This is an optimization exercise on Yosys and OpenROAD, whose aim is small area, a short achievable clock period and few clock cycles, not a production implementation. The RTL was checked by simulation tests, not by an equivalence proof against the original design. Some runs may be left out. An edit can pass the tests and still lose a function that they never use.

==> flow/design.v, too long to show whole: its modules and the start of the top module <==
// module Milestone_1: 168 lines
// module m1_unit_rb: 228 lines
// module m1_unit_gb: 328 lines
// module m1_filter: 272 lines
module Milestone_1 (
   input  logic            Clock_50,
   input  logic            Resetn,
   input  logic            Initialize,
   input  logic   [15:0]   SRAM_read_data,
   output logic   [17:0]   SRAM_address,
   output logic   [15:0]   SRAM_write_data,
   output logic            SRAM_we_n,
   output logic            sim_done
);
  // ...
==> flow/flow/run.sh <==
#!/bin/bash
# Standard ORFS layout (standard.sh, standard synthesis script) with a
# larger setup margin for OpenROAD's timing repair, so that repair works the
# design's own paths below the 14 ns constraint. The SDC is unchanged.
set -euo pipefail
MARGIN=$(cat flow/setup_margin.txt)
bash standard.sh SETUP_SLACK_MARGIN=$MARGIN finish > flow_make.log 2>&1
==> flow/flow/setup_margin.txt <==
7
==> flow/standard.sh <==
#!/bin/bash
# synth_recipe.tcl (not shown) runs the flow's synth.tcl, then flattens the netlist and writes it again
# the make line also repeats each setting of config.mk as NAME=value (left out here)
make -C /OpenROAD-flow-scripts/flow DESIGN_CONFIG=/design/flow/config.mk WORK_HOME=/design/flow/orfs CLKGATE_MAP_FILE= SYNTH_SCRIPT=/design/flow/synth_recipe.tcl "${@:-finish}"
==> flow/config.mk <==
export PLATFORM = sky130hd
export DESIGN_NAME = Milestone_1
export DESIGN_NICKNAME = Milestone_1
export VERILOG_FILES = /design/flow/design.v
export SDC_FILE = /design/flow/constraint.sdc
export NUM_CORES = 4
export LEC_CHECK = 0
export CAP_MARGIN = 20
export CORE_MARGIN = 2
export CORE_UTILIZATION = 40
export SLEW_MARGIN = 20
==> flow/constraint.sdc <==
create_clock -name core_clock -period 14.0 [get_ports {Clock_50}]
set_input_delay 2.8000 -clock core_clock [delete_from_list [all_inputs] [get_ports {Clock_50}]]
set_output_delay 2.8000 -clock core_clock [all_outputs]
set_load 0.01 [all_outputs]
### Sequential cells coloured by netlist name, run 1

(2 px per um) Other sequential cells in the stronger grey, the rest of the logic in the fainter grey.
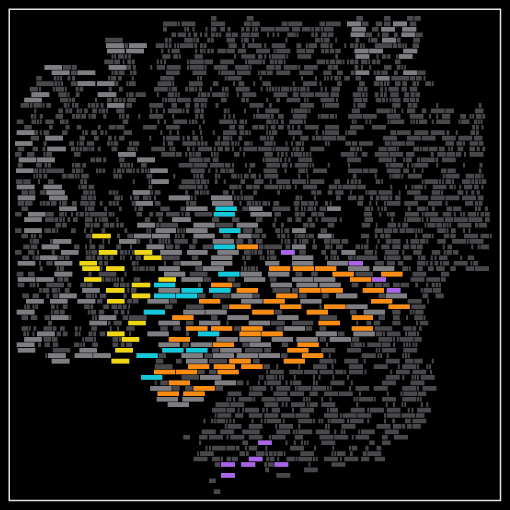
- yellow: w_addr (sequential cells 18; where left middle)
- cyan: upend (sequential cells 16)
- orange: vw (sequential cells 48)
- purple: f1 (sequential cells 10)
- not coloured: 167
Seq/total area: 27.3%
sequential cell area: 7020 um2
Core Util, Final: 44.6%

### Cells coloured by class, run 1

(1.5 px per um)
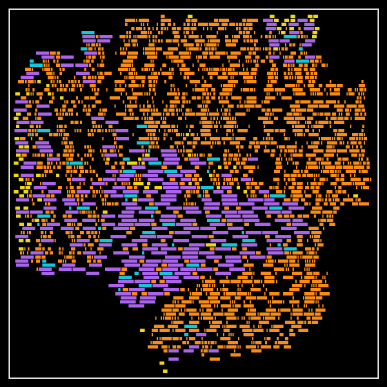
- purple: flops (cells 259; share of their area 28%)
- cyan: clock drivers and dummy loads (cells 54; share of their area 3.8%)
- yellow: other buffers and delay cells (cells 78; share of their area 3.1%)
- orange: combinational and other logic (cells 1927; share of their area 65%)

### Signal wires by layer, run 1

(1.5 px per um)
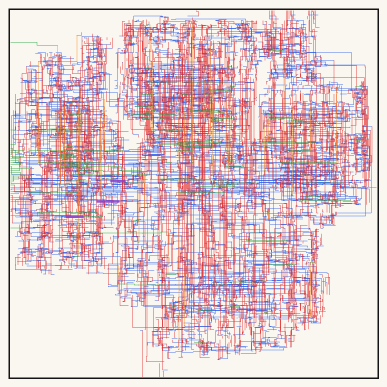
- blue: metal 1 (wire length 26.5 mm)
- orange: metal 4 (wire length 2310 um)
- purple: metal 5 (wire length 32.2 um)
- green: metal 3 (wire length 3290 um)
- red: metal 2 (wire length 30.9 mm)
wire per inst: 20.4 um
routed via count: 16251
gr usage total: 21.3%

==> summary.txt, run 1 <==
status=finished clean; largest net degree at the start of global routing=81; die area=60000 um2; Crit path depth=21; number of synthesized register bits=259; layout cells sized above 1=7.33%; Worst Hold Depth=0; RD Place Congestion=0.922; fin. max-slew vios=0; flop-to-flop setup slack=7.34 ns; clock period minus worst slack=6.66 ns; initial antenna violation count=4; crit-path cells=clkinv_1 > buf_4 > a21boi_0 > buf_4 > xnor2_1 > nand2_1 > xnor2_1 > fa_1 > fa_1 > fa_1 > inv_1 > fa_1 > ha_1 > o21a_1 > o22a_1 > a211oi_4 > o31ai_2 > or4b_4 > nand4_4 > nor2_1 > o22ai_1; Ys Warns=3; CTS tree=done; DRC=0; fin crit share=47.5%; Post-DP HPWL=50000 um; CTS root buffer=clkbuf_16; PnR worst setup slack=7.34 ns; post-synth top area cell=fa_1; total core area=57600 um2; Worst-Margin Slew=1.10 ns; Final setup viols=0; top-area cell type share of the netlist area=22.9%; asr flop ratio synth=34.4%; Setup Crit Path Kind=reg -> reg; # diodes=0; Inst Count DP=3026; width of the die=245 um; Worst-path clk slew=0.06 ns; DRT Pass-1 Iters=5; Unique masters post-synth=85; crit-path max FO=45; H-tree depth=1; # port buffers=54; CTS buffer count=29; setup TNS=0 ns; Max clock buf depth=3; RSZ-0062 raised after global routing=no; worst path arrival time=7.16 ns; I/O pins=55; starting density of the core=40.3%; reg2reg path depth=21
Testbench counts for the RTL of run 1, summed over its fixed seeds: cycles 776,644.
[run 1: worst register-to-register path, delay by kind of cell, from the launching register on]
kind                     cells  cell delay [ns]
AO/OA/AOI/OAI                6             1.26
XOR/XNOR                     2             0.51
adder cells (fa/ha/maj)      5             2.42
buffers and inverters        4             0.91
flip-flops                   1             0.64
AND/OR/NAND/NOR              4             0.85
[run 1: cells in the final DEF, fill, tap and decap left out, drive strengths merged, types with 35 or more instances in the layout]
cell type | Yosys | layout
inv | 369 | 374
fa | 266 | 266
nand2 | 185 | 185
ha | 168 | 168
edfxtp | 136 | 136
nor2 | 125 | 125
xnor2 | 124 | 124
o21ai | 100 | 100
a21oi | 97 | 97
dfrtp | 78 | 78
mux2i | 58 | 58
clkdlybuf4s50 | 0 | 53
xor2 | 50 | 50
nand3 | 43 | 43
mux2 | 40 | 40
clkbuf | 52 | 35
[run 1: timing repair]
item                       4_1_cts  5_1_grt
gates cloned                     0        0
buffers inserted                 1        2
hold buffers                     0        0
setup endpoints to repair       23       20
gates resized for setup          5       12
[run 1: routing by layer]
metal | GRT usage, % | vias to the layer above | part of all wire (%)
met5 | 0 | - | 0.051
li1 | - | 7528 | -
met3 | 2.68 | 123 | 5.2
met1 | 27.5 | 8128 | 42
met4 | 7.50 | 6 | 3.7
met2 | 36.8 | 466 | 49
[run 1: metrics by stage]
stage / instance area (um2) / hold WS, ns
final: 25700 / 0.366
after global routing: 25700 / 0.386
after CTS: 25600 / 0.360
after detailed placement: 24600 / 0.367
after global placement: 24600 / 0.366
after floorplan: 23200 / 0.351
[run 1: cell families (layout without fill, tap and decap cells)]
| group | count (synthesis) | in the layout | synth area share (%) |
|---|---|---|---|
| AND/OR/NAND/NOR | 471 | 471 | 9.33 |
| buffers and inverters | 440 | 504 | 7.15 |
| adder cells (fa/ha/maj) | 439 | 439 | 32.2 |
| flip-flops | 259 | 259 | 30.2 |
| other | 2 | 6 | 0.0323 |
| AO/OA/AOI/OAI | 366 | 366 | 9.99 |
| XOR/XNOR | 174 | 174 | 6.56 |
| multiplexers | 99 | 99 | 4.55 |
[run 1: final cells by class]
cell class	count	area, um2	area share (%)
repair buffers	78	763	2.97
multi-input cells	1555	14600	56.9
clock buffers	35	769	2.99
inverters	372	1400	5.46
clock inverters	19	180	0.701
well taps	765	957	3.72
flip-flops and latches	259	7020	27.3
==> run 2, diff against run 1 <==
==> flow/run.sh (new file) <==
#!/bin/bash
# synth_recipe.tcl (not shown) runs the flow's synth.tcl, then flattens the netlist and writes it again
# the make line also repeats each setting of config.mk as NAME=value (left out here)
make -C /OpenROAD-flow-scripts/flow DESIGN_CONFIG=/design/flow/config.mk WORK_HOME=/design/flow/orfs CLKGATE_MAP_FILE= SYNTH_SCRIPT=/design/flow/synth_recipe.tcl finish
removed: flow/flow/run.sh
removed: flow/flow/setup_margin.txt
removed: flow/standard.sh
### Clock network drawn from the DEF, run 2

(1.5 px per um)
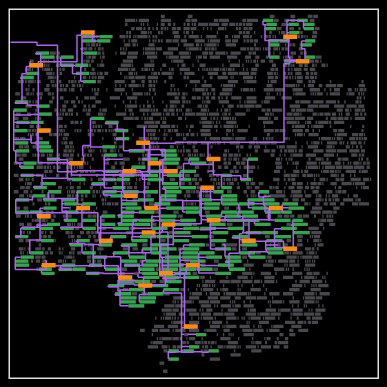
- purple: clock wires (length 3590 um)
- green: flip-flops (count 259)
- orange: clock drivers (count 29)
- routed clock nets: 30
clock skew: 0.0221 ns
Clk Latency, worst-skew pair: 0.59 ns

==> summary.txt, run 2 <==
RD Place Congestion=0.922 (unchanged); most common cell in the netlist=inv_1; Worst Hold Depth=0 (unchanged); DRC=0 (unchanged); commonest non-fill, non-tap cell in the layout=inv_1; Post-DP HPWL=50000 um (unchanged); CP endpoint kind=register; most frequent cells in the layout=369 x inv_1, 266 x fa_1, 184 x nand2_1; Initial DRC Count=1255; DRT Pass-1 Iters=5 (unchanged); Netlist Area Pre-Place=23200 um2; Seq/Total Area, Yosys=30.2%; crit-path max FO=53 (+18%); CTS tree=done; # diodes=0 (unchanged); post-CTS setup buffer count=0 (-1); initial antenna violation count=4 (unchanged); layout cells sized above 1=6.65% (-0.68 points); I/O pins=55 (unchanged); Worst-Margin Slew=1.11 ns (+0.00604 ns); reg2reg path depth=20 (-4.8%); Synth Flop Type=edfxtp_1; Max Fclk=136 MHz; width of the die=245 um (unchanged); vias per cell=5.26; CTS root buffer=clkbuf_16; die area=60000 um2 (unchanged); Unique masters post-synth=85 (unchanged); worst path arrival time=7.84 ns (+0.68 ns); vias in the first global route=16934; setup TNS=0 ns (unchanged); relative slew slack=23.8%; fin. max-slew vios=0 (unchanged); final hold vios=0; flop-to-flop setup slack=6.63 ns (-0.72 ns); Max-Cap Viols=0; Die Span Y=245 um; CTS sink cnt=259; Max clock buf depth=3 (unchanged); routed wire length=62500 um; Avg Inst Size Synth=10.3 um2; first-pass GRT wire length=98100 um; synth top area cells=fa_1 23%, edfxtp_1 18%, ha_1 9.1%; fin nets=2745; Final setup viols=0 (unchanged); post-synth top area cell=fa_1; gr usage total=21.2% (-0.089 points); # port buffers=54 (unchanged); Setup Crit Path Kind=reg -> reg; status=finished clean; HP Class=reg -> reg; synthesis-to-layout area growth=10.2%; Worst-path clk slew=0.06 ns (about the same); fin crit share=52.7% (+5.1 points); Mapped Cells=2250; hold buffers post-CTS=0 (unchanged); H-tree depth=1 (unchanged); top-area cell type share of the netlist area=22.9% (unchanged); total core area=57600 um2 (unchanged); CTS buffer count=29 (unchanged); Synth top cells by count=369 x inv_1, 266 x fa_1, 185 x nand2_1; WHS=0.368 ns (+0.00104 ns); remaining global-route overflow=0; Filler Cells Inserted=5479; wire per inst=20.3 um (-0.76%); number of synthesized register bits=259 (unchanged); Critical Path Start Type=register; clock period minus worst slack=7.37 ns (+0.717 ns); Resize count post-CTS=0 (-5); routed via count=16207 (-0.27%); Post-synth EDFFs=136; Worst Path Required=14.47 ns; asr flop ratio synth=34.4% (unchanged); # rows=88; largest net degree at the start of global routing=81 (unchanged); RSZ-0062 raised after global routing=no; antenna-violating nets left=0; starting density of the core=40.3% (unchanged); Ys Warns=3 (unchanged)
### Cells coloured by class, run 2

(1.5 px per um)
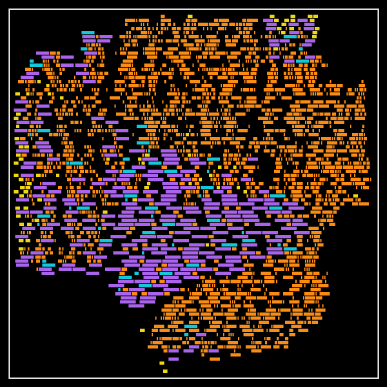
- cyan: clock drivers and dummy loads (cells 54; share of their area 3.9%)
- orange: combinational and other logic (cells 1927; share of their area 65%)
- purple: flops (cells 259; share of their area 28%)
- yellow: other buffers and delay cells (cells 75; share of their area 2.8%)

-- run 2: cell types whose count changed in the layout (fill, tap and decap cells not counted), sizes merged --
cell      change
clkinv        +2
clkinvlp      -2
buf           -3
-- run 2: per-stage QoR --
step / worst slack [ns] / utilization, % / area, um2 / cells
6_report: 6.63 / 44.4 / 25600 / 3080
3_3_place_gp: 6.74 / 42.8 / 24600 / 3026
3_5_place_dp: 6.65 / 42.8 / 24600 / 3026
5_1_grt: 6.26 / 44.4 / 25600 / 3080
2_1_floorplan: 7.00 / - / 23200 / 2254
4_1_cts: 6.61 / 44.4 / 25600 / 3080
-- run 2: logic make-up (layout without fill, tap and decap cells) --
logic type               after synthesis  after routing  synth area share (%)
buffers and inverters                440            501                  7.15
adder cells (fa/ha/maj)              439            439                  32.2
multiplexers                          99             99                  4.55
AO/OA/AOI/OAI                        366            366                  9.99
other                                  2              6                0.0323
AND/OR/NAND/NOR                      471            471                  9.33
XOR/XNOR                             174            174                  6.56
flip-flops                           259            259                  30.2
-- run 2: critical path, cell delays in order (launching register included) --
cell and delay (ns):
dfrtp_4 0.72, buf_4 0.69, mux2i_1 0.35, inv_1 0.13
fa_1 0.49, inv_1 0.05, fa_1 0.47, fa_1 0.53
fa_1 0.45, fa_1 0.52, fa_1 0.42, ha_1 0.32
a21o_1 0.18, a21oi_1 0.13, o21ai_1 0.13, a2111oi_1 0.77
o31ai_1 0.26, o21ai_1 0.18, nand2b_1 0.10, a21o_1 0.21
xnor2_1 0.12
-- run 2: final cells by class --
type | instances | area (um2) | area share, %
tap | 765 | 957 | 3.74
multi-input combinational | 1555 | 14600 | 57.0
inverter | 372 | 1400 | 5.46
sequential | 259 | 7010 | 27.4
clock inverter | 19 | 180 | 0.704
timing repair buffer | 75 | 696 | 2.72
clock buffer | 35 | 769 | 3.01
-- run 2: routing by layer --
metal	track usage (%)	vias up	wire length, um	share of wire [%]
li1	-	7505	-	-
met1	27.4	8139	26200	42
met2	36.8	444	30800	49
met3	2.62	113	3310	5.3
met4	7.30	6	2180	3.5
met5	0	-	32	0.051
==> run 3, diff against run 2 <==
--- a/flow/config.mk
+++ b/flow/config.mk
@@ -6,6 +6,8 @@
 export NUM_CORES = 4
 export LEC_CHECK = 0
+export ABC_CLOCK_PERIOD_IN_PS = 4000
 export CAP_MARGIN = 20
 export CORE_MARGIN = 2
 export CORE_UTILIZATION = 40
+export SETUP_SLACK_MARGIN = 5
 export SLEW_MARGIN = 20
### Sequential cells coloured by netlist name, run 3

(2 px per um) Other sequential cells in the stronger grey, the rest of the logic in the fainter grey.
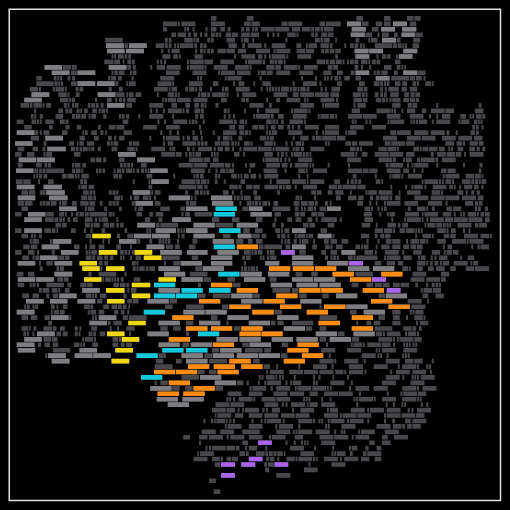
- orange: vw (sequential cells 48)
- yellow: w_addr (sequential cells 18; where left middle)
- cyan: upend (sequential cells 16)
- purple: f1 (sequential cells 10)
sequential cell area: 7010 um2
Seq/total area: 27.4%

==> summary.txt, run 3 <==
status=finished clean; hold buffers post-CTS=0 (unchanged); Crit path depth=20 (unchanged); Ys Warns=3 (unchanged); Buf/Inv on CP=3 (unchanged); I/O pins=55 (unchanged); RD Place Congestion=0.922 (unchanged); Final setup viols=0 (unchanged); final hold vios=0 (unchanged); Worst Path Required=14.47 ns (about the same); worst path arrival time=7.84 ns (about the same); fin nets=2745 (unchanged); DRT Pass-1 Iters=5 (unchanged); Clk Latency, worst-skew pair=0.59 ns (about the same); most used cell, CP=fa_1; CP endpoint kind=register; fin crit share=52.7% (unchanged); largest net degree at the start of global routing=81 (unchanged); post-synth top area cell=fa_1; total core area=57600 um2 (unchanged); Synth Flop Type=edfxtp_1; flop-to-flop setup slack=6.63 ns (about the same); # rows=88 (unchanged); critical path's slowest cell=a2111oi_1; CTS tree=done; post-CTS setup buffer count=0 (unchanged); crit-path max cell delay=0.77 ns (about the same); Post-synth EDFFs=136 (unchanged); initial antenna violation count=4 (unchanged); Unique masters post-synth=85 (unchanged); die area=60000 um2 (unchanged); # diodes=0 (unchanged); Post-DP HPWL=50000 um (unchanged); CTS sink cnt=259 (unchanged); H-tree depth=1 (unchanged); vias per cell=5.26 (unchanged); Resize count post-CTS=0 (unchanged); # port buffers=54 (unchanged); commonest non-fill, non-tap cell in the layout=inv_1; Avg Inst Size Synth=10.3 um2 (unchanged); fin. max-slew vios=0 (unchanged); Worst-Margin Slew=1.11 ns (unchanged); Initial DRC Count=1255 (unchanged); Max-Cap Viols=0 (unchanged); relative slew slack=23.8% (unchanged); clock period minus worst slack=7.37 ns (unchanged); Critical Path Start Type=register; crit-path max FO=53 (unchanged); synthesis-to-layout area growth=10.2% (unchanged); clock skew=0.0221 ns (unchanged); RSZ-0062 raised after global routing=no; setup TNS=0 ns (unchanged); Core Util, Final=44.4% (unchanged); pre-CTS setup slack=6.65 ns (unchanged); Setup Crit Path Kind=reg -> reg; asr flop ratio synth=34.4% (unchanged); Die Span Y=245 um (unchanged); remaining global-route overflow=0 (unchanged); Seq/Total Area, Yosys=30.2% (unchanged); reg2reg path depth=20 (unchanged); layout cells sized above 1=6.65% (unchanged); CTS root buffer=clkbuf_16; synth top area cells=fa_1 23%, edfxtp_1 18%, ha_1 9.1%; vias in the first global route=16934 (unchanged); width of the die=245 um (unchanged); most frequent cells in the layout=369 x inv_1, 266 x fa_1, 184 x nand2_1; Mapped Cells=2250 (unchanged); most common cell in the netlist=inv_1; Netlist Area Pre-Place=23200 um2 (unchanged); Max clock buf depth=3 (unchanged); Top Family by Delay on Critical Path=adder cells; HP Class=reg -> reg; crit-path cells=buf_4 > mux2i_1 > inv_1 > fa_1 > inv_1 > fa_1 > fa_1 > fa_1 > fa_1 > fa_1 > ha_1 > a21o_1 > a21oi_1 > o21ai_1 > a2111oi_1 > o31ai_1 > o21ai_1 > nand2b_1 > a21o_1 > xnor2_1; starting density of the core=40.3% (unchanged)
### Signal wires by layer, run 3

(1.5 px per um)
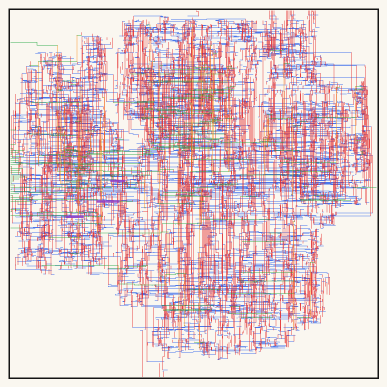
- blue: metal 1 (wire length 26.2 mm)
- purple: metal 5 (wire length 32.2 um)
- green: metal 3 (wire length 3310 um)
- orange: metal 4 (wire length 2180 um)
- red: metal 2 (wire length 30.8 mm)
routed wire length: 62500 um
wire per inst: 20.3 um
routed via count: 16207
gr usage total: 21.2%

==> run 3: cell counts after synthesis <==
Identical to the previous run, type by type.
==> run 3: metal layers <==
layer	track usage [%]	wire length [um]
met5	0	32
met4	7.30	2180
met3	2.62	3310
met2	36.8	30800
met1	27.4	26200
==> run 3: cell type report <==
| type | count | area [um2] |
|---|---|---|
| Inverter | 372 | 1400 |
| Tap cell | 765 | 957 |
| Timing Repair Buffer | 75 | 696 |
| Sequential cell | 259 | 7010 |
| Clock buffer | 35 | 769 |
| Fill cell | 5479 | 32000 |
| Multi-Input combinational cell | 1555 | 14600 |
| Clock inverter | 19 | 180 |
==> run 3: stage by stage <==
step                cells  hold slack [ns]  cell area (um2)
detailed placement   3026            0.367            24600
floorplan            2254            0.351            23200
finish               3080            0.368            25600
global route         3080            0.386            25600
CTS                  3080            0.360            25600
global placement     3026            0.366            24600
==> run 3: cells by family (layout without fill, tap and decap cells) <==
family | after synthesis | count (layout) | share of synthesized area, %
buf+inv | 440 | 501 | 7.15
simple gates | 471 | 471 | 9.33
xor+xnor | 174 | 174 | 6.56
mux | 99 | 99 | 4.55
fa+ha+maj | 439 | 439 | 32.2
flops | 259 | 259 | 30.2
compound gates | 366 | 366 | 9.99
other cells | 2 | 6 | 0.0323
--- run 4: outline of the changes from run 3 ---
flow/design.v: 998 -> 1017 lines; modules unchanged: 0
  Milestone_1: edited, 168 -> 193 lines
  m1_unit_rb: edited, 228 -> 230 lines
  m1_unit_gb: edited, 328 -> 318 lines
  m1_filter: edited, 272 -> 274 lines
==> module Milestone_1 as of run 4 <==
module Milestone_1 (
   input  logic            Clock_50,
   input  logic            Resetn,
   input  logic            Initialize,
   input  logic   [15:0]   SRAM_read_data,
   output logic   [17:0]   SRAM_address,
   output logic   [15:0]   SRAM_write_data,
   output logic            SRAM_we_n,
   output logic            sim_done
);
localparam [1:0] M_IDLE = 2'd0, M_PRO = 2'd1, M_RUN = 2'd2, M_DONE = 2'd3;
logic [1:0]  mode;
logic [3:0]  cnt;           
logic [4:0]  ph;            
logic [7:0]  pcol;          
logic [15:0] y_addr;
logic [15:0] u_addr;
logic [17:0] w_addr;
logic [15:0] yreg;          
logic [7:0]  uw [0:5];      
logic [7:0]  vw [0:5];      
logic [15:0] upend;         
logic [7:0]  vhold;         
logic [9:0]  f1;            
logic [7:0]  f2;            
wire pro = (mode == M_PRO);
wire b0 = ph[0];
wire b1 = ph[1];
wire b2 = ph[2];
wire b3 = ph[3];
wire b4 = ph[4];
wire podd = pcol[0];
wire tail = (pcol >= 8'd156);       
wire last_col = (pcol == 8'd159);
wire v_read = ~podd & (pcol <= 8'd154);
wire u_read = podd & (pcol <= 8'd153);
wire [7:0] xy = b0 ? yreg[15:8] : yreg[7:0];
wire [7:0] xx = b0 ? vw[2] : f1[7:0];
wire [10:0] xa0_d, xa1_d;
wire xac_d;
m1_unit_rb ux (.s(b2), .y(xy), .x(xx), .o0(xa0_d), .o1(xa1_d), .oc(xac_d));
wire [7:0] gy = b2 ? yreg[7:0] : yreg[15:8];
wire [9:0] gu = b2 ? {f1[9:8] & {2{pcol != 8'd0}}, f1[7:0]} : {2'b00, uw[2]};
wire [7:0] gv = b2 ? f2 : b1 ? 8'd128 : vw[2];
wire [10:0] ga0_d, ga1_d;
wire gac_d;
m1_unit_gb ug (.s(b1), .y(gy), .u(gu), .v(gv), .o0(ga0_d), .o1(ga1_d), .oc(gac_d));
wire fv = b4 | (pro & (cnt == 4'd8));
wire [9:0] fa0_d, fa1_d;
wire fac_d;
m1_filter uf (.a(fv ? vw[0] : uw[0]), .b(fv ? vw[1] : uw[1]),
              .c(fv ? vw[2] : uw[2]), .d(fv ? vw[3] : uw[3]),
              .e(fv ? vw[4] : uw[4]), .f(fv ? vw[5] : uw[5]),
              .o0(fa0_d), .o1(fa1_d), .oc(fac_d));
logic [10:0] xa0, xa1, ga0, ga1;
logic [9:0]  fa0, fa1;
logic        xac, gac, fac;
wire [10:0] xo = xa0 + xa1 + {10'd0, xac};
wire [10:0] go = ga0 + ga1 + {10'd0, gac};
wire [9:0]  fo = fa0 + fa1 + {9'd0, fac};
function automatic [7:0] sat(input [10:0] o);
   sat = ~o[10] ? 8'd0 : (|o[9:8]) ? 8'hff : o[7:0];
endfunction
wire [7:0] xsat = sat(xo);
wire [7:0] gsat = sat(go);
logic [1:0] usrc, vsrc;
logic ush, vsh;
always_comb begin
   if (pro) begin
      ush = (cnt >= 4'd3);
      vsh = (cnt >= 4'd2) & (cnt <= 4'd7);
      case (cnt)
         4'd3, 4'd7: usrc = 2'd0;
         4'd6, 4'd8: usrc = 2'd2;
         default:    usrc = 2'd3;
      endcase
      case (cnt)
         4'd2, 4'd6: vsrc = 2'd0;
         4'd5, 4'd7: vsrc = 2'd1;
         default:    vsrc = 2'd2;
      endcase
   end else begin
      ush = b3;
      vsh = b3;
      usrc = tail ? 2'd3 : podd ? 2'd2 : 2'd1;
      vsrc = tail ? 2'd2 : podd ? 2'd1 : 2'd0;
   end
end
wire [7:0] unew = (usrc == 2'd0) ? SRAM_read_data[15:8] : (usrc == 2'd1) ? upend[15:8] :
                  (usrc == 2'd2) ? upend[7:0] : uw[5];
wire [7:0] vnew = (vsrc == 2'd0) ? SRAM_read_data[15:8] : (vsrc == 2'd1) ? vhold : vw[5];
wire upend_ld = (b3 & podd) | (pro & (cnt == 4'd3 || cnt == 4'd7 || cnt == 4'd8));
wire vhold_ld = vsh & (vsrc == 2'd0);
always_ff @(posedge Clock_50) begin
   if (ush) begin
      uw[0] <= uw[1]; uw[1] <= uw[2]; uw[2] <= uw[3]; uw[3] <= uw[4]; uw[4] <= uw[5]; uw[5] <= unew;
   end
   if (vsh) begin
      vw[0] <= vw[1]; vw[1] <= vw[2]; vw[2] <= vw[3]; vw[3] <= vw[4]; vw[4] <= vw[5]; vw[5] <= vnew;
   end
   if (upend_ld) upend <= SRAM_read_data;
   if (vhold_ld) vhold <= SRAM_read_data[7:0];
   if (b2 | (pro & (cnt == 4'd4))) yreg <= SRAM_read_data;
   xa0 <= xa0_d; xa1 <= xa1_d; xac <= xac_d;
   ga0 <= ga0_d; ga1 <= ga1_d; gac <= gac_d;
   fa0 <= fa0_d; fa1 <= fa1_d; fac <= fac_d;
   f1 <= fo;
   f2 <= f1[7:0];
   SRAM_write_data <= b1 ? {xsat, gsat} : {gsat, xsat};
end
wire [16:0] v_addr = {1'b0, u_addr} + 17'd19200;
always_ff @(posedge Clock_50 or negedge Resetn) begin
   if (~Resetn) begin
      mode <= M_IDLE;
      cnt <= 4'd0;
      ph <= 5'd0;
      pcol <= 8'd0;
      y_addr <= 16'd0;
      u_addr <= 16'd38400;
      w_addr <= 18'd146944;
      SRAM_address <= 18'd0;
      SRAM_we_n <= 1'b1;
      sim_done <= 1'b0;
   end else begin
      SRAM_we_n <= 1'b1;
      case (mode)
         M_IDLE: if (Initialize) begin
            mode <= M_PRO;
            cnt <= 4'd0;
            SRAM_address <= {1'b0, v_addr};
         end
         M_PRO: begin
            cnt <= cnt + 4'd1;
            case (cnt)
               4'd0, 4'd4: begin
                  SRAM_address <= {2'b00, u_addr};
                  u_addr <= u_addr + 16'd1;
               end
               4'd1: begin
                  SRAM_address <= {2'b00, y_addr};
                  y_addr <= y_addr + 16'd1;
               end
               4'd3: SRAM_address <= {1'b0, v_addr};
               4'd5: SRAM_address <= {2'b00, u_addr};
               4'd8: begin
                  SRAM_address <= {2'b00, y_addr};
                  y_addr <= y_addr + 16'd1;
                  mode <= M_RUN;
                  ph <= 5'd1;
                  pcol <= 8'd0;
               end
               default: ;
            endcase
         end
         M_RUN: begin
            ph <= {ph[3:0], ph[4]};
            case (1'b1)
               b0: begin
                  if (podd) begin
                     SRAM_address <= {2'b00, u_addr};
                  end else begin
                     SRAM_address <= {1'b0, v_addr};
                     if (v_read) u_addr <= u_addr + 16'd1;
                  end
               end
               b1, b2, b3: begin
                  SRAM_address <= w_addr;
                  SRAM_we_n <= 1'b0;
                  w_addr <= w_addr + 18'd1;
               end
               default: begin  
                  pcol <= pcol + 8'd1;
                  if (w_addr == 18'd0) begin
                     mode <= M_DONE;
                     ph <= 5'd0;
                     sim_done <= 1'b1;
                  end else if (last_col) begin
                     mode <= M_PRO;
                     ph <= 5'd0;
                     cnt <= 4'd0;
                     SRAM_address <= {1'b0, v_addr};
                  end else begin
                     SRAM_address <= {2'b00, y_addr};
                     if (pcol != 8'd158) y_addr <= y_addr + 16'd1;
                  end
               end
            endcase
         end
         default: ;
      endcase
   end
end
endmodule
--- a/flow/config.mk
+++ b/flow/config.mk
@@ -6,8 +6,6 @@
 export NUM_CORES = 4
 export LEC_CHECK = 0
-export ABC_CLOCK_PERIOD_IN_PS = 4000
 export CAP_MARGIN = 20
 export CORE_MARGIN = 2
 export CORE_UTILIZATION = 40
-export SETUP_SLACK_MARGIN = 5
 export SLEW_MARGIN = 20
### Clock network drawn from the DEF, run 4

(1.5 px per um)
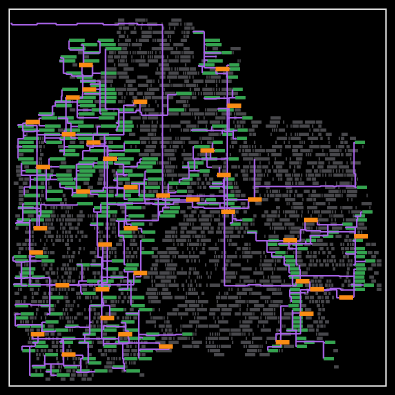
- orange: clock drivers (count 39)
- purple: clock wires (length 4610 um)
- green: flip-flops (count 319)
- flops lie: spread over the die
Clk Latency, worst-skew pair: 0.58 ns
clock skew: 0.0279 ns

==> summary.txt, run 4 <==
status=finished clean; Max-Cap Viols=0 (unchanged); RD Place Congestion=0.960 (+4.2%); Worst-path clk slew=0.07 ns; CTS root buffer=clkbuf_16; Initial DRC Count=1002 (-20%); width of the die=250 um (+2.1%); starting density of the core=40.3% (about the same); fin nets=2739 (-0.22%); flop-to-flop setup slack=7.66 ns (+1.03 ns); CTS sink cnt=319 (+23%); Avg Inst Size Synth=11.2 um2 (+8.4%); DRC=0; Ys Warns=3 (unchanged); Critical Path Start Type=register; asr flop ratio synth=27.9% (-6.5 points); H-tree depth=2 (+1); Mapped Cells=2166 (-3.7%); CTS tree=done; initial antenna violation count=0 (-4); commonest non-fill, non-tap cell in the layout=inv_1; die area=62600 um2 (+4.3%); routed via count=15255 (-5.9%); Worst Hold Depth=0; PnR worst setup slack=7.66 ns; Unique masters post-synth=77 (-9.4%); Seq/Total Area, Yosys=33.9% (+3.7 points); Core Util, Final=44.8% (+0.38 points); vias in the first global route=16313 (-3.7%); Setup Crit Path Kind=reg -> reg; vias per cell=5.02 (-4.6%); clock period minus worst slack=6.34 ns (-1.03 ns); setup TNS=0 ns (unchanged); HP Class=reg -> reg; wire per inst=19.0 um (-6.2%); top-area cell type share of the netlist area=27.2%; gr usage total=19.0% (-2.2 points); pre-CTS setup slack=7.65 ns (+1.01 ns); remaining global-route overflow=0 (unchanged); Resize count post-CTS=0 (unchanged); I/O pins=55 (unchanged); first-pass GRT wire length=92700 um; Worst Path Required=14.46 ns (about the same); reg2reg path depth=20 (unchanged); number of synthesized register bits=319; Post-DP HPWL=46700 um (-6.7%); Post-synth EDFFs=136 (unchanged); most common cell in the netlist=inv_1; Netlist Area Pre-Place=24200 um2 (+4.4%); fin crit share=45.3% (-7.4 points); post-synth top area cell=fa_1; CP endpoint kind=register; antenna-violating nets left=0; Max Fclk=158 MHz; Die Span Y=250 um (+2.1%); crit-path max FO=48 (-9.4%); total core area=60100 um2 (+4.4%); final hold vios=0 (unchanged); CTS buffer count=39; post-CTS setup buffer count=0 (unchanged); relative slew slack=21.0% (-2.8 points); # diodes=0 (unchanged); DRT Pass-1 Iters=5 (unchanged); # port buffers=54 (unchanged); hold buffers post-CTS=0 (unchanged); fin. max-slew vios=0 (unchanged); RSZ-0062 raised after global routing=no; Synth Flop Type=edfxtp_1; Worst-Margin Slew=1.15 ns (+0.0407 ns); routed wire length=57800 um (-7.5%); # rows=90 (+2.3%); worst path arrival time=6.80 ns (-1.04 ns); most frequent cells in the layout=505 x inv_1, 329 x fa_1, 160 x ha_1; layout cells sized above 1=6.65% (about the same); Final setup viols=0 (unchanged); synthesis-to-layout area growth=11.2%; largest net degree at the start of global routing=63 (-22%); Max clock buf depth=3 (unchanged); synth top area cells=fa_1 27%, edfxtp_1 17%, ha_1 8.3%; Synth top cells by count=505 x inv_1, 329 x fa_1, 160 x ha_1
Testbench counts for the RTL of run 4, summed over its fixed seeds: cycles 776,648.
### Signal wires by layer, run 4

(1.5 px per um)
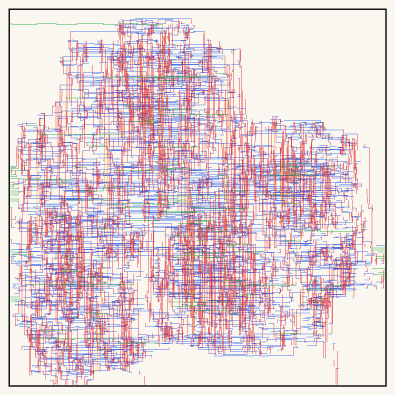
- blue: metal 1 (wire length 27.5 mm)
- red: metal 2 (wire length 27.1 mm)
- orange: metal 4 (wire length 1130 um)
- green: metal 3 (wire length 2050 um)

-- run 4: logic make-up after synthesis --
logic type	Yosys count	synth area share [%]
and+or+nand+nor	338	6.87
DFF	319	33.9
muxes	93	4.05
adders and majority gates	494	35.6
other	1	0.0155
xor gates and xnor gates	98	3.54
AOI/OAI and AO/OA	268	7.21
buffers and inverters	555	8.81
-- run 4: area by class of cell --
class                           instances  area, um2
Clock buffer                           46       1010
Clock inverter                         20        244
Fill cell                            5665      33200
Inverter                              507       1900
Multi-Input combinational cell       1292      13900
Sequential cell                       319       8210
Tap cell                              782        978
Timing Repair Buffer                   72        686
-- run 4: per-layer routing --
metal  GRT usage, %  wire length [um]
met5              0                 0
met4           4.74              1130
met3           2.13              2050
met2           30.6             27100
met1           27.6             27500
-- run 4: metrics by stage --
step / hold WS, ns / area (um2) / std cells
floorplan: 0.347 / 24200 / 2166
global placement: 0.380 / 25700 / 2971
detailed placement: 0.379 / 25700 / 2971
CTS: 0.389 / 26900 / 3037
global route: 0.399 / 27000 / 3038
finish: 0.398 / 27000 / 3038
-- run 4: critical path, stage by stage (launching register included) --
cell and delay (ns):
dfrtp_1 0.39, inv_1 0.10, ha_1 0.31, and3b_1 0.33, a21oi_4 0.17, buf_4 0.64, mux2i_1 0.35, inv_1 0.15
fa_1 0.57, inv_1 0.06, fa_1 0.49, inv_1 0.06, fa_1 0.46, fa_1 0.49, inv_1 0.05, fa_1 0.49
fa_1 0.41, ha_1 0.30, a21o_1 0.16, a21oi_1 0.13, o21ai_1 0.07
==> run 5, diff against run 4 <==
==> flow/flow/run.sh (new file) <==
#!/bin/bash
# Standard ORFS layout (standard.sh, standard synthesis script) with a
# larger setup margin for OpenROAD's timing repair, so that repair works the
# design's own paths below the 14 ns constraint. The SDC is unchanged.
set -euo pipefail
MARGIN=$(cat flow/setup_margin.txt)
bash standard.sh SETUP_SLACK_MARGIN=$MARGIN finish > flow_make.log 2>&1
==> flow/flow/setup_margin.txt (new file) <==
9
==> flow/standard.sh (new file) <==
#!/bin/bash
# synth_recipe.tcl (not shown) runs the flow's synth.tcl, then flattens the netlist and writes it again
# the make line also repeats each setting of config.mk as NAME=value (left out here)
make -C /OpenROAD-flow-scripts/flow DESIGN_CONFIG=/design/flow/config.mk WORK_HOME=/design/flow/orfs CLKGATE_MAP_FILE= SYNTH_SCRIPT=/design/flow/synth_recipe.tcl "${@:-finish}"
removed: flow/run.sh
### Cells coloured by class, run 5

(1.5 px per um)
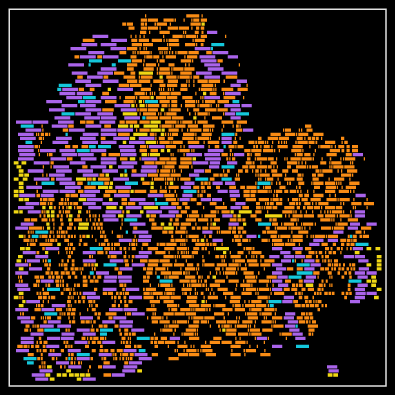
- yellow: other buffers and delay cells (cells 142; share of their area 5.6%)
- cyan: clock drivers and dummy loads (cells 70; share of their area 4.6%)
- purple: flops (cells 319; share of their area 30%)
- orange: combinational and other logic (cells 1800; share of their area 60%)
total core area: 60100 um2
fin area: 28300 um2
Seq/total area: 29.0%
Core Util, Final: 47.1%

==> summary.txt, run 5 <==
status=finished clean; Unique masters post-synth=77 (unchanged); WHS=0.381 ns (-0.0168 ns); reg2reg path depth=20 (unchanged); commonest non-fill, non-tap cell in the layout=inv_1; top-area cell type share of the netlist area=27.2% (unchanged); Netlist Area Pre-Place=24200 um2 (unchanged); clock period minus worst slack=5.42 ns (-0.926 ns); fin crit share=38.7% (-6.6 points); Final setup viols=0 (unchanged); final hold vios=0 (unchanged); Ys Warns=3 (unchanged); gr usage total=19.5% (+0.49 points); # port buffers=54 (unchanged); crit-path max FO=6 (-88%); synth top area cells=fa_1 27%, edfxtp_1 17%, ha_1 8.3%; HP Class=reg -> reg; Synth Flop Type=edfxtp_1; Critical Path Start Type=register; first-pass GRT wire length=94700 um (+2.1%); H-tree depth=2 (unchanged); Die Span Y=250 um (unchanged); Worst Path Required=14.44 ns (-0.02 ns); Mapped Cells=2166 (unchanged); vias in the first global route=16794 (+2.9%); width of the die=250 um (unchanged); initial antenna violation count=1 (+1); antenna-violating nets left=0 (unchanged); synthesis-to-layout area growth=16.9%; CP endpoint kind=register; relative slew slack=24.2% (+3.2 points); routed via count=15618 (+2.4%); RD Place Congestion=0.953 (-0.80%); flop-to-flop setup slack=8.58 ns (+0.93 ns); wire per inst=19.2 um (+1.2%); CTS sink cnt=319 (unchanged); post-synth top area cell=fa_1; Worst Hold Depth=0 (unchanged); RSZ-0062 raised after global routing=yes; Avg Inst Size Synth=11.2 um2 (unchanged); number of synthesized register bits=319 (unchanged); Setup Crit Path Kind=reg -> reg; worst path arrival time=5.85 ns (-0.95 ns); Max-Cap Viols=0 (unchanged); # rows=90 (unchanged); DRT Pass-1 Iters=5 (unchanged); asr flop ratio synth=27.9% (unchanged); PnR worst setup slack=8.58 ns (+0.926 ns); layout cells sized above 1=13.6% (+7.0 points); largest net degree at the start of global routing=61 (-3.2%); Worst-path clk slew=0.07 ns (about the same)
### Clock network drawn from the DEF, run 5

(1.5 px per um)
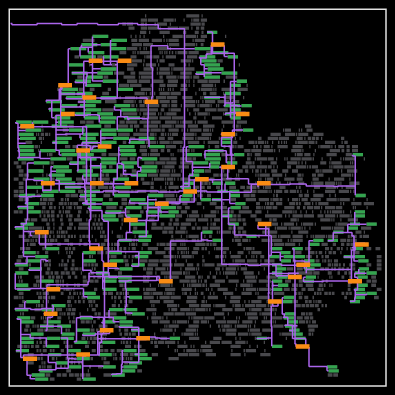
- green: flip-flops (count 319)
- orange: clock drivers (count 38)
- purple: clock wires (length 4700 um)
- routed clock nets: 39
- flops lie: spread over the die
clock skew: 0.0308 ns
Clk Latency, worst-skew pair: 0.57 ns

## run 5: cell families (layout without fill, tap and decap cells)
group | Yosys count | in the layout | synth area share (%)
DFF | 319 | 319 | 33.9
muxes | 93 | 93 | 4.05
adders and majority gates | 494 | 494 | 35.6
and+or+nand+nor | 338 | 338 | 6.87
xor gates and xnor gates | 98 | 98 | 3.54
buffers and inverters | 555 | 720 | 8.81
other | 1 | 1 | 0.0155
AOI/OAI and AO/OA | 268 | 268 | 7.21
## run 5: worst max-delay path: stages, from the launching register on
cell     delay (ns)
dfrtp_1        0.38
inv_2          0.07
ha_4           0.15
and3b_2        0.23
a21oi_4        0.19
buf_12         0.18
mux2i_4        0.26
inv_2          0.07
fa_1           0.54
inv_1          0.05
fa_1           0.48
inv_1          0.05
fa_1           0.47
fa_1           0.52
inv_1          0.05
fa_1           0.49
fa_1           0.41
ha_1           0.30
a21o_1         0.19
a21oi_2        0.12
o21ai_1        0.06
## run 5: through the flow
| stage | util (%) | instances | area, um2 |
|---|---|---|---|
| 2_1_floorplan | - | 2166 | 24400 |
| 3_3_place_gp | 42.8 | 2969 | 25700 |
| 3_5_place_dp | 42.8 | 2969 | 25700 |
| 4_1_cts | 46.0 | 3073 | 27700 |
| 5_1_grt | 47.1 | 3113 | 28300 |
| 6_report | 47.1 | 3113 | 28300 |
## run 5: layout make-up
cell class | instances | area (um2)
clock buffers | 54 | 1090
clock inverters | 16 | 168
fillers | 5490 | 31800
inverters | 507 | 1910
multi-input cells | 1292 | 14400
flip-flops and latches | 319 | 8220
well taps | 782 | 978
repair buffers | 142 | 1530
repair inverters | 1 | 5.00
## run 5: layer usage
layer | up-vias | track usage [%] | routed length [um]
met2 | 413 | 31.7 | 28000
met3 | 91 | 3.43 | 3280
li1 | 7208 | - | -
met5 | - | 0 | 13
met1 | 7904 | 27.0 | 27000
met4 | 2 | 5.59 | 1600
## run 5: what timing repair did
action	in CTS	in global routing
hold buffers	0	0
setup buffers	28	38
gates cloned	6	2
pin swaps	17	24
setup endpoints to repair	25	13
gates resized for setup	74	58
--- run 6: outline of the changes from run 5 ---
flow/design.v: 1017 -> 752 lines; modules unchanged: 0
  Milestone_1: edited, 193 -> 188 lines
  m1_unit_x: new, 316 lines
  m1_unit_gb: edited, 318 -> 246 lines
  removed: m1_unit_rb, m1_filter
==> module Milestone_1 as of run 6 <==
module Milestone_1 (
   input  logic            Clock_50,
   input  logic            Resetn,
   input  logic            Initialize,
   input  logic   [15:0]   SRAM_read_data,
   output logic   [17:0]   SRAM_address,
   output logic   [15:0]   SRAM_write_data,
   output logic            SRAM_we_n,
   output logic            sim_done
);
logic        busy;          
logic        pro;           
logic [3:0]  pcnt;          
logic [4:0]  ph;            
logic        wpend;         
logic [7:0]  pcol;          
logic [15:0] y_addr;
logic [15:0] u_addr;
logic [17:0] w_addr;
logic [15:0] yreg;          
logic [7:0]  uw [0:5];      
logic [7:0]  vw [0:5];      
logic [15:0] upend;         
logic [7:0]  vhold;         
logic [10:0] f1;            
logic [9:0]  f2;            
logic [7:0]  f3;
wire c0 = ph[0];
wire c1 = ph[1];
wire c2 = ph[2];
wire c3 = ph[3];
wire c4 = ph[4];
wire podd = pcol[0];
wire tail = (pcol >= 8'd156);       
wire last_col = (pcol == 8'd159);
wire v_read = ~podd & (pcol <= 8'd154);
wire [7:0] xy = c2 ? yreg[15:8] : yreg[7:0];
wire [7:0] xx = c2 ? vw[2] : f2[7:0];
wire [10:0] xa0_d, xa1_d;
wire xac_d;
m1_unit_x ux (.sr(c2 | c3), .sb(c4), .sfv(c0), .sfu(c1), .y(xy), .x(xx),
              .v0(vw[0]), .v1(vw[1]), .v2(vw[2]), .v3(vw[3]), .v4(vw[4]), .v5(vw[5]),
              .u0(uw[0]), .u1(uw[1]), .u2(uw[2]), .u3(uw[3]), .u4(uw[4]), .u5(uw[5]),
              .o0(xa0_d), .o1(xa1_d), .oc(xac_d));
wire [7:0] gy = c4 ? yreg[7:0] : yreg[15:8];
wire [9:0] gu = c4 ? {f2[9:8] & {2{pcol != 8'd0}}, f2[7:0]} : {2'b00, uw[2]};
wire [7:0] gv = c4 ? f3 : c3 ? 8'd128 : vw[2];
wire [10:0] ga0_d, ga1_d;
wire gac_d;
m1_unit_gb ug (.s(c3), .y(gy), .u(gu), .v(gv), .o0(ga0_d), .o1(ga1_d), .oc(gac_d));
logic [10:0] xa0, xa1, ga0, ga1;
logic        xac, gac;
wire [10:0] xo = xa0 + xa1 + {10'd0, xac};
wire [10:0] go = ga0 + ga1 + {10'd0, gac};
function automatic [7:0] sat(input [10:0] o);
   sat = ~o[10] ? 8'd0 : (|o[9:8]) ? 8'hff : o[7:0];
endfunction
wire [7:0] xsat = sat(xo);
wire [7:0] gsat = sat(go);
logic [1:0] usrc, vsrc;
logic ush, vsh, upend_ld;
always_comb begin
   if (pro) begin
      ush = 1'b0; vsh = 1'b0; upend_ld = 1'b0;
      usrc = 2'd3; vsrc = 2'd2;
      case (pcnt)
         4'd2: begin vsh = 1'b1; vsrc = 2'd0; end
         4'd3: begin vsh = 1'b1; ush = 1'b1; usrc = 2'd0; upend_ld = 1'b1; end
         4'd4: begin vsh = 1'b1; ush = 1'b1; end
         4'd5: begin vsh = 1'b1; vsrc = 2'd1; ush = 1'b1; end
         4'd6: begin ush = 1'b1; usrc = 2'd2; end
         4'd7: begin vsh = 1'b1; vsrc = 2'd0; end
         4'd8: begin vsh = 1'b1; vsrc = 2'd1; ush = 1'b1; usrc = 2'd0; upend_ld = 1'b1; end
         4'd9: begin ush = 1'b1; usrc = 2'd2; upend_ld = 1'b1; end
         default: ;
      endcase
   end else begin
      ush = c4;
      vsh = c4;
      upend_ld = c4 & podd;
      usrc = tail ? 2'd3 : podd ? 2'd2 : 2'd1;
      vsrc = tail ? 2'd2 : podd ? 2'd1 : 2'd0;
   end
end
wire [7:0] unew = (usrc == 2'd0) ? SRAM_read_data[15:8] : (usrc == 2'd1) ? upend[15:8] :
                  (usrc == 2'd2) ? upend[7:0] : uw[5];
wire [7:0] vnew = (vsrc == 2'd0) ? SRAM_read_data[15:8] : (vsrc == 2'd1) ? vhold : vw[5];
wire vhold_ld = vsh & (vsrc == 2'd0);
always_ff @(posedge Clock_50) begin
   if (ush) begin
      uw[0] <= uw[1]; uw[1] <= uw[2]; uw[2] <= uw[3]; uw[3] <= uw[4]; uw[4] <= uw[5]; uw[5] <= unew;
   end
   if (vsh) begin
      vw[0] <= vw[1]; vw[1] <= vw[2]; vw[2] <= vw[3]; vw[3] <= vw[4]; vw[4] <= vw[5]; vw[5] <= vnew;
   end
   if (upend_ld) upend <= SRAM_read_data;
   if (vhold_ld) vhold <= SRAM_read_data[7:0];
   if (c0) yreg <= SRAM_read_data;
   xa0 <= xa0_d; xa1 <= xa1_d; xac <= xac_d;
   ga0 <= ga0_d; ga1 <= ga1_d; gac <= gac_d;
   f1 <= xo;
   f2 <= f1[9:0];
   f3 <= f2[7:0];
   SRAM_write_data <= c3 ? {xsat, gsat} : {gsat, xsat};
end
wire [16:0] v_addr = {1'b0, u_addr} + 17'd19200;
always_ff @(posedge Clock_50 or negedge Resetn) begin
   if (~Resetn) begin
      busy <= 1'b0;
      pro <= 1'b0;
      pcnt <= 4'd0;
      ph <= 5'd0;
      wpend <= 1'b0;
      pcol <= 8'd0;
      y_addr <= 16'd0;
      u_addr <= 16'd38400;
      w_addr <= 18'd146944;
      SRAM_address <= 18'd0;
      SRAM_we_n <= 1'b1;
      sim_done <= 1'b0;
   end else begin
      SRAM_we_n <= 1'b1;
      if (~busy) begin
         if (Initialize & ~sim_done) begin
            busy <= 1'b1;
            pro <= 1'b1;
            pcnt <= 4'd0;
            SRAM_address <= {1'b0, v_addr};
         end
      end else begin
         if (ph != 5'd0) ph <= {ph[3:0], ph[4]};
         if (c4) wpend <= 1'b1;
         if (c0) wpend <= 1'b0;
         if (c3 | c4 | (c0 & wpend)) begin
            SRAM_address <= w_addr;
            SRAM_we_n <= 1'b0;
            w_addr <= w_addr + 18'd1;
         end
         if (c1 & ~pro) begin
            if (last_col) begin
               pro <= 1'b1;
               pcnt <= 4'd0;
               SRAM_address <= {1'b0, v_addr};
            end else if (podd) begin
               SRAM_address <= {2'b00, u_addr};
            end else begin
               SRAM_address <= {1'b0, v_addr};
               if (v_read) u_addr <= u_addr + 16'd1;
            end
         end
         if (c2 & ~pro) begin
            SRAM_address <= {2'b00, y_addr};
            if (pcol != 8'd159) y_addr <= y_addr + 16'd1;
         end
         if (c4 & ~last_col) pcol <= pcol + 8'd1;
         if (pro) begin
            pcnt <= pcnt + 4'd1;
            case (pcnt)
               4'd0, 4'd5: begin
                  SRAM_address <= {2'b00, u_addr};
                  u_addr <= u_addr + 16'd1;
               end
               4'd4: begin
                  ph <= 5'd0;
                  SRAM_address <= {1'b0, v_addr};
                  if (w_addr == 18'd0) begin
                     busy <= 1'b0;
                     pro <= 1'b0;
                     sim_done <= 1'b1;
                  end
               end
               4'd6: SRAM_address <= {2'b00, u_addr};
               4'd7: begin
                  SRAM_address <= {2'b00, y_addr};
                  y_addr <= y_addr + 16'd1;
               end
               4'd9: begin
                  pro <= 1'b0;
                  ph <= 5'd1;
                  pcol <= 8'd0;
               end
               default: ;
            endcase
         end
      end
   end
end
endmodule
==> flow/run.sh (new file) <==
#!/bin/bash
# synth_recipe.tcl (not shown) runs the flow's synth.tcl, then flattens the netlist and writes it again
# the make line also repeats each setting of config.mk as NAME=value (left out here)
make -C /OpenROAD-flow-scripts/flow DESIGN_CONFIG=/design/flow/config.mk WORK_HOME=/design/flow/orfs CLKGATE_MAP_FILE= SYNTH_SCRIPT=/design/flow/synth_recipe.tcl finish
removed: flow/flow/run.sh
removed: flow/flow/setup_margin.txt
removed: flow/standard.sh
### Sequential cells coloured by netlist name, run 6

(2 px per um) Other sequential cells in the stronger grey, the rest of the logic in the fainter grey.
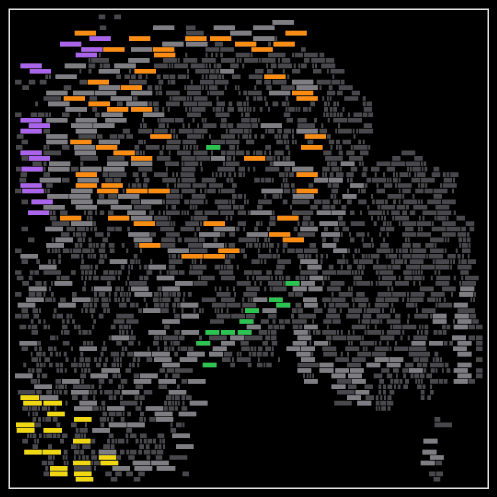
- yellow: w_addr (sequential cells 18; where bottom left)
- purple: upend (sequential cells 16)
- green: xa0 (sequential cells 11)
- orange: vw (sequential cells 48)

==> summary.txt, run 6 <==
status=finished clean; # rows=86 (-4.4%); H-tree depth=2 (unchanged); Max-Cap Viols=0 (unchanged); starting density of the core=40.2%; RSZ-0062 raised after global routing=no; hold buffers post-CTS=0 (unchanged); PnR worst setup slack=7.93 ns (-0.657 ns); Worst Hold Depth=0 (unchanged); Seq/Total Area, Yosys=36.5%; Critical Path Start Type=register; Resize count post-CTS=0 (-100%); most common cell in the netlist=inv_1; top-area cell type share of the netlist area=20.6% (-6.6 points); layout cells sized above 1=7.15% (-6.4 points); vias in the first global route=15788 (-6.0%); crit-path max FO=38 (+32); # port buffers=54 (unchanged); flop-to-flop setup slack=7.93 ns (-0.66 ns); RD Place Congestion=0.982 (+3.1%); reg2reg path depth=16 (-20%); total core area=54800 um2 (-8.9%); Netlist Area Pre-Place=22000 um2 (-9.1%); width of the die=239 um (-4.6%); Initial DRC Count=1350; Worst-path clk slew=0.07 ns (about the same); post-synth top area cell=fa_1; placed inst area=23300 um2 (-9.3%); synthesis-to-layout area growth=11.5%; Ys Warns=5 (+2); synth top area cells=fa_1 21%, edfxtp_1 19%, dfrtp_1 9.0%; first-pass GRT wire length=94600 um (-0.12%); CP endpoint kind=register; antenna-violating nets left=0 (unchanged); Setup Crit Path Kind=reg -> reg; routed via count=15560 (-0.37%); Die Span Y=239 um (-4.6%); Unique masters post-synth=83 (+7.8%); Mapped Cells=2071 (-4.4%); HP Class=reg -> reg; WHS=0.327 ns (-0.0543 ns); fin area=24600 um2 (-13%); most frequent cells in the layout=348 x inv_1, 227 x fa_1, 136 x nand2_1, 136 x edfxtp_1, 129 x ha_1; routed wire length=60900 um; clock period minus worst slack=6.07 ns (+0.657 ns); Max clock buf depth=3; CTS sink cnt=311 (-2.5%); Synth top cells by count=348 x inv_1, 227 x fa_1, 136 x edfxtp_1, 136 x nand2_1, 129 x ha_1; wire per inst=21.4 um (+11%); relative slew slack=29.1% (+4.9 points); asr flop ratio synth=28.9% (+1.0 points); DRT Pass-1 Iters=9 (+4); post-CTS setup buffer count=0 (-100%); CTS tree=done; gr usage total=21.8% (+2.3 points); largest net degree at the start of global routing=63 (+3.3%); Worst Path Required=14.46 ns (+0.02 ns); final hold vios=0 (unchanged); Synth Flop Type=edfxtp_1; fin crit share=43.4% (+4.7 points); vias per cell=5.47; commonest non-fill, non-tap cell in the layout=inv_1; Final setup viols=0 (unchanged); number of synthesized register bits=311 (-2.5%); worst path arrival time=6.53 ns (+0.68 ns); Avg Inst Size Synth=10.6 um2 (-4.9%); I/O pins=55; Max Fclk=165 MHz; fin nets=2485; initial antenna violation count=0 (-1); pre-CTS setup slack=7.94 ns
Testbench counts for the RTL of run 6, summed over its fixed seeds: cycles 774,748.
### Clock network drawn from the DEF, run 6

(1.5 px per um)
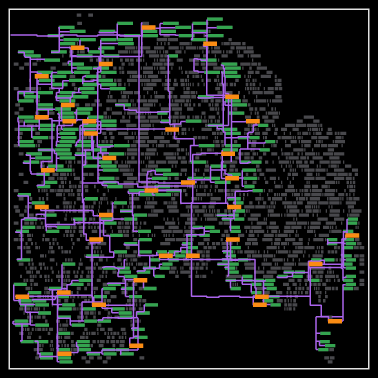
- purple: clock wires (length 4450 um)
- green: flip-flops (count 311)
- orange: clock drivers (count 37)
- flops lie: spread over the die
clock skew: 0.0289 ns
Clk Latency, worst-skew pair: 0.58 ns

## run 6: layout make-up
type / count / area [um2]
repair buffers: 77 / 711
fillers: 5135 / 30200
flip-flops and latches: 311 / 8060
clock buffers: 52 / 1040
clock inverters: 16 / 186
well taps: 704 / 881
multi-input cells: 1331 / 12400
inverters: 352 / 1320
## run 6: per-stage QoR
step / std cells / utilization, %
after floorplan: 2071 / -
after global placement: 2775 / 42.6
after detailed placement: 2775 / 42.6
after CTS: 2843 / 44.9
after global routing: 2843 / 44.9
final: 2843 / 44.9
## run 6: worst max-delay path, cell delays in order, from the launching register on
cell	delay (ns)
dfrtp_2	0.86
clkinv_1	0.66
buf_4	0.42
o22ai_1	0.20
a21oi_1	0.09
fa_1	0.57
inv_1	0.05
fa_1	0.48
fa_1	0.55
inv_1	0.05
fa_1	0.41
fa_1	0.49
fa_1	0.51
inv_1	0.04
ha_1	0.30
a21oi_1	0.14
o21ai_0	0.10
## run 6: cells by family after synthesis
group,synth area share (%)
AO/OA/AOI/OAI,12.2
buffers and inverters,7.40
AND/OR/NAND/NOR,8.57
adder cells (fa/ha/maj),28.1
flip-flops,36.5
multiplexers,3.30
XOR/XNOR,3.90
## run 6: layer usage
layer	track usage (%)	share of wire, %	vias up	wire length (um)
met4	7.48	3.3	0	1980
met1	30.6	44	7771	26700
met5	0	0	-	0
met3	3.21	6.9	129	4190
li1	-	-	7010	-
met2	34.5	46	650	28100
==> run 7, diff against run 6 <==
==> flow/flow/run.sh (new file) <==
#!/bin/bash
# Standard ORFS layout (standard.sh, standard synthesis script) with a
# larger setup margin for OpenROAD's timing repair, so that repair works the
# design's own paths below the 14 ns constraint. The SDC is unchanged.
set -euo pipefail
MARGIN=$(cat flow/setup_margin.txt)
bash standard.sh SETUP_SLACK_MARGIN=$MARGIN finish > flow_make.log 2>&1
==> flow/flow/setup_margin.txt (new file) <==
9
==> flow/standard.sh (new file) <==
#!/bin/bash
# synth_recipe.tcl (not shown) runs the flow's synth.tcl, then flattens the netlist and writes it again
# the make line also repeats each setting of config.mk as NAME=value (left out here)
make -C /OpenROAD-flow-scripts/flow DESIGN_CONFIG=/design/flow/config.mk WORK_HOME=/design/flow/orfs CLKGATE_MAP_FILE= SYNTH_SCRIPT=/design/flow/synth_recipe.tcl "${@:-finish}"
removed: flow/run.sh
### Cells coloured by class, run 7

(1.5 px per um)
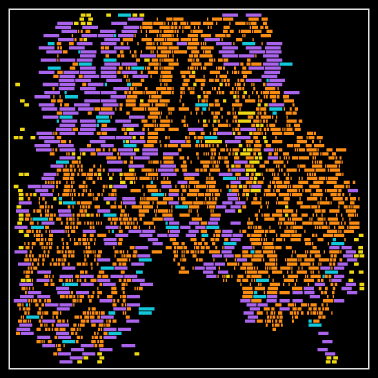
- orange: combinational and other logic (cells 1683; share of their area 57%)
- cyan: clock drivers and dummy loads (cells 67; share of their area 4.8%)
- purple: flops (cells 311; share of their area 33%)
- yellow: other buffers and delay cells (cells 118; share of their area 4.8%)

==> summary.txt, run 7 <==
top-area cell type share of the netlist area=20.6% (unchanged); # port buffers=54 (unchanged); starting density of the core=40.2% (unchanged); Mapped Cells=2071 (unchanged); Setup Crit Path Kind=reg -> reg; # rows=86 (unchanged); worst path arrival time=5.37 ns (-1.16 ns); Max clock buf depth=3 (unchanged); Avg Inst Size Synth=10.6 um2 (unchanged); CTS tree=done; first-pass GRT wire length=99000 um (+4.7%); layout cells sized above 1=10.5% (+3.3 points); RD Place Congestion=0.959 (-2.3%); synth top area cells=fa_1 21%, edfxtp_1 19%, dfrtp_1 9.0%; routed wire length=65000 um (+6.8%); initial antenna violation count=0 (unchanged); wire per inst=22.5 um (+5.3%); gr usage total=23.1% (+1.3 points); antenna-violating nets left=0 (unchanged); Seq/Total Area, Yosys=36.5% (unchanged); Netlist Area Pre-Place=22000 um2 (unchanged); fin crit share=35.2% (-8.2 points); Die Span Y=239 um (unchanged); width of the die=239 um (unchanged); fin nets=2526 (+1.6%); commonest non-fill, non-tap cell in the layout=inv_1; status=finished clean; Adder-Cell Fraction of Synth Area=28.1% (unchanged); most frequent cells in the layout=344 x inv_1, 224 x fa_1, 136 x edfxtp_1; Unique masters post-synth=83 (unchanged); Synth top cells by count=348 x inv_1, 227 x fa_1, 136 x edfxtp_1, 136 x nand2_1, 129 x ha_1; Filler Cells Inserted=5078 (-1.1%); clock period minus worst slack=4.93 ns (-1.14 ns); Worst Path Required=14.43 ns (-0.03 ns); Synth Flop Type=edfxtp_1; flop-to-flop setup slack=9.07 ns (+1.14 ns); CP endpoint kind=register; Critical Path Start Type=register; Max Fclk=203 MHz (+23%); Clk Latency, worst-skew pair=0.56 ns (-0.02 ns)
### Clock network drawn from the DEF, run 7

(1.5 px per um)
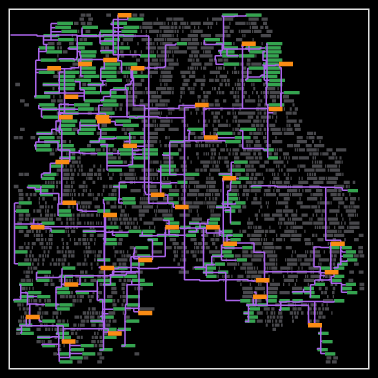
- green: flip-flops (count 311)
- purple: clock wires (length 4600 um)
- orange: clock drivers (count 37)
- flops lie: spread over the die

## run 7: changes by cell type in the layout (fill, tap and decap cells not counted), moves of 6 or more
cell,delta
buf_4,+26
buf_6,+6
clkinvlp_4,+6
mux2i_1,-6
## run 7: layer usage
layer	track usage, %	part of all wire (%)
met1	29.9	41
met2	37.2	47
met3	5.85	8.4
met4	9.19	4.1
met5	0	0
## run 7: cell families (layout without fill, tap and decap cells)
| logic type | count (synthesis) | count (layout) |
|---|---|---|
| buffers and inverters | 429 | 537 |
| AND/OR/NAND/NOR | 403 | 403 |
| AO/OA/AOI/OAI | 402 | 402 |
| adder cells (fa/ha/maj) | 359 | 359 |
| flip-flops | 311 | 311 |
| XOR/XNOR | 98 | 98 |
| multiplexers | 69 | 69 |
## run 7: critical path, stage by stage (launching register included)
cell	delay [ns]
dfrtp_2	0.46
buf_12	0.18
nor3_4	0.24
buf_12	0.16
nor2_1	0.07
a221o_1	0.37
ha_4	0.26
xor2_2	0.18
fa_1	0.51
fa_1	0.55
inv_1	0.06
fa_2	0.36
fa_1	0.47
fa_1	0.50
inv_1	0.07
ha_4	0.22
a21oi_1	0.11
o21ai_1	0.08
## run 7: final cells by class
class | count | area [um2] | area share, %
multi-input combinational | 1331 | 12600 | 49.9
clock buffer | 52 | 1020 | 4.06
tap | 704 | 881 | 3.50
clock inverter | 15 | 151 | 0.601
inverter | 352 | 1340 | 5.32
timing repair buffer | 118 | 1160 | 4.62
sequential | 311 | 8060 | 32.0
## run 7: what timing repair did
action                                  CTS  global route
setup buffers                            20            18
endpoints found under the setup margin   14             6
cloned                                    3             1
hold buffers                              0             0
pin swaps                                 7            10
resized for setup                        41            26
## run 7: metrics by stage
step / hold WS (ns) / area (um2) / instances / setup WS [ns] / utilization, %
global placement: 0.312 / 23400 / 2774 / 8.36 / 42.7
detailed placement: 0.312 / 23400 / 2774 / 8.33 / 42.7
floorplan: 0.310 / 22100 / 2071 / 8.99 / -
CTS: 0.324 / 24900 / 2864 / 8.99 / 45.5
finish: 0.325 / 25200 / 2883 / 9.07 / 46.0
global route: 0.332 / 25200 / 2883 / 8.91 / 46.0
==> run 8, diff against run 7 <==
==> flow/flow/run.sh (replaced) <==
#!/bin/bash
# Standard ORFS layout (standard.sh, standard synthesis script) with
# two changes to how the layout is made: synthesis leaves the adders to ABC
# (no full-adder cell extraction), and OpenROAD's timing repair aims for a
# larger setup margin, so that repair works the design's own paths below the
# 14 ns constraint. The SDC is unchanged. make's output goes to flow_make.log.
set -euo pipefail
MARGIN=$(cat flow/setup_margin.txt)
bash standard.sh ADDER_MAP_FILE= SETUP_SLACK_MARGIN=$MARGIN finish > flow_make.log 2>&1
### Clock network drawn from the DEF, run 8

(1.5 px per um)
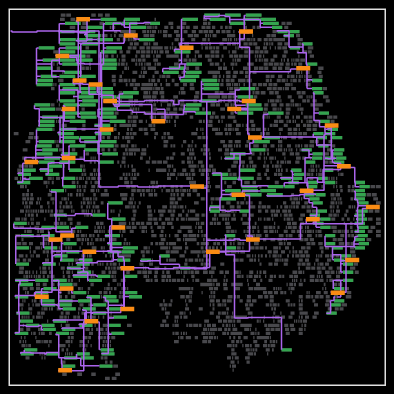
- purple: clock wires (length 4500 um)
- green: flip-flops (count 311)
- orange: clock drivers (count 38)
- flops lie: spread over the die
- routed clock nets: 39

==> summary.txt, run 8 <==
pre-CTS setup slack=8.57 ns (+0.236 ns); top-area cell type share of the netlist area=16.9% (-3.7 points); CP endpoint kind=register; commonest non-fill, non-tap cell in the layout=xnor2_1; initial antenna violation count=0 (unchanged); crit-path cells=buf_8 > buf_12 > o21ba_2 > a22oi_2 > o221ai_2 > maj3_1 > xnor3_2 > xnor2_1 > mux2_2 > o32a_1 > nand3_1 > a21oi_1 > o211a_1 > maj3_2 > o211a_1; Worst Path Required=14.46 ns (+0.03 ns); # rows=90 (+4.7%); Top Family by Delay on Critical Path=compound AO/OA/AOI/OAI gates; multi-input combinational cell area=15200 um2 (+21%); layout cells sized above 1=8.66% (-1.8 points); Synth top cells by count=387 x xnor2_1, 301 x nand2_1, 207 x nor2_1; Synth Flop Type=edfxtp_1; Mapped Cells=2670 (+29%); crit-path max cell delay=0.48 ns (-0.07 ns); fin crit share=35.0% (-0.25 points); Avg Inst Size Synth=9.04 um2 (-15%); Unique masters post-synth=99 (+19%); Setup Crit Path Kind=reg -> reg; flop-to-flop setup slack=9.10 ns (+0.04 ns); RD Place Congestion=0.967 (+0.84%); wire per inst=22.2 um (-1.4%); Filler Cells Inserted=5825 (+15%); post-synth top area cell=edfxtp_1; status=finished clean; Max Fclk=204 MHz (+0.72%); worst path arrival time=5.36 ns (about the same); Die Span Y=250 um (+4.6%); gr usage total=24.2% (+1.1 points); CTS tree=done; Clk Latency, worst-skew pair=0.57 ns (about the same); clock period minus worst slack=4.90 ns (-0.0354 ns); Crit path depth=15 (-2); fin nets=2691 (+6.5%); starting density of the core=40.2% (about the same); Buf/Inv on CP=2 (-2); width of the die=250 um (+4.6%); synth top area cells=edfxtp_1 17%, xnor2_1 14%, dfrtp_1 8.2%; PnR worst setup slack=9.10 ns (+0.0354 ns); sequential cell area=8070 um2 (about the same); Netlist Area Pre-Place=24100 um2 (+9.5%); fin cells=3484 (+21%)
### Signal wires by layer, run 8

(1.5 px per um)
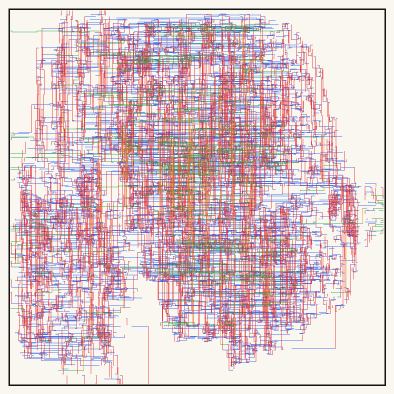
- red: metal 2 (wire length 35.2 mm)
- orange: metal 4 (wire length 2730 um)
- green: metal 3 (wire length 5990 um)
- blue: metal 1 (wire length 33.5 mm)

## run 8: cell count changes after synthesis, sizes merged, moves of 129 or more
cell / previous run / this run
xnor2: 53 / 390
inv: 348 / 83
fa: 227 / 0
nand2: 137 / 303
maj3: 3 / 166
ha: 129 / 0
## run 8: stage by stage
stage / hold slack [ns] / util [%] / instance area, um2
global placement: 0.314 / 42.1 / 25300
detailed placement: 0.312 / 42.1 / 25300
floorplan: 0.310 / - / 24100
CTS: 0.326 / 44.2 / 26500
finish: 0.326 / 44.4 / 26700
global route: 0.332 / 44.4 / 26700
## run 8: area by class of cell
cell class	count	share of cell area [%]
repair buffers	87	3.15
inverters	87	1.24
flip-flops and latches	311	30.2
multi-input cells	2147	57.1
clock inverters	17	0.605
well taps	782	3.67
clock buffers	53	4.02
## run 8: kinds of logic (layout without fill, tap and decap cells)
group / after synthesis / in the layout / share of synthesized area (%)
buffers and inverters: 212 / 244 / 3.90
flip-flops: 311 / 311 / 33.4
XOR/XNOR: 540 / 540 / 21.0
AND/OR/NAND/NOR: 710 / 710 / 12.9
multiplexers: 76 / 76 / 3.52
AO/OA/AOI/OAI: 655 / 655 / 18.3
adder cells (fa/ha/maj): 166 / 166 / 7.02
## run 8: timing repair
item / 4_1_cts / 5_1_grt
gates resized for setup: 4 / 31
buffers inserted: 0 / 5
endpoints found under the hold margin: 0 / 0
endpoints found under the setup margin: 16 / 13
pin swaps: 0 / 4
hold buffers: 0 / 0
## run 8: worst reg2reg max path, cell delays in order (launching register included)
cell	delay, ns
dfrtp_4	0.48
buf_8	0.25
buf_12	0.33
o21ba_2	0.42
a22oi_2	0.24
o221ai_2	0.20
maj3_1	0.45
xnor3_2	0.41
xnor2_1	0.26
mux2_2	0.39
o32a_1	0.34
nand3_1	0.15
a21oi_1	0.11
o211a_1	0.24
maj3_2	0.30
o211a_1	0.23
## run 8: per-layer routing
layer | track usage (%) | part of all wire (%) | routed length, um
met1 | 32.6 | 43 | 33500
met4 | 8.73 | 3.5 | 2730
met3 | 4.20 | 7.7 | 5990
met2 | 38.9 | 45 | 35200
met5 | 0 | 0 | 0
==> run 9, diff against run 8 <==
--- a/flow/design.v
+++ b/flow/design.v
@@ -18,5 +18,4 @@
 logic [7:0]  pcol;          
 logic [15:0] y_addr;
-logic [15:0] u_addr;
 logic [17:0] w_addr;
 logic [15:0] yreg;          
@@ -36,5 +35,4 @@
 wire tail = (pcol >= 8'd156);       
 wire last_col = (pcol == 8'd159);
-wire v_read = ~podd & (pcol <= 8'd154);
 wire [7:0] xy = c2 ? yreg[15:8] : yreg[7:0];
 wire [7:0] xx = c2 ? vw[2] : f2[7:0];
@@ -106,5 +104,22 @@
    SRAM_write_data <= c3 ? {xsat, gsat} : {gsat, xsat};
 end
-wire [16:0] v_addr = {1'b0, u_addr} + 17'd19200;
+logic       uv_v;
+logic [1:0] uv_k;
+always_comb begin
+   uv_v = 1'b1; uv_k = 2'd2;
+   if (pro) begin
+      case (pcnt)
+         4'd0:    begin uv_v = 1'b0; uv_k = 2'd0; end
+         4'd4:    begin uv_v = 1'b1; uv_k = 2'd1; end
+         4'd5:    begin uv_v = 1'b0; uv_k = 2'd1; end
+         default: begin uv_v = 1'b0; uv_k = 2'd2; end
+      endcase
+   end else if (~busy | last_col) begin
+      uv_k = 2'd0;                             
+   end else begin
+      uv_v = ~podd;
+   end
+end
+wire [16:0] uv_addr = {2'b00, y_addr[15:1]} + (uv_v ? 17'd57600 : 17'd38400) + {15'd0, uv_k};
 always_ff @(posedge Clock_50 or negedge Resetn) begin
    if (~Resetn) begin
@@ -116,5 +131,4 @@
       pcol <= 8'd0;
       y_addr <= 16'd0;
-      u_addr <= 16'd38400;
       w_addr <= 18'd146944;
       SRAM_address <= 18'd0;
@@ -128,5 +142,5 @@
             pro <= 1'b1;
             pcnt <= 4'd0;
-            SRAM_address <= {1'b0, v_addr};
+            SRAM_address <= {1'b0, uv_addr};
          end
       end else begin
@@ -140,13 +154,8 @@
          end
          if (c1 & ~pro) begin
+            SRAM_address <= {1'b0, uv_addr};
             if (last_col) begin
                pro <= 1'b1;
                pcnt <= 4'd0;
-               SRAM_address <= {1'b0, v_addr};
-            end else if (podd) begin
-               SRAM_address <= {2'b00, u_addr};
-            end else begin
-               SRAM_address <= {1'b0, v_addr};
-               if (v_read) u_addr <= u_addr + 16'd1;
             end
          end
@@ -159,11 +168,8 @@
             pcnt <= pcnt + 4'd1;
             case (pcnt)
-               4'd0, 4'd5: begin
-                  SRAM_address <= {2'b00, u_addr};
-                  u_addr <= u_addr + 16'd1;
-               end
+               4'd0, 4'd5, 4'd6: SRAM_address <= {1'b0, uv_addr};
                4'd4: begin
                   ph <= 5'd0;
-                  SRAM_address <= {1'b0, v_addr};
+                  SRAM_address <= {1'b0, uv_addr};
                   if (w_addr == 18'd0) begin
                      busy <= 1'b0;
@@ -172,5 +178,4 @@
                   end
                end
-               4'd6: SRAM_address <= {2'b00, u_addr};
                4'd7: begin
                   SRAM_address <= {2'b00, y_addr};
==> flow/flow/run.sh (replaced) <==
#!/bin/bash
# Standard ORFS layout (standard.sh, standard synthesis script) with a
# larger setup margin for OpenROAD's timing repair, so that repair works the
# design's own paths below the 14 ns constraint. The SDC is unchanged.
set -euo pipefail
MARGIN=$(cat flow/setup_margin.txt)
bash standard.sh SETUP_SLACK_MARGIN=$MARGIN finish > flow_make.log 2>&1
### Sequential cells coloured by netlist name, run 9

(2 px per um) Other sequential cells in the stronger grey, the rest of the logic in the fainter grey.
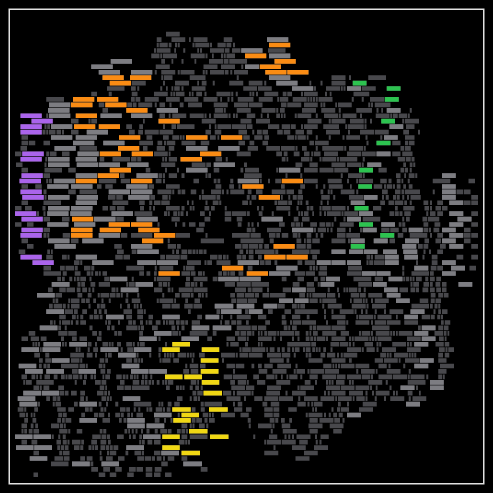
- orange: vw (sequential cells 48)
- green: xa0 (sequential cells 11)
- yellow: w_addr (sequential cells 18; where bottom middle)
- purple: upend (sequential cells 16)
- not coloured: 202
Core Util, Final: 46.1%
sequential cell area: 7660 um2

==> summary.txt, run 9 <==
Adder-Cell Fraction of Synth Area=29.1% (+22 points); Synth Area in XOR/XNOR=3.24% (-18 points); top-area cell type share of the netlist area=21.1% (+4.2 points); reg2reg path depth=20; CTS buffer count=35; CP endpoint kind=register; initial antenna violation count=0 (unchanged); vias per cell=5.49; Synth Flop Type=edfxtp_1; remaining global-route overflow=0; post-synthesis simple-gate area fraction=8.73% (-4.2 points); Max clock buf depth=3; Initial DRC Count=1554; fin crit share=36.9% (+2.0 points); main combinational cell family by area after synthesis=adder cells; asr flop ratio synth=25.1%; M2 GR Usage=35.9% (-3.0 points); first-pass GRT wire length=96400 um; vias in the first global route=15786; fin nets=2480 (-7.8%); Post-DP HPWL=47400 um; HP Class=reg -> reg; flop-to-flop setup slack=8.83 ns (-0.27 ns); largest net degree at the start of global routing=75; Compound-Gate Fraction of Synth Area=13.0% (-5.3 points); Die Span Y=236 um (-5.3%); hold buffers post-CTS=0 (unchanged); I/O pins=55; layout cells sized above 1=10.2% (+1.6 points); RD Place Congestion=0.950 (-1.8%); relative slew slack=35.3%; CTS tree=done; fin. max-slew vios=0; routed wire length=62300 um; Max Fclk=193 MHz (-5.3%); die area=55900 um2; Netlist Area Pre-Place=21600 um2 (-10%); H-tree depth=2; Mapped Cells=2024 (-24%); GRT Max-Usage Layer=met2; # rows=85 (-5.6%); synth top area cells=fa_1 21%, edfxtp_1 19%, dfxtp_1 7.9%; Worst Path Required=14.42 ns (-0.04 ns); Setup Crit Path Kind=reg -> reg; Avg Inst Size Synth=10.7 um2 (+18%); Unique masters post-synth=87 (-12%); mux cell area share after synthesis=3.15% (-0.37 points); width of the die=236 um (-5.3%); global routing usage on met3=4.24% (+0.040 points); # diodes=0; starting density of the core=40.3% (+0.12 points); status=finished clean; gr usage total=22.6% (-1.5 points); CTS sink cnt=295; multi-input combinational cell area=12600 um2 (-17%); post-synth top area cell=fa_1; wire per inst=22.1 um (-0.51%); Worst-Margin Slew=0.970 ns; Filler Cells Inserted=5022 (-14%); Synth top cells by count=344 x inv_1, 228 x fa_1, 150 x nand2_1; clock period minus worst slack=5.17 ns (+0.274 ns); GR met1 Demand/Resource=31.3% (-1.3 points); commonest non-fill, non-tap cell in the layout=inv_1; Clk Latency, worst-skew pair=0.57 ns (about the same); DRC=0; worst path arrival time=5.59 ns (+0.23 ns); Final setup viols=0
Testbench counts for the RTL of run 9, summed over its fixed seeds: cycles 774,748.
### Cells coloured by class, run 9

(1.5 px per um)
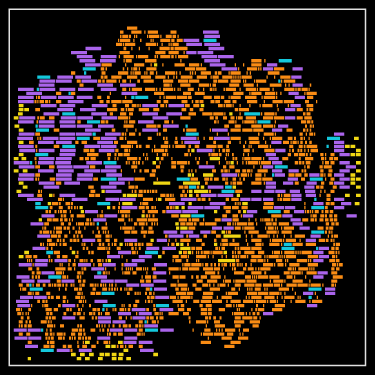
- cyan: clock drivers and dummy loads (cells 63; share of their area 4.6%)
- purple: flops (cells 295; share of their area 32%)
- orange: combinational and other logic (cells 1655; share of their area 58%)
- yellow: other buffers and delay cells (cells 110; share of their area 4.9%)

-- run 9: cell count changes in the layout (fill, tap and decap cells not counted), sizes merged, moves of 81 or more --
cell / previous run / this run
inv: 85 / 346
xor2: 129 / 29
nor2: 207 / 96
maj3: 166 / 3
nand2: 303 / 150
xnor2: 390 / 51
ha: 0 / 136
a21oi: 135 / 54
fa: 0 / 228
-- run 9: cells by family (layout without fill, tap and decap cells) --
group	after synthesis	after routing
muxes	64	64
AOI/OAI and AO/OA	400	400
adders and majority gates	367	367
buffers and inverters	419	518
and+or+nand+nor	399	399
xor gates and xnor gates	80	80
DFF	295	295
-- run 9: what timing repair did --
action                     CTS  global route
setup endpoints to repair   13            10
buffers inserted            24             5
gates cloned                 6             0
resized for setup           54            19
pin swaps                   18            11
-- run 9: layer usage --
layer  up-vias  wire length [um]
li1       7000                 -
met1      7730             27100
met2       630             28500
met3       125              4640
met4         0              2030
met5         -                 0
-- run 9: cell type report --
cell class,count,share of cell area (%)
clock inverters,16,0.618
well taps,696,3.53
inverters,345,5.26
flip-flops and latches,295,31.0
clock buffers,47,3.85
multi-input cells,1310,51.0
repair buffers,110,4.71
-- run 9: critical path: stages (launching register included) --
cell and delay [ns]:
dfrtp_2 0.48, buf_16 0.17, nor3_4 0.23, buf_12 0.15
buf_4 0.15, nor2_1 0.10, a221o_1 0.29, ha_1 0.31
xnor2_2 0.17, fa_2 0.36, fa_1 0.54, inv_1 0.05
fa_1 0.47, inv_1 0.05, fa_1 0.49, inv_1 0.04
ha_1 0.31, a21o_1 0.16, a21o_1 0.18, a211oi_2 0.20
o31ai_1 0.10
-- run 9: through the flow --
step / setup WS (ns) / hold WS, ns / std cells / instance area [um2]
floorplan: 9.01 / 0.310 / 2024 / 21700
global placement: 8.42 / 0.319 / 2721 / 22900
detailed placement: 8.37 / 0.318 / 2721 / 22900
CTS: 8.89 / 0.331 / 2814 / 24600
global route: 8.66 / 0.336 / 2819 / 24700
finish: 8.83 / 0.329 / 2819 / 24700
==> run 10, diff against run 9 <==
==> flow/flow/setup_margin.txt (replaced) <==
9.5
### Sequential cells coloured by netlist name, run 10

(2 px per um) Other sequential cells in the stronger grey, the rest of the logic in the fainter grey.
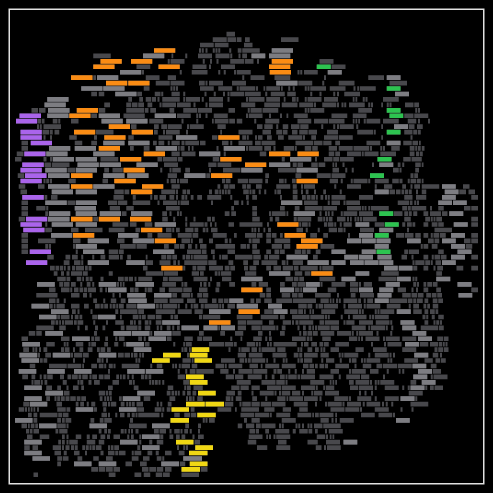
- orange: vw (sequential cells 48)
- purple: upend (sequential cells 16)
- green: xa0 (sequential cells 11)
- yellow: w_addr (sequential cells 18; where bottom middle)
- not coloured: 202

==> summary.txt, run 10 <==
status=finished clean; placed inst area=22900 um2 (about the same); Worst-Margin Slew=0.971 ns (+0.000557 ns); DRT Pass-1 Iters=6; vias per cell=5.47 (-0.38%); clock period minus worst slack=5.06 ns (-0.107 ns); CTS tree=done; Synth top cells by count=344 x inv_1, 228 x fa_1, 150 x nand2_1; Ys Warns=5; multi-input combinational cell area=12900 um2 (+2.5%); fin crit share=36.2% (-0.77 points); WHS=0.330 ns (+0.00114 ns); Max clock buf depth=3 (unchanged); commonest non-fill, non-tap cell in the layout=inv_1; Inst Count DP=2720 (-0.037%); routed via count=15661; routed wire length=62800 um (+0.69%); PnR worst setup slack=8.94 ns (+0.107 ns); vias in the first global route=16081 (+1.9%); Die Span Y=236 um (unchanged); top-area cell type share of the netlist area=21.1% (unchanged); Max Fclk=198 MHz (+2.1%); Max-Cap Viols=0; Worst Hold Depth=0; reg2reg path depth=20 (unchanged); final hold vios=0; Post-DP HPWL=47000 um (-0.75%); CTS root buffer=clkbuf_16; fin nets=2521 (+1.7%); # rows=85 (unchanged); CP endpoint kind=register; sequential cell area=7660 um2 (about the same); Synth Flop Type=edfxtp_1; most frequent cells in the layout=321 x inv_1, 206 x fa_1, 146 x nand2_1; Worst Path Required=14.42 ns (about the same); Unique masters post-synth=87 (unchanged); CTS buffer count=36 (+2.9%); RD Place Congestion=0.972 (+2.3%); Avg Inst Size Synth=10.7 um2 (unchanged); Setup Crit Path Kind=reg -> reg; first-pass GRT wire length=96900 um (+0.50%); Post-synth EDFFs=136; wire per inst=21.9 um (-0.82%); worst path arrival time=5.48 ns (-0.11 ns); synth top area cells=fa_1 21%, edfxtp_1 19%, dfxtp_1 7.9%; width of the die=236 um (unchanged); antenna-violating nets left=0; post-synth top area cell=fa_1; Worst-path clk slew=0.06 ns; H-tree depth=2 (unchanged); relative slew slack=35.3% (-0.037 points); Netlist Area Pre-Place=21600 um2 (unchanged); initial antenna violation count=0 (unchanged); pre-CTS setup slack=8.22 ns (-0.147 ns); Seq/Total Area, Yosys=35.4%; fin cells=2862 (+1.5%); HP Class=reg -> reg; layout cells sized above 1=15.2% (+5.0 points); largest net degree at the start of global routing=75 (unchanged); starting density of the core=40.3% (unchanged); crit-path max FO=8; gr usage total=22.8% (+0.14 points); number of synthesized register bits=295; Filler Cells Inserted=4952 (-1.4%); Critical Path Start Type=register; flop-to-flop setup slack=8.94 ns (+0.11 ns); Initial DRC Count=1516 (-2.4%); setup TNS=0 ns; Mapped Cells=2024 (unchanged); synthesis-to-layout area growth=18.1%; die area=55900 um2 (unchanged); DRC=0 (unchanged); fin. max-slew vios=0 (unchanged); most common cell in the netlist=inv_1; asr flop ratio synth=25.1% (unchanged); clock skew=0.0280 ns; RSZ-0062 raised after global routing=yes; I/O pins=55 (unchanged); remaining global-route overflow=0 (unchanged); Clk Latency, worst-skew pair=0.57 ns (about the same); Final setup viols=0 (unchanged); CTS sink cnt=295 (unchanged); # port buffers=54
### Cells coloured by class, run 10

(1.5 px per um)
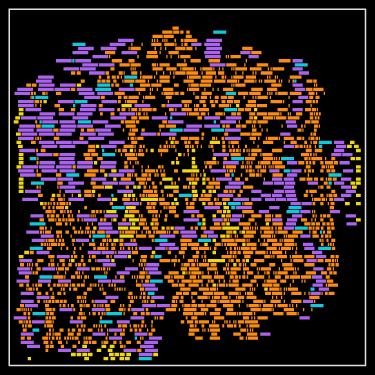
- cyan: clock drivers and dummy loads (cells 65; share of their area 4.9%)
- purple: flops (cells 295; share of their area 31%)
- orange: combinational and other logic (cells 1655; share of their area 58%)
- yellow: other buffers and delay cells (cells 150; share of their area 6.3%)
fin area: 25500 um2
Core Util, Final: 47.6%
Seq/total area: 30.0%
total core area: 53600 um2

[run 10: layer usage]
| layer | vias up | track usage (%) | wire [um] |
|---|---|---|---|
| li1 | 7093 | - | - |
| met4 | 0 | 7.23 | 1890 |
| met5 | - | 0 | 0 |
| met1 | 7877 | 31.3 | 27200 |
| met2 | 577 | 36.4 | 29100 |
| met3 | 114 | 4.41 | 4600 |
[run 10: cell families after synthesis]
| kind of cell | Yosys count | synth area share (%) |
|---|---|---|
| compound gates | 400 | 13.0 |
| xor+xnor | 80 | 3.24 |
| fa+ha+maj | 367 | 29.1 |
| buf+inv | 419 | 7.41 |
| flops | 295 | 35.4 |
| mux | 64 | 3.15 |
| simple gates | 399 | 8.73 |
[run 10: repair_timing]
item                                    in CTS  in global routing
hold buffers                                 0                  0
setup buffers                               31                 38
resized for setup                           79                 89
endpoints found under the setup margin      19                 15
cloned                                       6                  1
pin swaps                                   16                 28
endpoints found under the hold margin        0                  0
[run 10: worst max-delay path: stages (launching register included)]
cell and delay, ns:
dfrtp_2 0.46, buf_12 0.16, buf_4 0.14, nor2_4 0.09, buf_6 0.14, clkinvlp_4 0.20
buf_4 0.21, a221o_1 0.34, fa_1 0.54, inv_1 0.06, fa_1 0.49, inv_1 0.05
fa_1 0.47, inv_1 0.05, fa_1 0.51, inv_1 0.05, ha_1 0.31, a21oi_1 0.29
nor2_1 0.09, a211oi_2 0.15, o31ai_1 0.09
[run 10: cell type report]
cell class              count  share of cell area [%]
diodes                      1                 0.00980
repair buffers            150                    6.06
clock buffers              50                    4.01
well taps                 696                    3.41
flip-flops and latches    295                    30.0
multi-input cells        1310                    50.6
inverters                 345                    5.22
clock inverters            15                   0.721
==> run 11, diff against run 10 <==
==> flow/flow/run.sh (replaced) <==
#!/bin/bash
# Standard ORFS layout through standard.sh, with two changes to how
# the layout is made:
#  - synthesis is the standard script with Yosys's quick ABC pass in
#    `synth` skipped (-noabc), so the full adders extract_fa finds keep the
#    polarity they are written with; registers are unchanged;
#  - OpenROAD's timing repair aims for a larger setup margin, so that repair
#    works the design's paths below the 14 ns constraint.
# The SDC is unchanged. make's output goes to flow_make.log.
set -euo pipefail
MARGIN=$(cat flow/setup_margin.txt)
sed 's/yosys synth -nofsm -noshare /yosys synth -nofsm -noshare -noabc /' synth_recipe.tcl > flow_synth.tcl
grep -q -- '-noabc' flow_synth.tcl
bash standard.sh SYNTH_SCRIPT="$PWD/flow_synth.tcl" SETUP_SLACK_MARGIN=$MARGIN finish > flow_make.log 2>&1
==> flow/flow/setup_margin.txt (replaced) <==
9
### Cells coloured by class, run 11

(1.5 px per um)
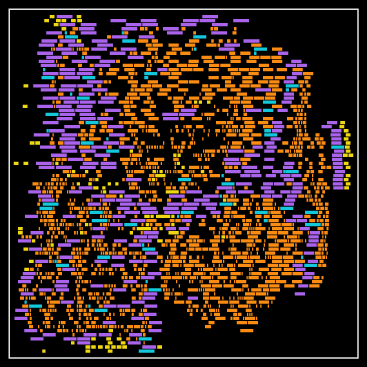
- cyan: clock drivers and dummy loads (cells 63; share of their area 5.0%)
- purple: flops (cells 295; share of their area 34%)
- yellow: other buffers and delay cells (cells 100; share of their area 4.3%)
- orange: combinational and other logic (cells 1428; share of their area 57%)
total core area: 51200 um2
fin area: 23700 um2
Core Util, Final: 46.2%
Seq/total area: 32.3%
# rows: 83

==> summary.txt, run 11 <==
critical path's slowest cell=fa_1; I/O pins=55 (unchanged); Seq/Total Area, Yosys=36.9% (+1.6 points); Ys Warns=5 (unchanged); relative slew slack=33.3% (-2.0 points); asr flop ratio synth=25.1% (unchanged); crit-path cells=buf_4 > nor2_4 > inv_4 > nor2_4 > inv_8 > a222oi_1 > inv_1 > fa_1 > fa_1 > fa_2 > fa_2 > fa_1 > fa_1 > ha_1 > nand4_1 > nor2_1 > a21oi_1 > o211ai_1 > a41o_1; number of synthesized register bits=295 (unchanged); vias in the first global route=14746 (-8.3%); Post-DP HPWL=45100 um (-4.1%); top-area cell type share of the netlist area=23.3% (+2.2 points); Mapped Cells=1782 (-12%); remaining global-route overflow=0 (unchanged); Buf/Inv on CP=4 (-5); Worst Path Required=14.44 ns (+0.02 ns); synthesis-to-layout area growth=14.4%; RD Place Congestion=0.970 (-0.15%); width of the die=231 um (-2.1%); RSZ-0062 raised after global routing=yes; Max clock buf depth=3 (unchanged); CTS root buffer=clkbuf_16; CTS tree=done; H-tree depth=2 (unchanged); GR met1 Demand/Resource=31.7% (+0.41 points); hold buffers post-CTS=0 (unchanged); # diodes=0 (-1); Die Span Y=231 um (-2.1%); most used cell, CP=fa_1; Worst Hold Depth=0 (unchanged); flop-to-flop setup slack=8.65 ns (-0.29 ns); Avg Inst Size Synth=11.6 um2 (+8.7%); CTS buffer count=35 (-2.8%); die area=53600 um2 (-4.2%); Final setup viols=0 (unchanged); Crit path depth=19 (-5.0%); Max-Cap Viols=0 (unchanged); worst path arrival time=5.79 ns (+0.31 ns); reg2reg path depth=19 (-5.0%); Synth Flop Type=edfxtp_1; status=finished clean; # port buffers=54 (unchanged); post-synth top area cell=fa_1; routed wire length=59100 um (-5.8%); HP Class=reg -> reg; Synth top cells by count=241 x fa_1, 164 x inv_1, 138 x nand2_1; M2 GR Usage=36.3% (about the same); layout cells sized above 1=11.3% (-3.8 points); Netlist Area Pre-Place=20700 um2 (-4.3%)
### Clock network drawn from the DEF, run 11

(1.5 px per um)
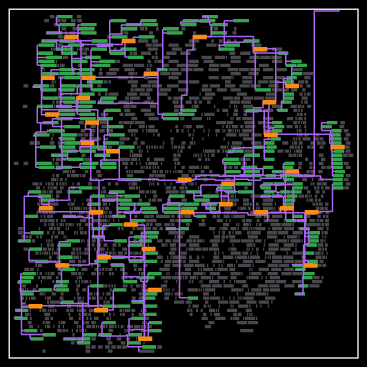
- orange: clock drivers (count 35)
- purple: clock wires (length 4200 um)
- green: flip-flops (count 295)
- flops lie: spread over the die
- routed clock nets: 36
Clk Latency, worst-skew pair: 0.56 ns
clock skew: 0.0339 ns

==> run 11: logic make-up (layout without fill, tap and decap cells) <==
family | count (synthesis) | after routing | synth area share, %
AO/OA/AOI/OAI | 367 | 367 | 12.4
XOR/XNOR | 67 | 67 | 2.84
adder cells (fa/ha/maj) | 375 | 375 | 31.4
buffers and inverters | 230 | 333 | 4.31
flip-flops | 295 | 295 | 36.9
multiplexers | 66 | 66 | 3.35
AND/OR/NAND/NOR | 382 | 383 | 8.71
==> run 11: metal layers <==
metal,vias up,wire length [um]
met1,7283,26600
li1,6409,-
met4,0,1680
met3,92,3140
met2,488,27700
met5,-,0
==> run 11: metrics by stage <==
stage / std cells / hold WS [ns] / setup WS [ns] / area (um2)
6_report: 2566 / 0.326 / 8.65 / 23700
5_1_grt: 2566 / 0.330 / 8.51 / 23700
4_1_cts: 2555 / 0.328 / 8.71 / 23400
3_5_place_dp: 2474 / 0.312 / 7.46 / 22000
3_3_place_gp: 2474 / 0.317 / 7.52 / 22000
2_1_floorplan: 1782 / 0.310 / 8.78 / 20700
==> run 11: layout make-up <==
cell class              count  area [um2]
repair buffers            100         977
fillers                  4631       27500
multi-input cells        1258       12400
inverters                 169         656
well taps                 680         851
clock inverters            23         238
flip-flops and latches    295        7660
repair inverters            1        6.26
clock buffers              40         905
==> run 11: repair_timing <==
item	in CTS	in global routing
pin swaps	11	6
gates resized for setup	29	27
endpoints found under the setup margin	17	5
setup buffers	16	10
cloned	2	1
==> run 11: worst register-to-register path, cell delays in order (launching register included) <==
cell and delay [ns]:
dfrtp_2 0.43, buf_4 0.16, nor2_4 0.12, inv_4 0.06
nor2_4 0.16, inv_8 0.07, a222oi_1 0.27, inv_1 0.14
fa_1 0.52, fa_1 0.55, fa_2 0.46, fa_2 0.36
fa_1 0.57, fa_1 0.43, ha_1 0.31, nand4_1 0.11
nor2_1 0.07, a21oi_1 0.13, o211ai_1 0.11, a41o_1 0.22
==> run 12, diff against run 11 <==
==> flow/flow/setup_margin.txt (replaced) <==
9.5
### Sequential cells coloured by netlist name, run 12

(2 px per um) Other sequential cells in the stronger grey, the rest of the logic in the fainter grey.
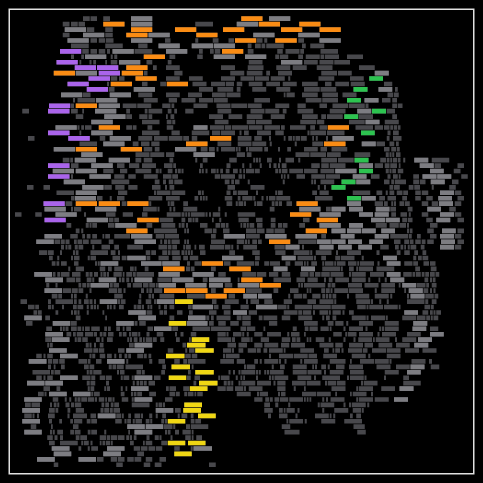
- green: xa0 (sequential cells 11; where top right)
- yellow: w_addr (sequential cells 18; where bottom middle)
- orange: vw (sequential cells 48)
- purple: upend (sequential cells 16; where top left)
Core Util, Final: 47.4%
sequential cell area: 7660 um2

==> summary.txt, run 12 <==
Worst Path Required=14.44 ns (about the same); Clk Latency, worst-skew pair=0.57 ns (about the same); Ys Warns=5 (unchanged); H-tree depth=2 (unchanged); CTS buffer count=36 (+2.9%); status=finished clean; RSZ-0062 raised after global routing=yes; routed wire length=59800 um (+1.1%); Filler Cells Inserted=4583 (-1.0%); antenna-violating nets left=0; fin cells=2601 (+1.4%); CTS tree=done; Synth top cells by count=241 x fa_1, 164 x inv_1, 138 x nand2_1; Seq/Total Area, Yosys=36.9% (unchanged); worst path arrival time=5.83 ns (+0.04 ns); die area=53600 um2 (unchanged); WHS=0.323 ns (-0.00346 ns); total core area=51200 um2 (unchanged); reg2reg path depth=16 (-3); HP Class=reg -> reg; RD Place Congestion=0.944 (-2.7%); clock skew=0.0378 ns (+0.00390 ns); post-synth top area cell=fa_1; Avg Inst Size Synth=11.6 um2 (unchanged); synthesis-to-layout area growth=17.3%; CTS root buffer=clkbuf_16; Max-Cap Viols=0 (unchanged); first-pass GRT wire length=90800 um; width of the die=231 um (unchanged); top-area cell type share of the netlist area=23.3% (unchanged); # diodes=0 (unchanged); I/O pins=55 (unchanged); Synth Flop Type=edfxtp_1; remaining global-route overflow=0 (unchanged); Worst Hold Depth=0 (unchanged); Inst Count DP=2471 (-0.12%); vias in the first global route=14599 (-1.0%); Post-DP HPWL=44200 um (-1.9%); Max clock buf depth=3 (unchanged); Die Span Y=231 um (unchanged)
### Cells coloured by class, run 12

(1.5 px per um)
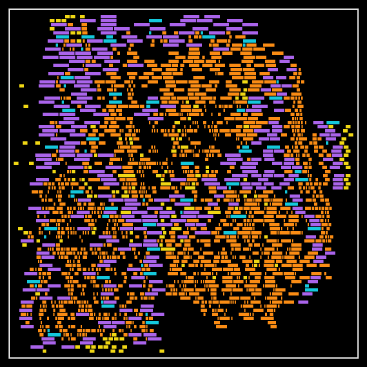
- cyan: clock drivers and dummy loads (cells 66; share of their area 4.9%)
- yellow: other buffers and delay cells (cells 131; share of their area 5.6%)
- orange: combinational and other logic (cells 1429; share of their area 57%)
- purple: flops (cells 295; share of their area 33%)
Seq/total area: 31.5%
fin area: 24300 um2

==> run 12: cell counts after synthesis <==
No cell type changed its count.
==> run 12: worst max-delay path: stages (launching register included) <==
cell      delay [ns]
dfrtp_4         0.55
buf_12          0.17
buf_6           0.11
mux2_4          0.35
a222oi_1        0.40
inv_1           0.19
fa_2            0.59
fa_1            0.45
fa_2            0.56
fa_2            0.48
fa_1            0.51
ha_1            0.30
nand4_1         0.09
nor2_1          0.07
a21oi_1         0.12
o211ai_1        0.09
a41o_1          0.21
==> run 12: final cells by class <==
cell class	count	share of cell area, %
well taps	680	3.50
multi-input cells	1258	52.0
repair buffers	131	5.41
flip-flops and latches	295	31.5
clock buffers	49	4.16
repair inverters	2	0.0618
inverters	169	2.75
clock inverters	17	0.541
==> run 12: per-stage QoR <==
step | worst slack, ns
finish | 8.61
floorplan | 8.78
global placement | 7.47
global route | 8.45
CTS | 8.63
detailed placement | 7.29
==> run 12: repair_timing <==
item,4_1_cts,5_1_grt
gates resized for setup,62,83
pin swaps,15,39
endpoints found under the setup margin,25,17
gates cloned,4,1
hold buffers,0,0
hold endpoints to repair,0,0
buffers inserted,29,30
==> run 12: cells by family (layout without fill, tap and decap cells) <==
group | after synthesis | after routing | share of synthesized area, %
muxes | 66 | 66 | 3.35
adders and majority gates | 375 | 375 | 31.4
xor gates and xnor gates | 67 | 67 | 2.84
buffers and inverters | 230 | 368 | 4.31
and+or+nand+nor | 382 | 383 | 8.71
AOI/OAI and AO/OA | 367 | 367 | 12.4
DFF | 295 | 295 | 36.9
==> run 12: routing by layer <==
layer / up-vias / global-route usage (%) / wire (um)
li1: 6488 / - / -
met1: 7205 / 29.9 / 25500
met2: 483 / 36.1 / 28000
met3: 113 / 5.50 / 4240
met4: 0 / 8.10 / 2170
met5: - / 0 / 0
==> run 13, diff against run 12 <==
==> flow/flow/setup_margin.txt (replaced) <==
9
--- a/flow/config.mk
+++ b/flow/config.mk
@@ -8,4 +8,4 @@
 export CAP_MARGIN = 20
 export CORE_MARGIN = 2
-export CORE_UTILIZATION = 40
+export CORE_UTILIZATION = 55
 export SLEW_MARGIN = 20
### Signal wires by layer, run 13

(2 px per um)
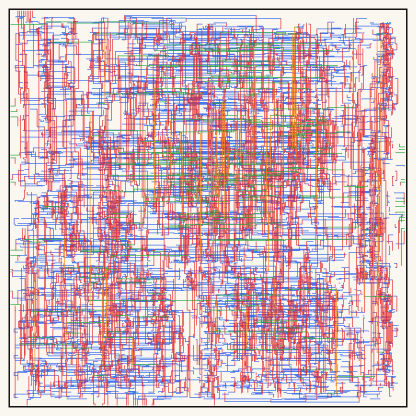
- green: metal 3 (wire length 3670 um)
- blue: metal 1 (wire length 25.6 mm)
- red: metal 2 (wire length 27.0 mm)
- orange: metal 4 (wire length 2240 um)
routed via count: 14428
wire per inst: 24.2 um
gr usage total: 31.1%

==> summary.txt, run 13 <==
status=finished clean; Post-DP HPWL=44300 um (+0.32%); vias in the first global route=14699 (+0.68%); I/O pins=55 (unchanged); Critical Path Start Type=register; GRT Max-Usage Layer=met2; Netlist Area Pre-Place=20700 um2; Avg Inst Size Synth=11.6 um2 (unchanged); setup TNS=0 ns; reg2reg path depth=21 (+5); antenna-violating nets left=0 (unchanged); fin cells=2412 (-7.3%); number of synthesized register bits=295; Max-Cap Viols=0 (unchanged); post-synthesis simple-gate area fraction=8.71% (unchanged); most common cell in the netlist=fa_1; Max clock buf depth=3 (unchanged); DRC=0; Core Util, Final=63.4% (+16 points); top-area cell type share of the netlist area=23.3% (unchanged); GR met1 Demand/Resource=44.0% (+14 points); H-tree depth=2 (unchanged); synthesis-to-layout area growth=14.6%; Clk Latency, worst-skew pair=0.55 ns (-0.02 ns); RD Place Congestion=0.954 (+1.0%); die area=39200 um2 (-27%); layout cells sized above 1=12.7%; most frequent cells in the layout=237 x fa_1, 155 x inv_1, 138 x nand2_1; first-pass GRT wire length=89400 um (-1.5%); CTS sink cnt=295; flop-to-flop setup slack=8.59 ns; hold buffers post-CTS=0 (unchanged); global routing usage on met3=5.01% (-0.49 points); CTS tree=done; routed wire length=58500 um (-2.2%); Synth Area in XOR/XNOR=2.84% (unchanged); # rows=71; Synth Flop Type=edfxtp_1; CP endpoint kind=register; Compound-Gate Fraction of Synth Area=12.4% (unchanged); Filler Cells Inserted=2952 (-36%); Die Span Y=198 um (-14%); Worst Path Required=14.44 ns (about the same); width of the die=198 um (-14%); CTS root buffer=clkbuf_16; fin. max-slew vios=0; total core area=37400 um2 (-27%); Synth top cells by count=241 x fa_1, 164 x inv_1, 138 x nand2_1; Inst Count DP=2303 (-6.8%); remaining global-route overflow=0 (unchanged); M2 GR Usage=48.4% (+12 points); asr flop ratio synth=25.1%; Adder-Cell Fraction of Synth Area=31.4% (unchanged); DRT Pass-1 Iters=6; # diodes=0 (unchanged); mux cell area share after synthesis=3.35% (unchanged); post-synth top area cell=fa_1; Unique masters post-synth=77; worst path arrival time=5.85 ns (+0.02 ns); # port buffers=54; Ys Warns=5 (unchanged); RSZ-0062 raised after global routing=yes; Final setup viols=0; Post-synth EDFFs=136; initial antenna violation count=0; Worst Hold Depth=0 (unchanged); HP Class=reg -> reg; Initial DRC Count=1322; Seq/Total Area, Yosys=36.9% (unchanged); main combinational cell family by area after synthesis=adder cells; CTS buffer count=34 (-5.6%)
### Clock network drawn from the DEF, run 13

(2 px per um)
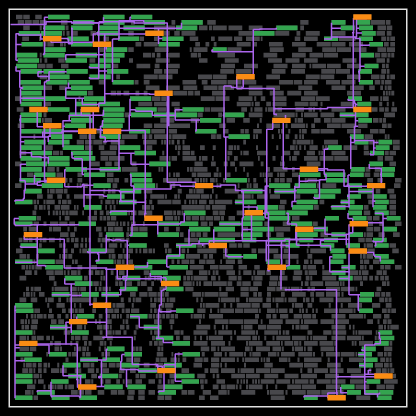
- orange: clock drivers (count 34)
- green: flip-flops (count 295)
- purple: clock wires (length 3890 um)
- routed clock nets: 35
- flops lie: spread over the die
clock skew: 0.0126 ns

==> run 13: cell counts after synthesis <==
No cell type changed its count.
==> run 13: logic make-up (layout without fill, tap and decap cells) <==
logic type	Yosys count	in the layout
AOI/OAI and AO/OA	367	367
adders and majority gates	375	375
xor gates and xnor gates	67	67
buffers and inverters	230	348
muxes	66	66
and+or+nand+nor	382	383
DFF	295	295
==> run 13: timing repair <==
action                     CTS  global route
setup buffers               14            29
setup endpoints to repair   17             3
gates resized for setup     28            38
pin swaps                    8            19
cloned                       4             1
==> run 13: metrics by stage <==
stage | worst slack, ns | area (um2) | hold WS (ns)
final | 8.59 | 23700 | 0.329
after CTS | 8.62 | 23300 | 0.329
after floorplan | 8.78 | 20700 | 0.310
after global placement | 7.41 | 21800 | 0.316
after global routing | 8.43 | 23700 | 0.338
after detailed placement | 7.39 | 21800 | 0.315
==> run 13: metal layers <==
metal	up-vias	wire, um
li1	6445	-
met1	7312	25600
met2	530	27000
met3	141	3670
met4	0	2240
met5	-	0
==> run 13: final cells by class <==
class	instances	area, um2	share of cell area, %
clock buffer	47	950	4.01
clock inverter	14	200	0.844
inverter	169	661	2.79
multi-input combinational	1258	12400	52.4
sequential	295	7650	32.3
tap	511	639	2.70
timing repair buffer	117	1180	4.96
timing repair inverter	1	6.26	0.0264
==> run 13: critical path: stages, from the launching register on <==
cell and delay (ns):
dfrtp_2 0.42, buf_4 0.15, nor2_4 0.15, inv_4 0.06, nor2_4 0.14, buf_4 0.13
buf_6 0.11, nor2_1 0.07, a221oi_2 0.26, inv_1 0.10, ha_1 0.33, fa_1 0.50
fa_1 0.44, fa_1 0.52, fa_1 0.44, fa_1 0.49, ha_1 0.33, nand4_1 0.12
nor2_1 0.07, a21oi_1 0.13, o211ai_1 0.11, a41o_1 0.22
==> run 14, diff against run 13 <==
--- a/flow/design.v
+++ b/flow/design.v
@@ -37,6 +37,6 @@
 wire [7:0] xy = c2 ? yreg[15:8] : yreg[7:0];
 wire [7:0] xx = c2 ? vw[2] : f2[7:0];
-wire [10:0] xa0_d, xa1_d;
-wire xac_d;
+wire [18:0] xa0_d, xa1_d;    
+wire xac_d;                  
 m1_unit_x ux (.sr(c2 | c3), .sb(c4), .sfv(c0), .sfu(c1), .y(xy), .x(xx),
               .v0(vw[0]), .v1(vw[1]), .v2(vw[2]), .v3(vw[3]), .v4(vw[4]), .v5(vw[5]),
@@ -49,7 +49,9 @@
 wire gac_d;
 m1_unit_gb ug (.s(c3), .y(gy), .u(gu), .v(gv), .o0(ga0_d), .o1(ga1_d), .oc(gac_d));
-logic [10:0] xa0, xa1, ga0, ga1;
+logic [18:0] xa0, xa1;
+logic [10:0] ga0, ga1;
 logic        xac, gac;
-wire [10:0] xo = xa0 + xa1 + {10'd0, xac};
+wire [18:0] xs = xa0 + xa1 + {18'd0, xac};
+wire [10:0] xo = xs[18:8];
 wire [10:0] go = ga0 + ga1 + {10'd0, gac};
 function automatic [7:0] sat(input [10:0] o);
@@ -194,5 +196,5 @@
 end
 endmodule
-module m1_unit_x(input sr, input sb, input sfv, input sfu, input [7:0] y, input [7:0] x, input [7:0] v0, v1, v2, v3, v4, v5, input [7:0] u0, u1, u2, u3, u4, u5, output [10:0] o0, output [10:0] o1, output oc);
+module m1_unit_x(input sr, input sb, input sfv, input sfu, input [7:0] y, input [7:0] x, input [7:0] v0, v1, v2, v3, v4, v5, input [7:0] u0, u1, u2, u3, u4, u5, output [18:0] o0, output [18:0] o1, output oc);
   wire t0 = (((sb | sr) & y[4]) | ((sfv) & v0[5]) | ((sfu) & u0[5])) ^ (((sb | sr) & y[2]) | ((sfv) & v0[3]) | ((sfu) & u0[3]));
   wire t1 = (((sb | sr) & y[4]) | ((sfv) & v0[5]) | ((sfu) & u0[5])) & (((sb | sr) & y[2]) | ((sfv) & v0[3]) | ((sfu) & u0[3]));
@@ -505,8 +507,8 @@
   wire [26:0] r0 = {((sfu | sfv)), (t307), (t305), (t303), (t301), (t299), (t297), (t295), (t293), (t291), (t289), (t287), (t285), (t283), (t281), (t279), (t277), (t275), (t273), (t271), (t269), (t267), (t265), (t263), (t262), (((sb | sr) & ~x[1])), (((sb | sr) & ~x[0]))};
   wire [26:0] r1 = {1'b0, (1'b1), (t306), (t304), (t302), (t300), (t298), (t296), (t294), (t292), (t290), (t288), (t286), (t284), (t282), (t280), (t278), (t276), (t274), (t272), (t270), (t268), (t266), (t264), ((sr)), 1'b0, ((sb | sr))};
-  wire [16:0] lo = r0[15:0] + r1[15:0];
-  assign o0 = r0[26:16];
-  assign o1 = r1[26:16];
-  assign oc = lo[16];
+  wire [8:0] lo = r0[7:0] + r1[7:0];
+  assign o0 = r0[26:8];
+  assign o1 = r1[26:8];
+  assign oc = lo[8];
 endmodule
 module m1_unit_gb(input s, input [7:0] y, input [9:0] u, input [7:0] v, output [10:0] o0, output [10:0] o1, output oc);
--- a/flow/config.mk
+++ b/flow/config.mk
@@ -8,4 +8,4 @@
 export CAP_MARGIN = 20
 export CORE_MARGIN = 2
-export CORE_UTILIZATION = 55
+export CORE_UTILIZATION = 40
 export SLEW_MARGIN = 20
### Cells coloured by class, run 14

(1.5 px per um)
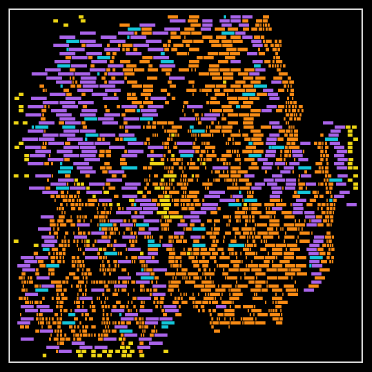
- orange: combinational and other logic (cells 1481; share of their area 56%)
- yellow: other buffers and delay cells (cells 90; share of their area 4.0%)
- cyan: clock drivers and dummy loads (cells 68; share of their area 5.4%)
- purple: flops (cells 311; share of their area 34%)

==> summary.txt, run 14 <==
H-tree depth=2 (unchanged); critical path's slowest cell=mux2i_1; asr flop ratio synth=23.8% (-1.3 points); number of synthesized register bits=311 (+5.4%); Post-DP HPWL=47000 um (+6.1%); pre-CTS setup slack=8.30 ns (+0.913 ns); first-pass GRT wire length=93200 um (+4.2%); CTS sink cnt=311 (+5.4%); status=finished clean; CP endpoint kind=register; initial antenna violation count=0 (unchanged); synthesis-to-layout area growth=13.4%; worst path arrival time=5.29 ns (-0.56 ns); Worst Hold Depth=0 (unchanged); Top Family by Delay on Critical Path=adder cells; DRC=0 (unchanged); routed wire length=61600 um (+5.3%); PnR worst setup slack=9.14 ns (+0.544 ns); most used cell, CP=fa_1; width of the die=234 um (+18%); Buf/Inv on CP=0 (-5); Initial DRC Count=1443 (+9.2%); remaining global-route overflow=0 (unchanged); Inst Count DP=2552 (+11%); Critical Path Start Type=register; total core area=52600 um2 (+41%); fin. max-slew vios=0 (unchanged); RD Place Congestion=0.947 (-0.80%); most frequent cells in the layout=239 x fa_1, 169 x inv_1, 162 x nand2_1; hold buffers post-CTS=0 (unchanged); layout cells sized above 1=9.49% (-3.2 points); flop-to-flop setup slack=9.14 ns (+0.54 ns); setup TNS=0 ns (unchanged); Max-Cap Viols=0 (unchanged); CTS tree=done; Max clock buf depth=3 (unchanged); clock skew=0.0342 ns (+0.0216 ns); RSZ-0062 raised after global routing=yes; reg2reg path depth=9 (-57%); crit-path cells=mux2i_1 > nor2_1 > a221o_1 > fa_1 > fa_1 > fa_1 > fa_1 > fa_1 > fa_1; # port buffers=54 (unchanged); fin cells=2638 (+9.4%); top-area cell type share of the netlist area=22.5% (-0.78 points); Clk Latency, worst-skew pair=0.57 ns (+0.02 ns); # diodes=0 (unchanged); Synth Flop Type=edfxtp_1; Synth top cells by count=239 x fa_1, 170 x inv_1, 162 x nand2_1; Crit path depth=9 (-57%); Filler Cells Inserted=4867 (+65%); Worst Path Required=14.43 ns (about the same); CTS buffer count=38 (+12%); Ys Warns=5 (unchanged); crit-path max cell delay=0.63 ns (+0.11 ns); Unique masters post-synth=76 (-1.3%); I/O pins=55 (unchanged); gr usage total=22.6% (-8.4 points)
Testbench counts for the RTL of run 14, summed over its fixed seeds: cycles 774,748.
### Sequential cells coloured by netlist name, run 14

(2 px per um) Other sequential cells in the stronger grey, the rest of the logic in the fainter grey.
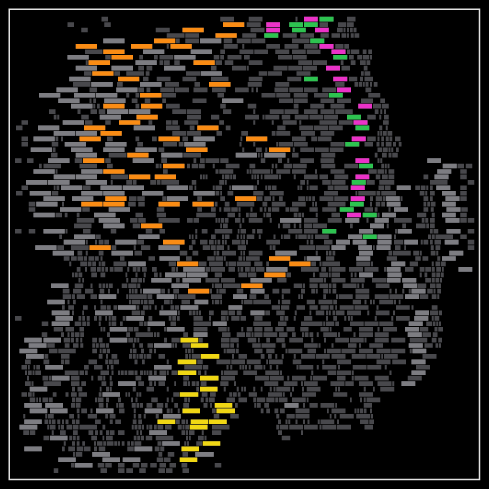
- yellow: w_addr (sequential cells 18; where bottom middle)
- green: xa0 (sequential cells 19)
- magenta: xa1 (sequential cells 17)
- orange: vw (sequential cells 48)
- not coloured: 209
Core Util, Final: 45.8%

[run 14: cell types whose count changed after synthesis, moves of 12 or more]
cell	previous run	this run
o21ai_0	67	95
nand2_1	138	162
clkbuf_1	33	54
dfxtp_1	85	101
o211ai_1	13	27
xnor2_1	54	42
[run 14: area by class of cell]
type	instances	area (um2)	share of cell area (%)
Multi-Input combinational cell	1307	12400	51.5
Clock buffer	53	1100	4.57
Clock inverter	15	144	0.597
Tap cell	688	861	3.57
Timing Repair Buffer	90	922	3.83
Sequential cell	311	7980	33.1
Inverter	174	664	2.76
[run 14: logic make-up (layout without fill, tap and decap cells)]
kind of cell | after synthesis | after routing | synth area share [%]
buf+inv | 246 | 332 | 4.49
xor+xnor | 64 | 64 | 2.64
mux | 72 | 72 | 3.59
fa+ha+maj | 374 | 374 | 30.5
flops | 311 | 311 | 37.5
simple gates | 427 | 427 | 9.33
compound gates | 370 | 370 | 11.9
[run 14: metal layers]
layer / part of all wire [%] / track usage, % / vias up
met5: 0 / 0 / -
li1: - / - / 6594
met4: 3.6 / 7.65 / 0
met1: 45 / 31.9 / 7572
met3: 6.2 / 3.38 / 123
met2: 46 / 35.8 / 544
[run 14: what timing repair did]
action | 4_1_cts | 5_1_grt
endpoints found under the setup margin | 23 | 12
pin swaps | 0 | 1
endpoints found under the hold margin | 0 | 0
resized for setup | 16 | 17
gates cloned | 0 | 4
setup buffers | 2 | 12
[run 14: per-stage QoR]
| stage | hold slack, ns | instance area (um2) | util (%) |
|---|---|---|---|
| 2_1_floorplan | 0.310 | 21200 | - |
| 3_3_place_gp | 0.317 | 22500 | 42.8 |
| 3_5_place_dp | 0.313 | 22500 | 42.8 |
| 4_1_cts | 0.329 | 23800 | 45.4 |
| 5_1_grt | 0.341 | 24100 | 45.8 |
| 6_report | 0.326 | 24100 | 45.8 |

## Gallery

Clock network drawn from the DEF.
(1.5 px per um)
shot_01.png
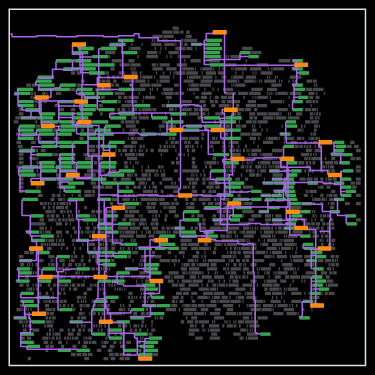
shot_02.png
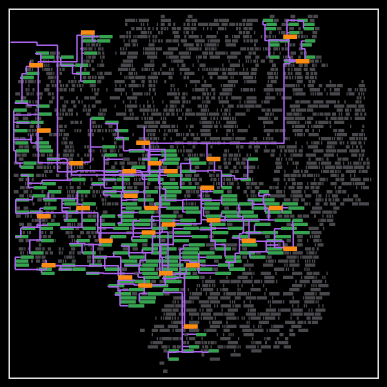
shot_03.png
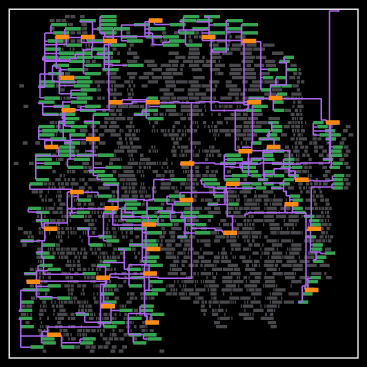
shot_04.png
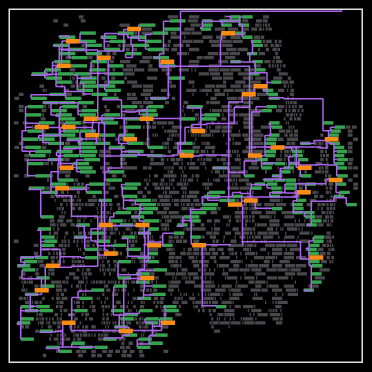
| from | picture |
|---|---|
| run 14 | shot_04.png |
| run 12 | shot_03.png |
| run 1 | shot_02.png |
| run 10 | shot_01.png |


==> screenshots <==
Signal wires by layer.
(1.5 px per um)
panel A
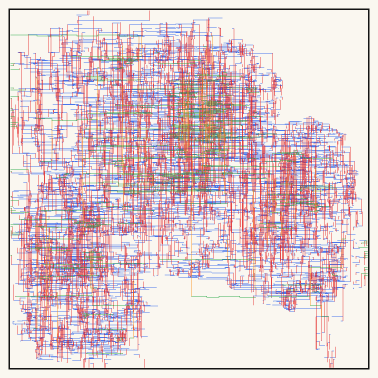
panel B
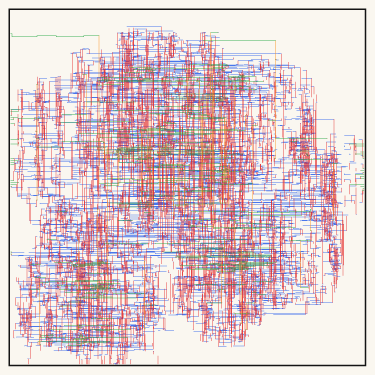
panel C
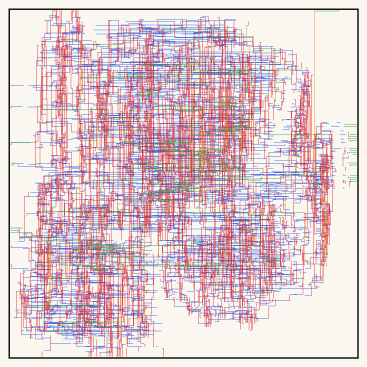
panel D
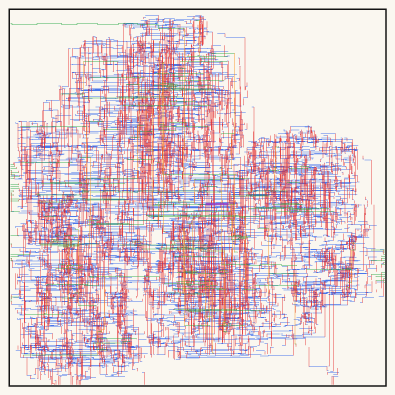
| from | picture |
|---|---|
| run 5 | panel D |
| run 6 | panel A |
| run 11 | panel C |
| run 9 | panel B |

Key to panel A:
- blue: metal 1 (wire length 26.7 mm)
- red: metal 2 (wire length 28.1 mm)
- green: metal 3 (wire length 4190 um)
- orange: metal 4 (wire length 1980 um)

==> static timing again, ports no longer ideal <==
How much do the figures lean on ideal ports? The routed layouts below were timed once more, with nothing changed but the port constraints. Step 1 sets driving cells, clkbuf_16 on the clock port and buf_2 on the other inputs (assumed; they add their load-dependent delay and slew). Step 2 adds t to the input delays and takes it off the output delays; t is the mean of the earliest and latest rising clock arrival at the registers after step 1. Input paths then give back, and output paths get back, about the clock's delay inside the block. Slacks: ideal / step 1 / step 2; pairs: ideal / step 1.
run	t (ns)	setup WS [ns]	hold slack, ns
run 1	0.637	7.344 / 7.344 / 7.344	0.366 / 0.366 / 0.366
run 2	0.635	6.627 / 6.627 / 6.627	0.368 / 0.368 / 0.368
run 3	0.635	6.627 / 6.627 / 6.627	0.368 / 0.368 / 0.368
run 4	0.625	7.657 / 7.657 / 7.657	0.398 / 0.398 / 0.398
run 5	0.615	8.583 / 8.583 / 8.583	0.381 / 0.381 / 0.381
run 6	0.629	7.926 / 7.926 / 7.926	0.327 / 0.327 / 0.327
run 7	0.605	9.069 / 9.069 / 9.069	0.325 / 0.325 / 0.325
run 8	0.623	9.104 / 9.104 / 9.104	0.326 / 0.326 / 0.326
run 9	0.613	8.830 / 8.830 / 8.830	0.329 / 0.329 / 0.329
run 10	0.611	8.937 / 8.937 / 8.937	0.330 / 0.330 / 0.330
run 11	0.597	8.648 / 8.648 / 8.648	0.326 / 0.326 / 0.326
run 12	0.606	8.610 / 8.610 / 8.610	0.323 / 0.323 / 0.323
run 13	0.599	8.594 / 8.594 / 8.594	0.329 / 0.329 / 0.329
run 14	0.607	9.138 / 9.138 / 9.138	0.326 / 0.326 / 0.326
After both steps every run listed still meets setup and hold.
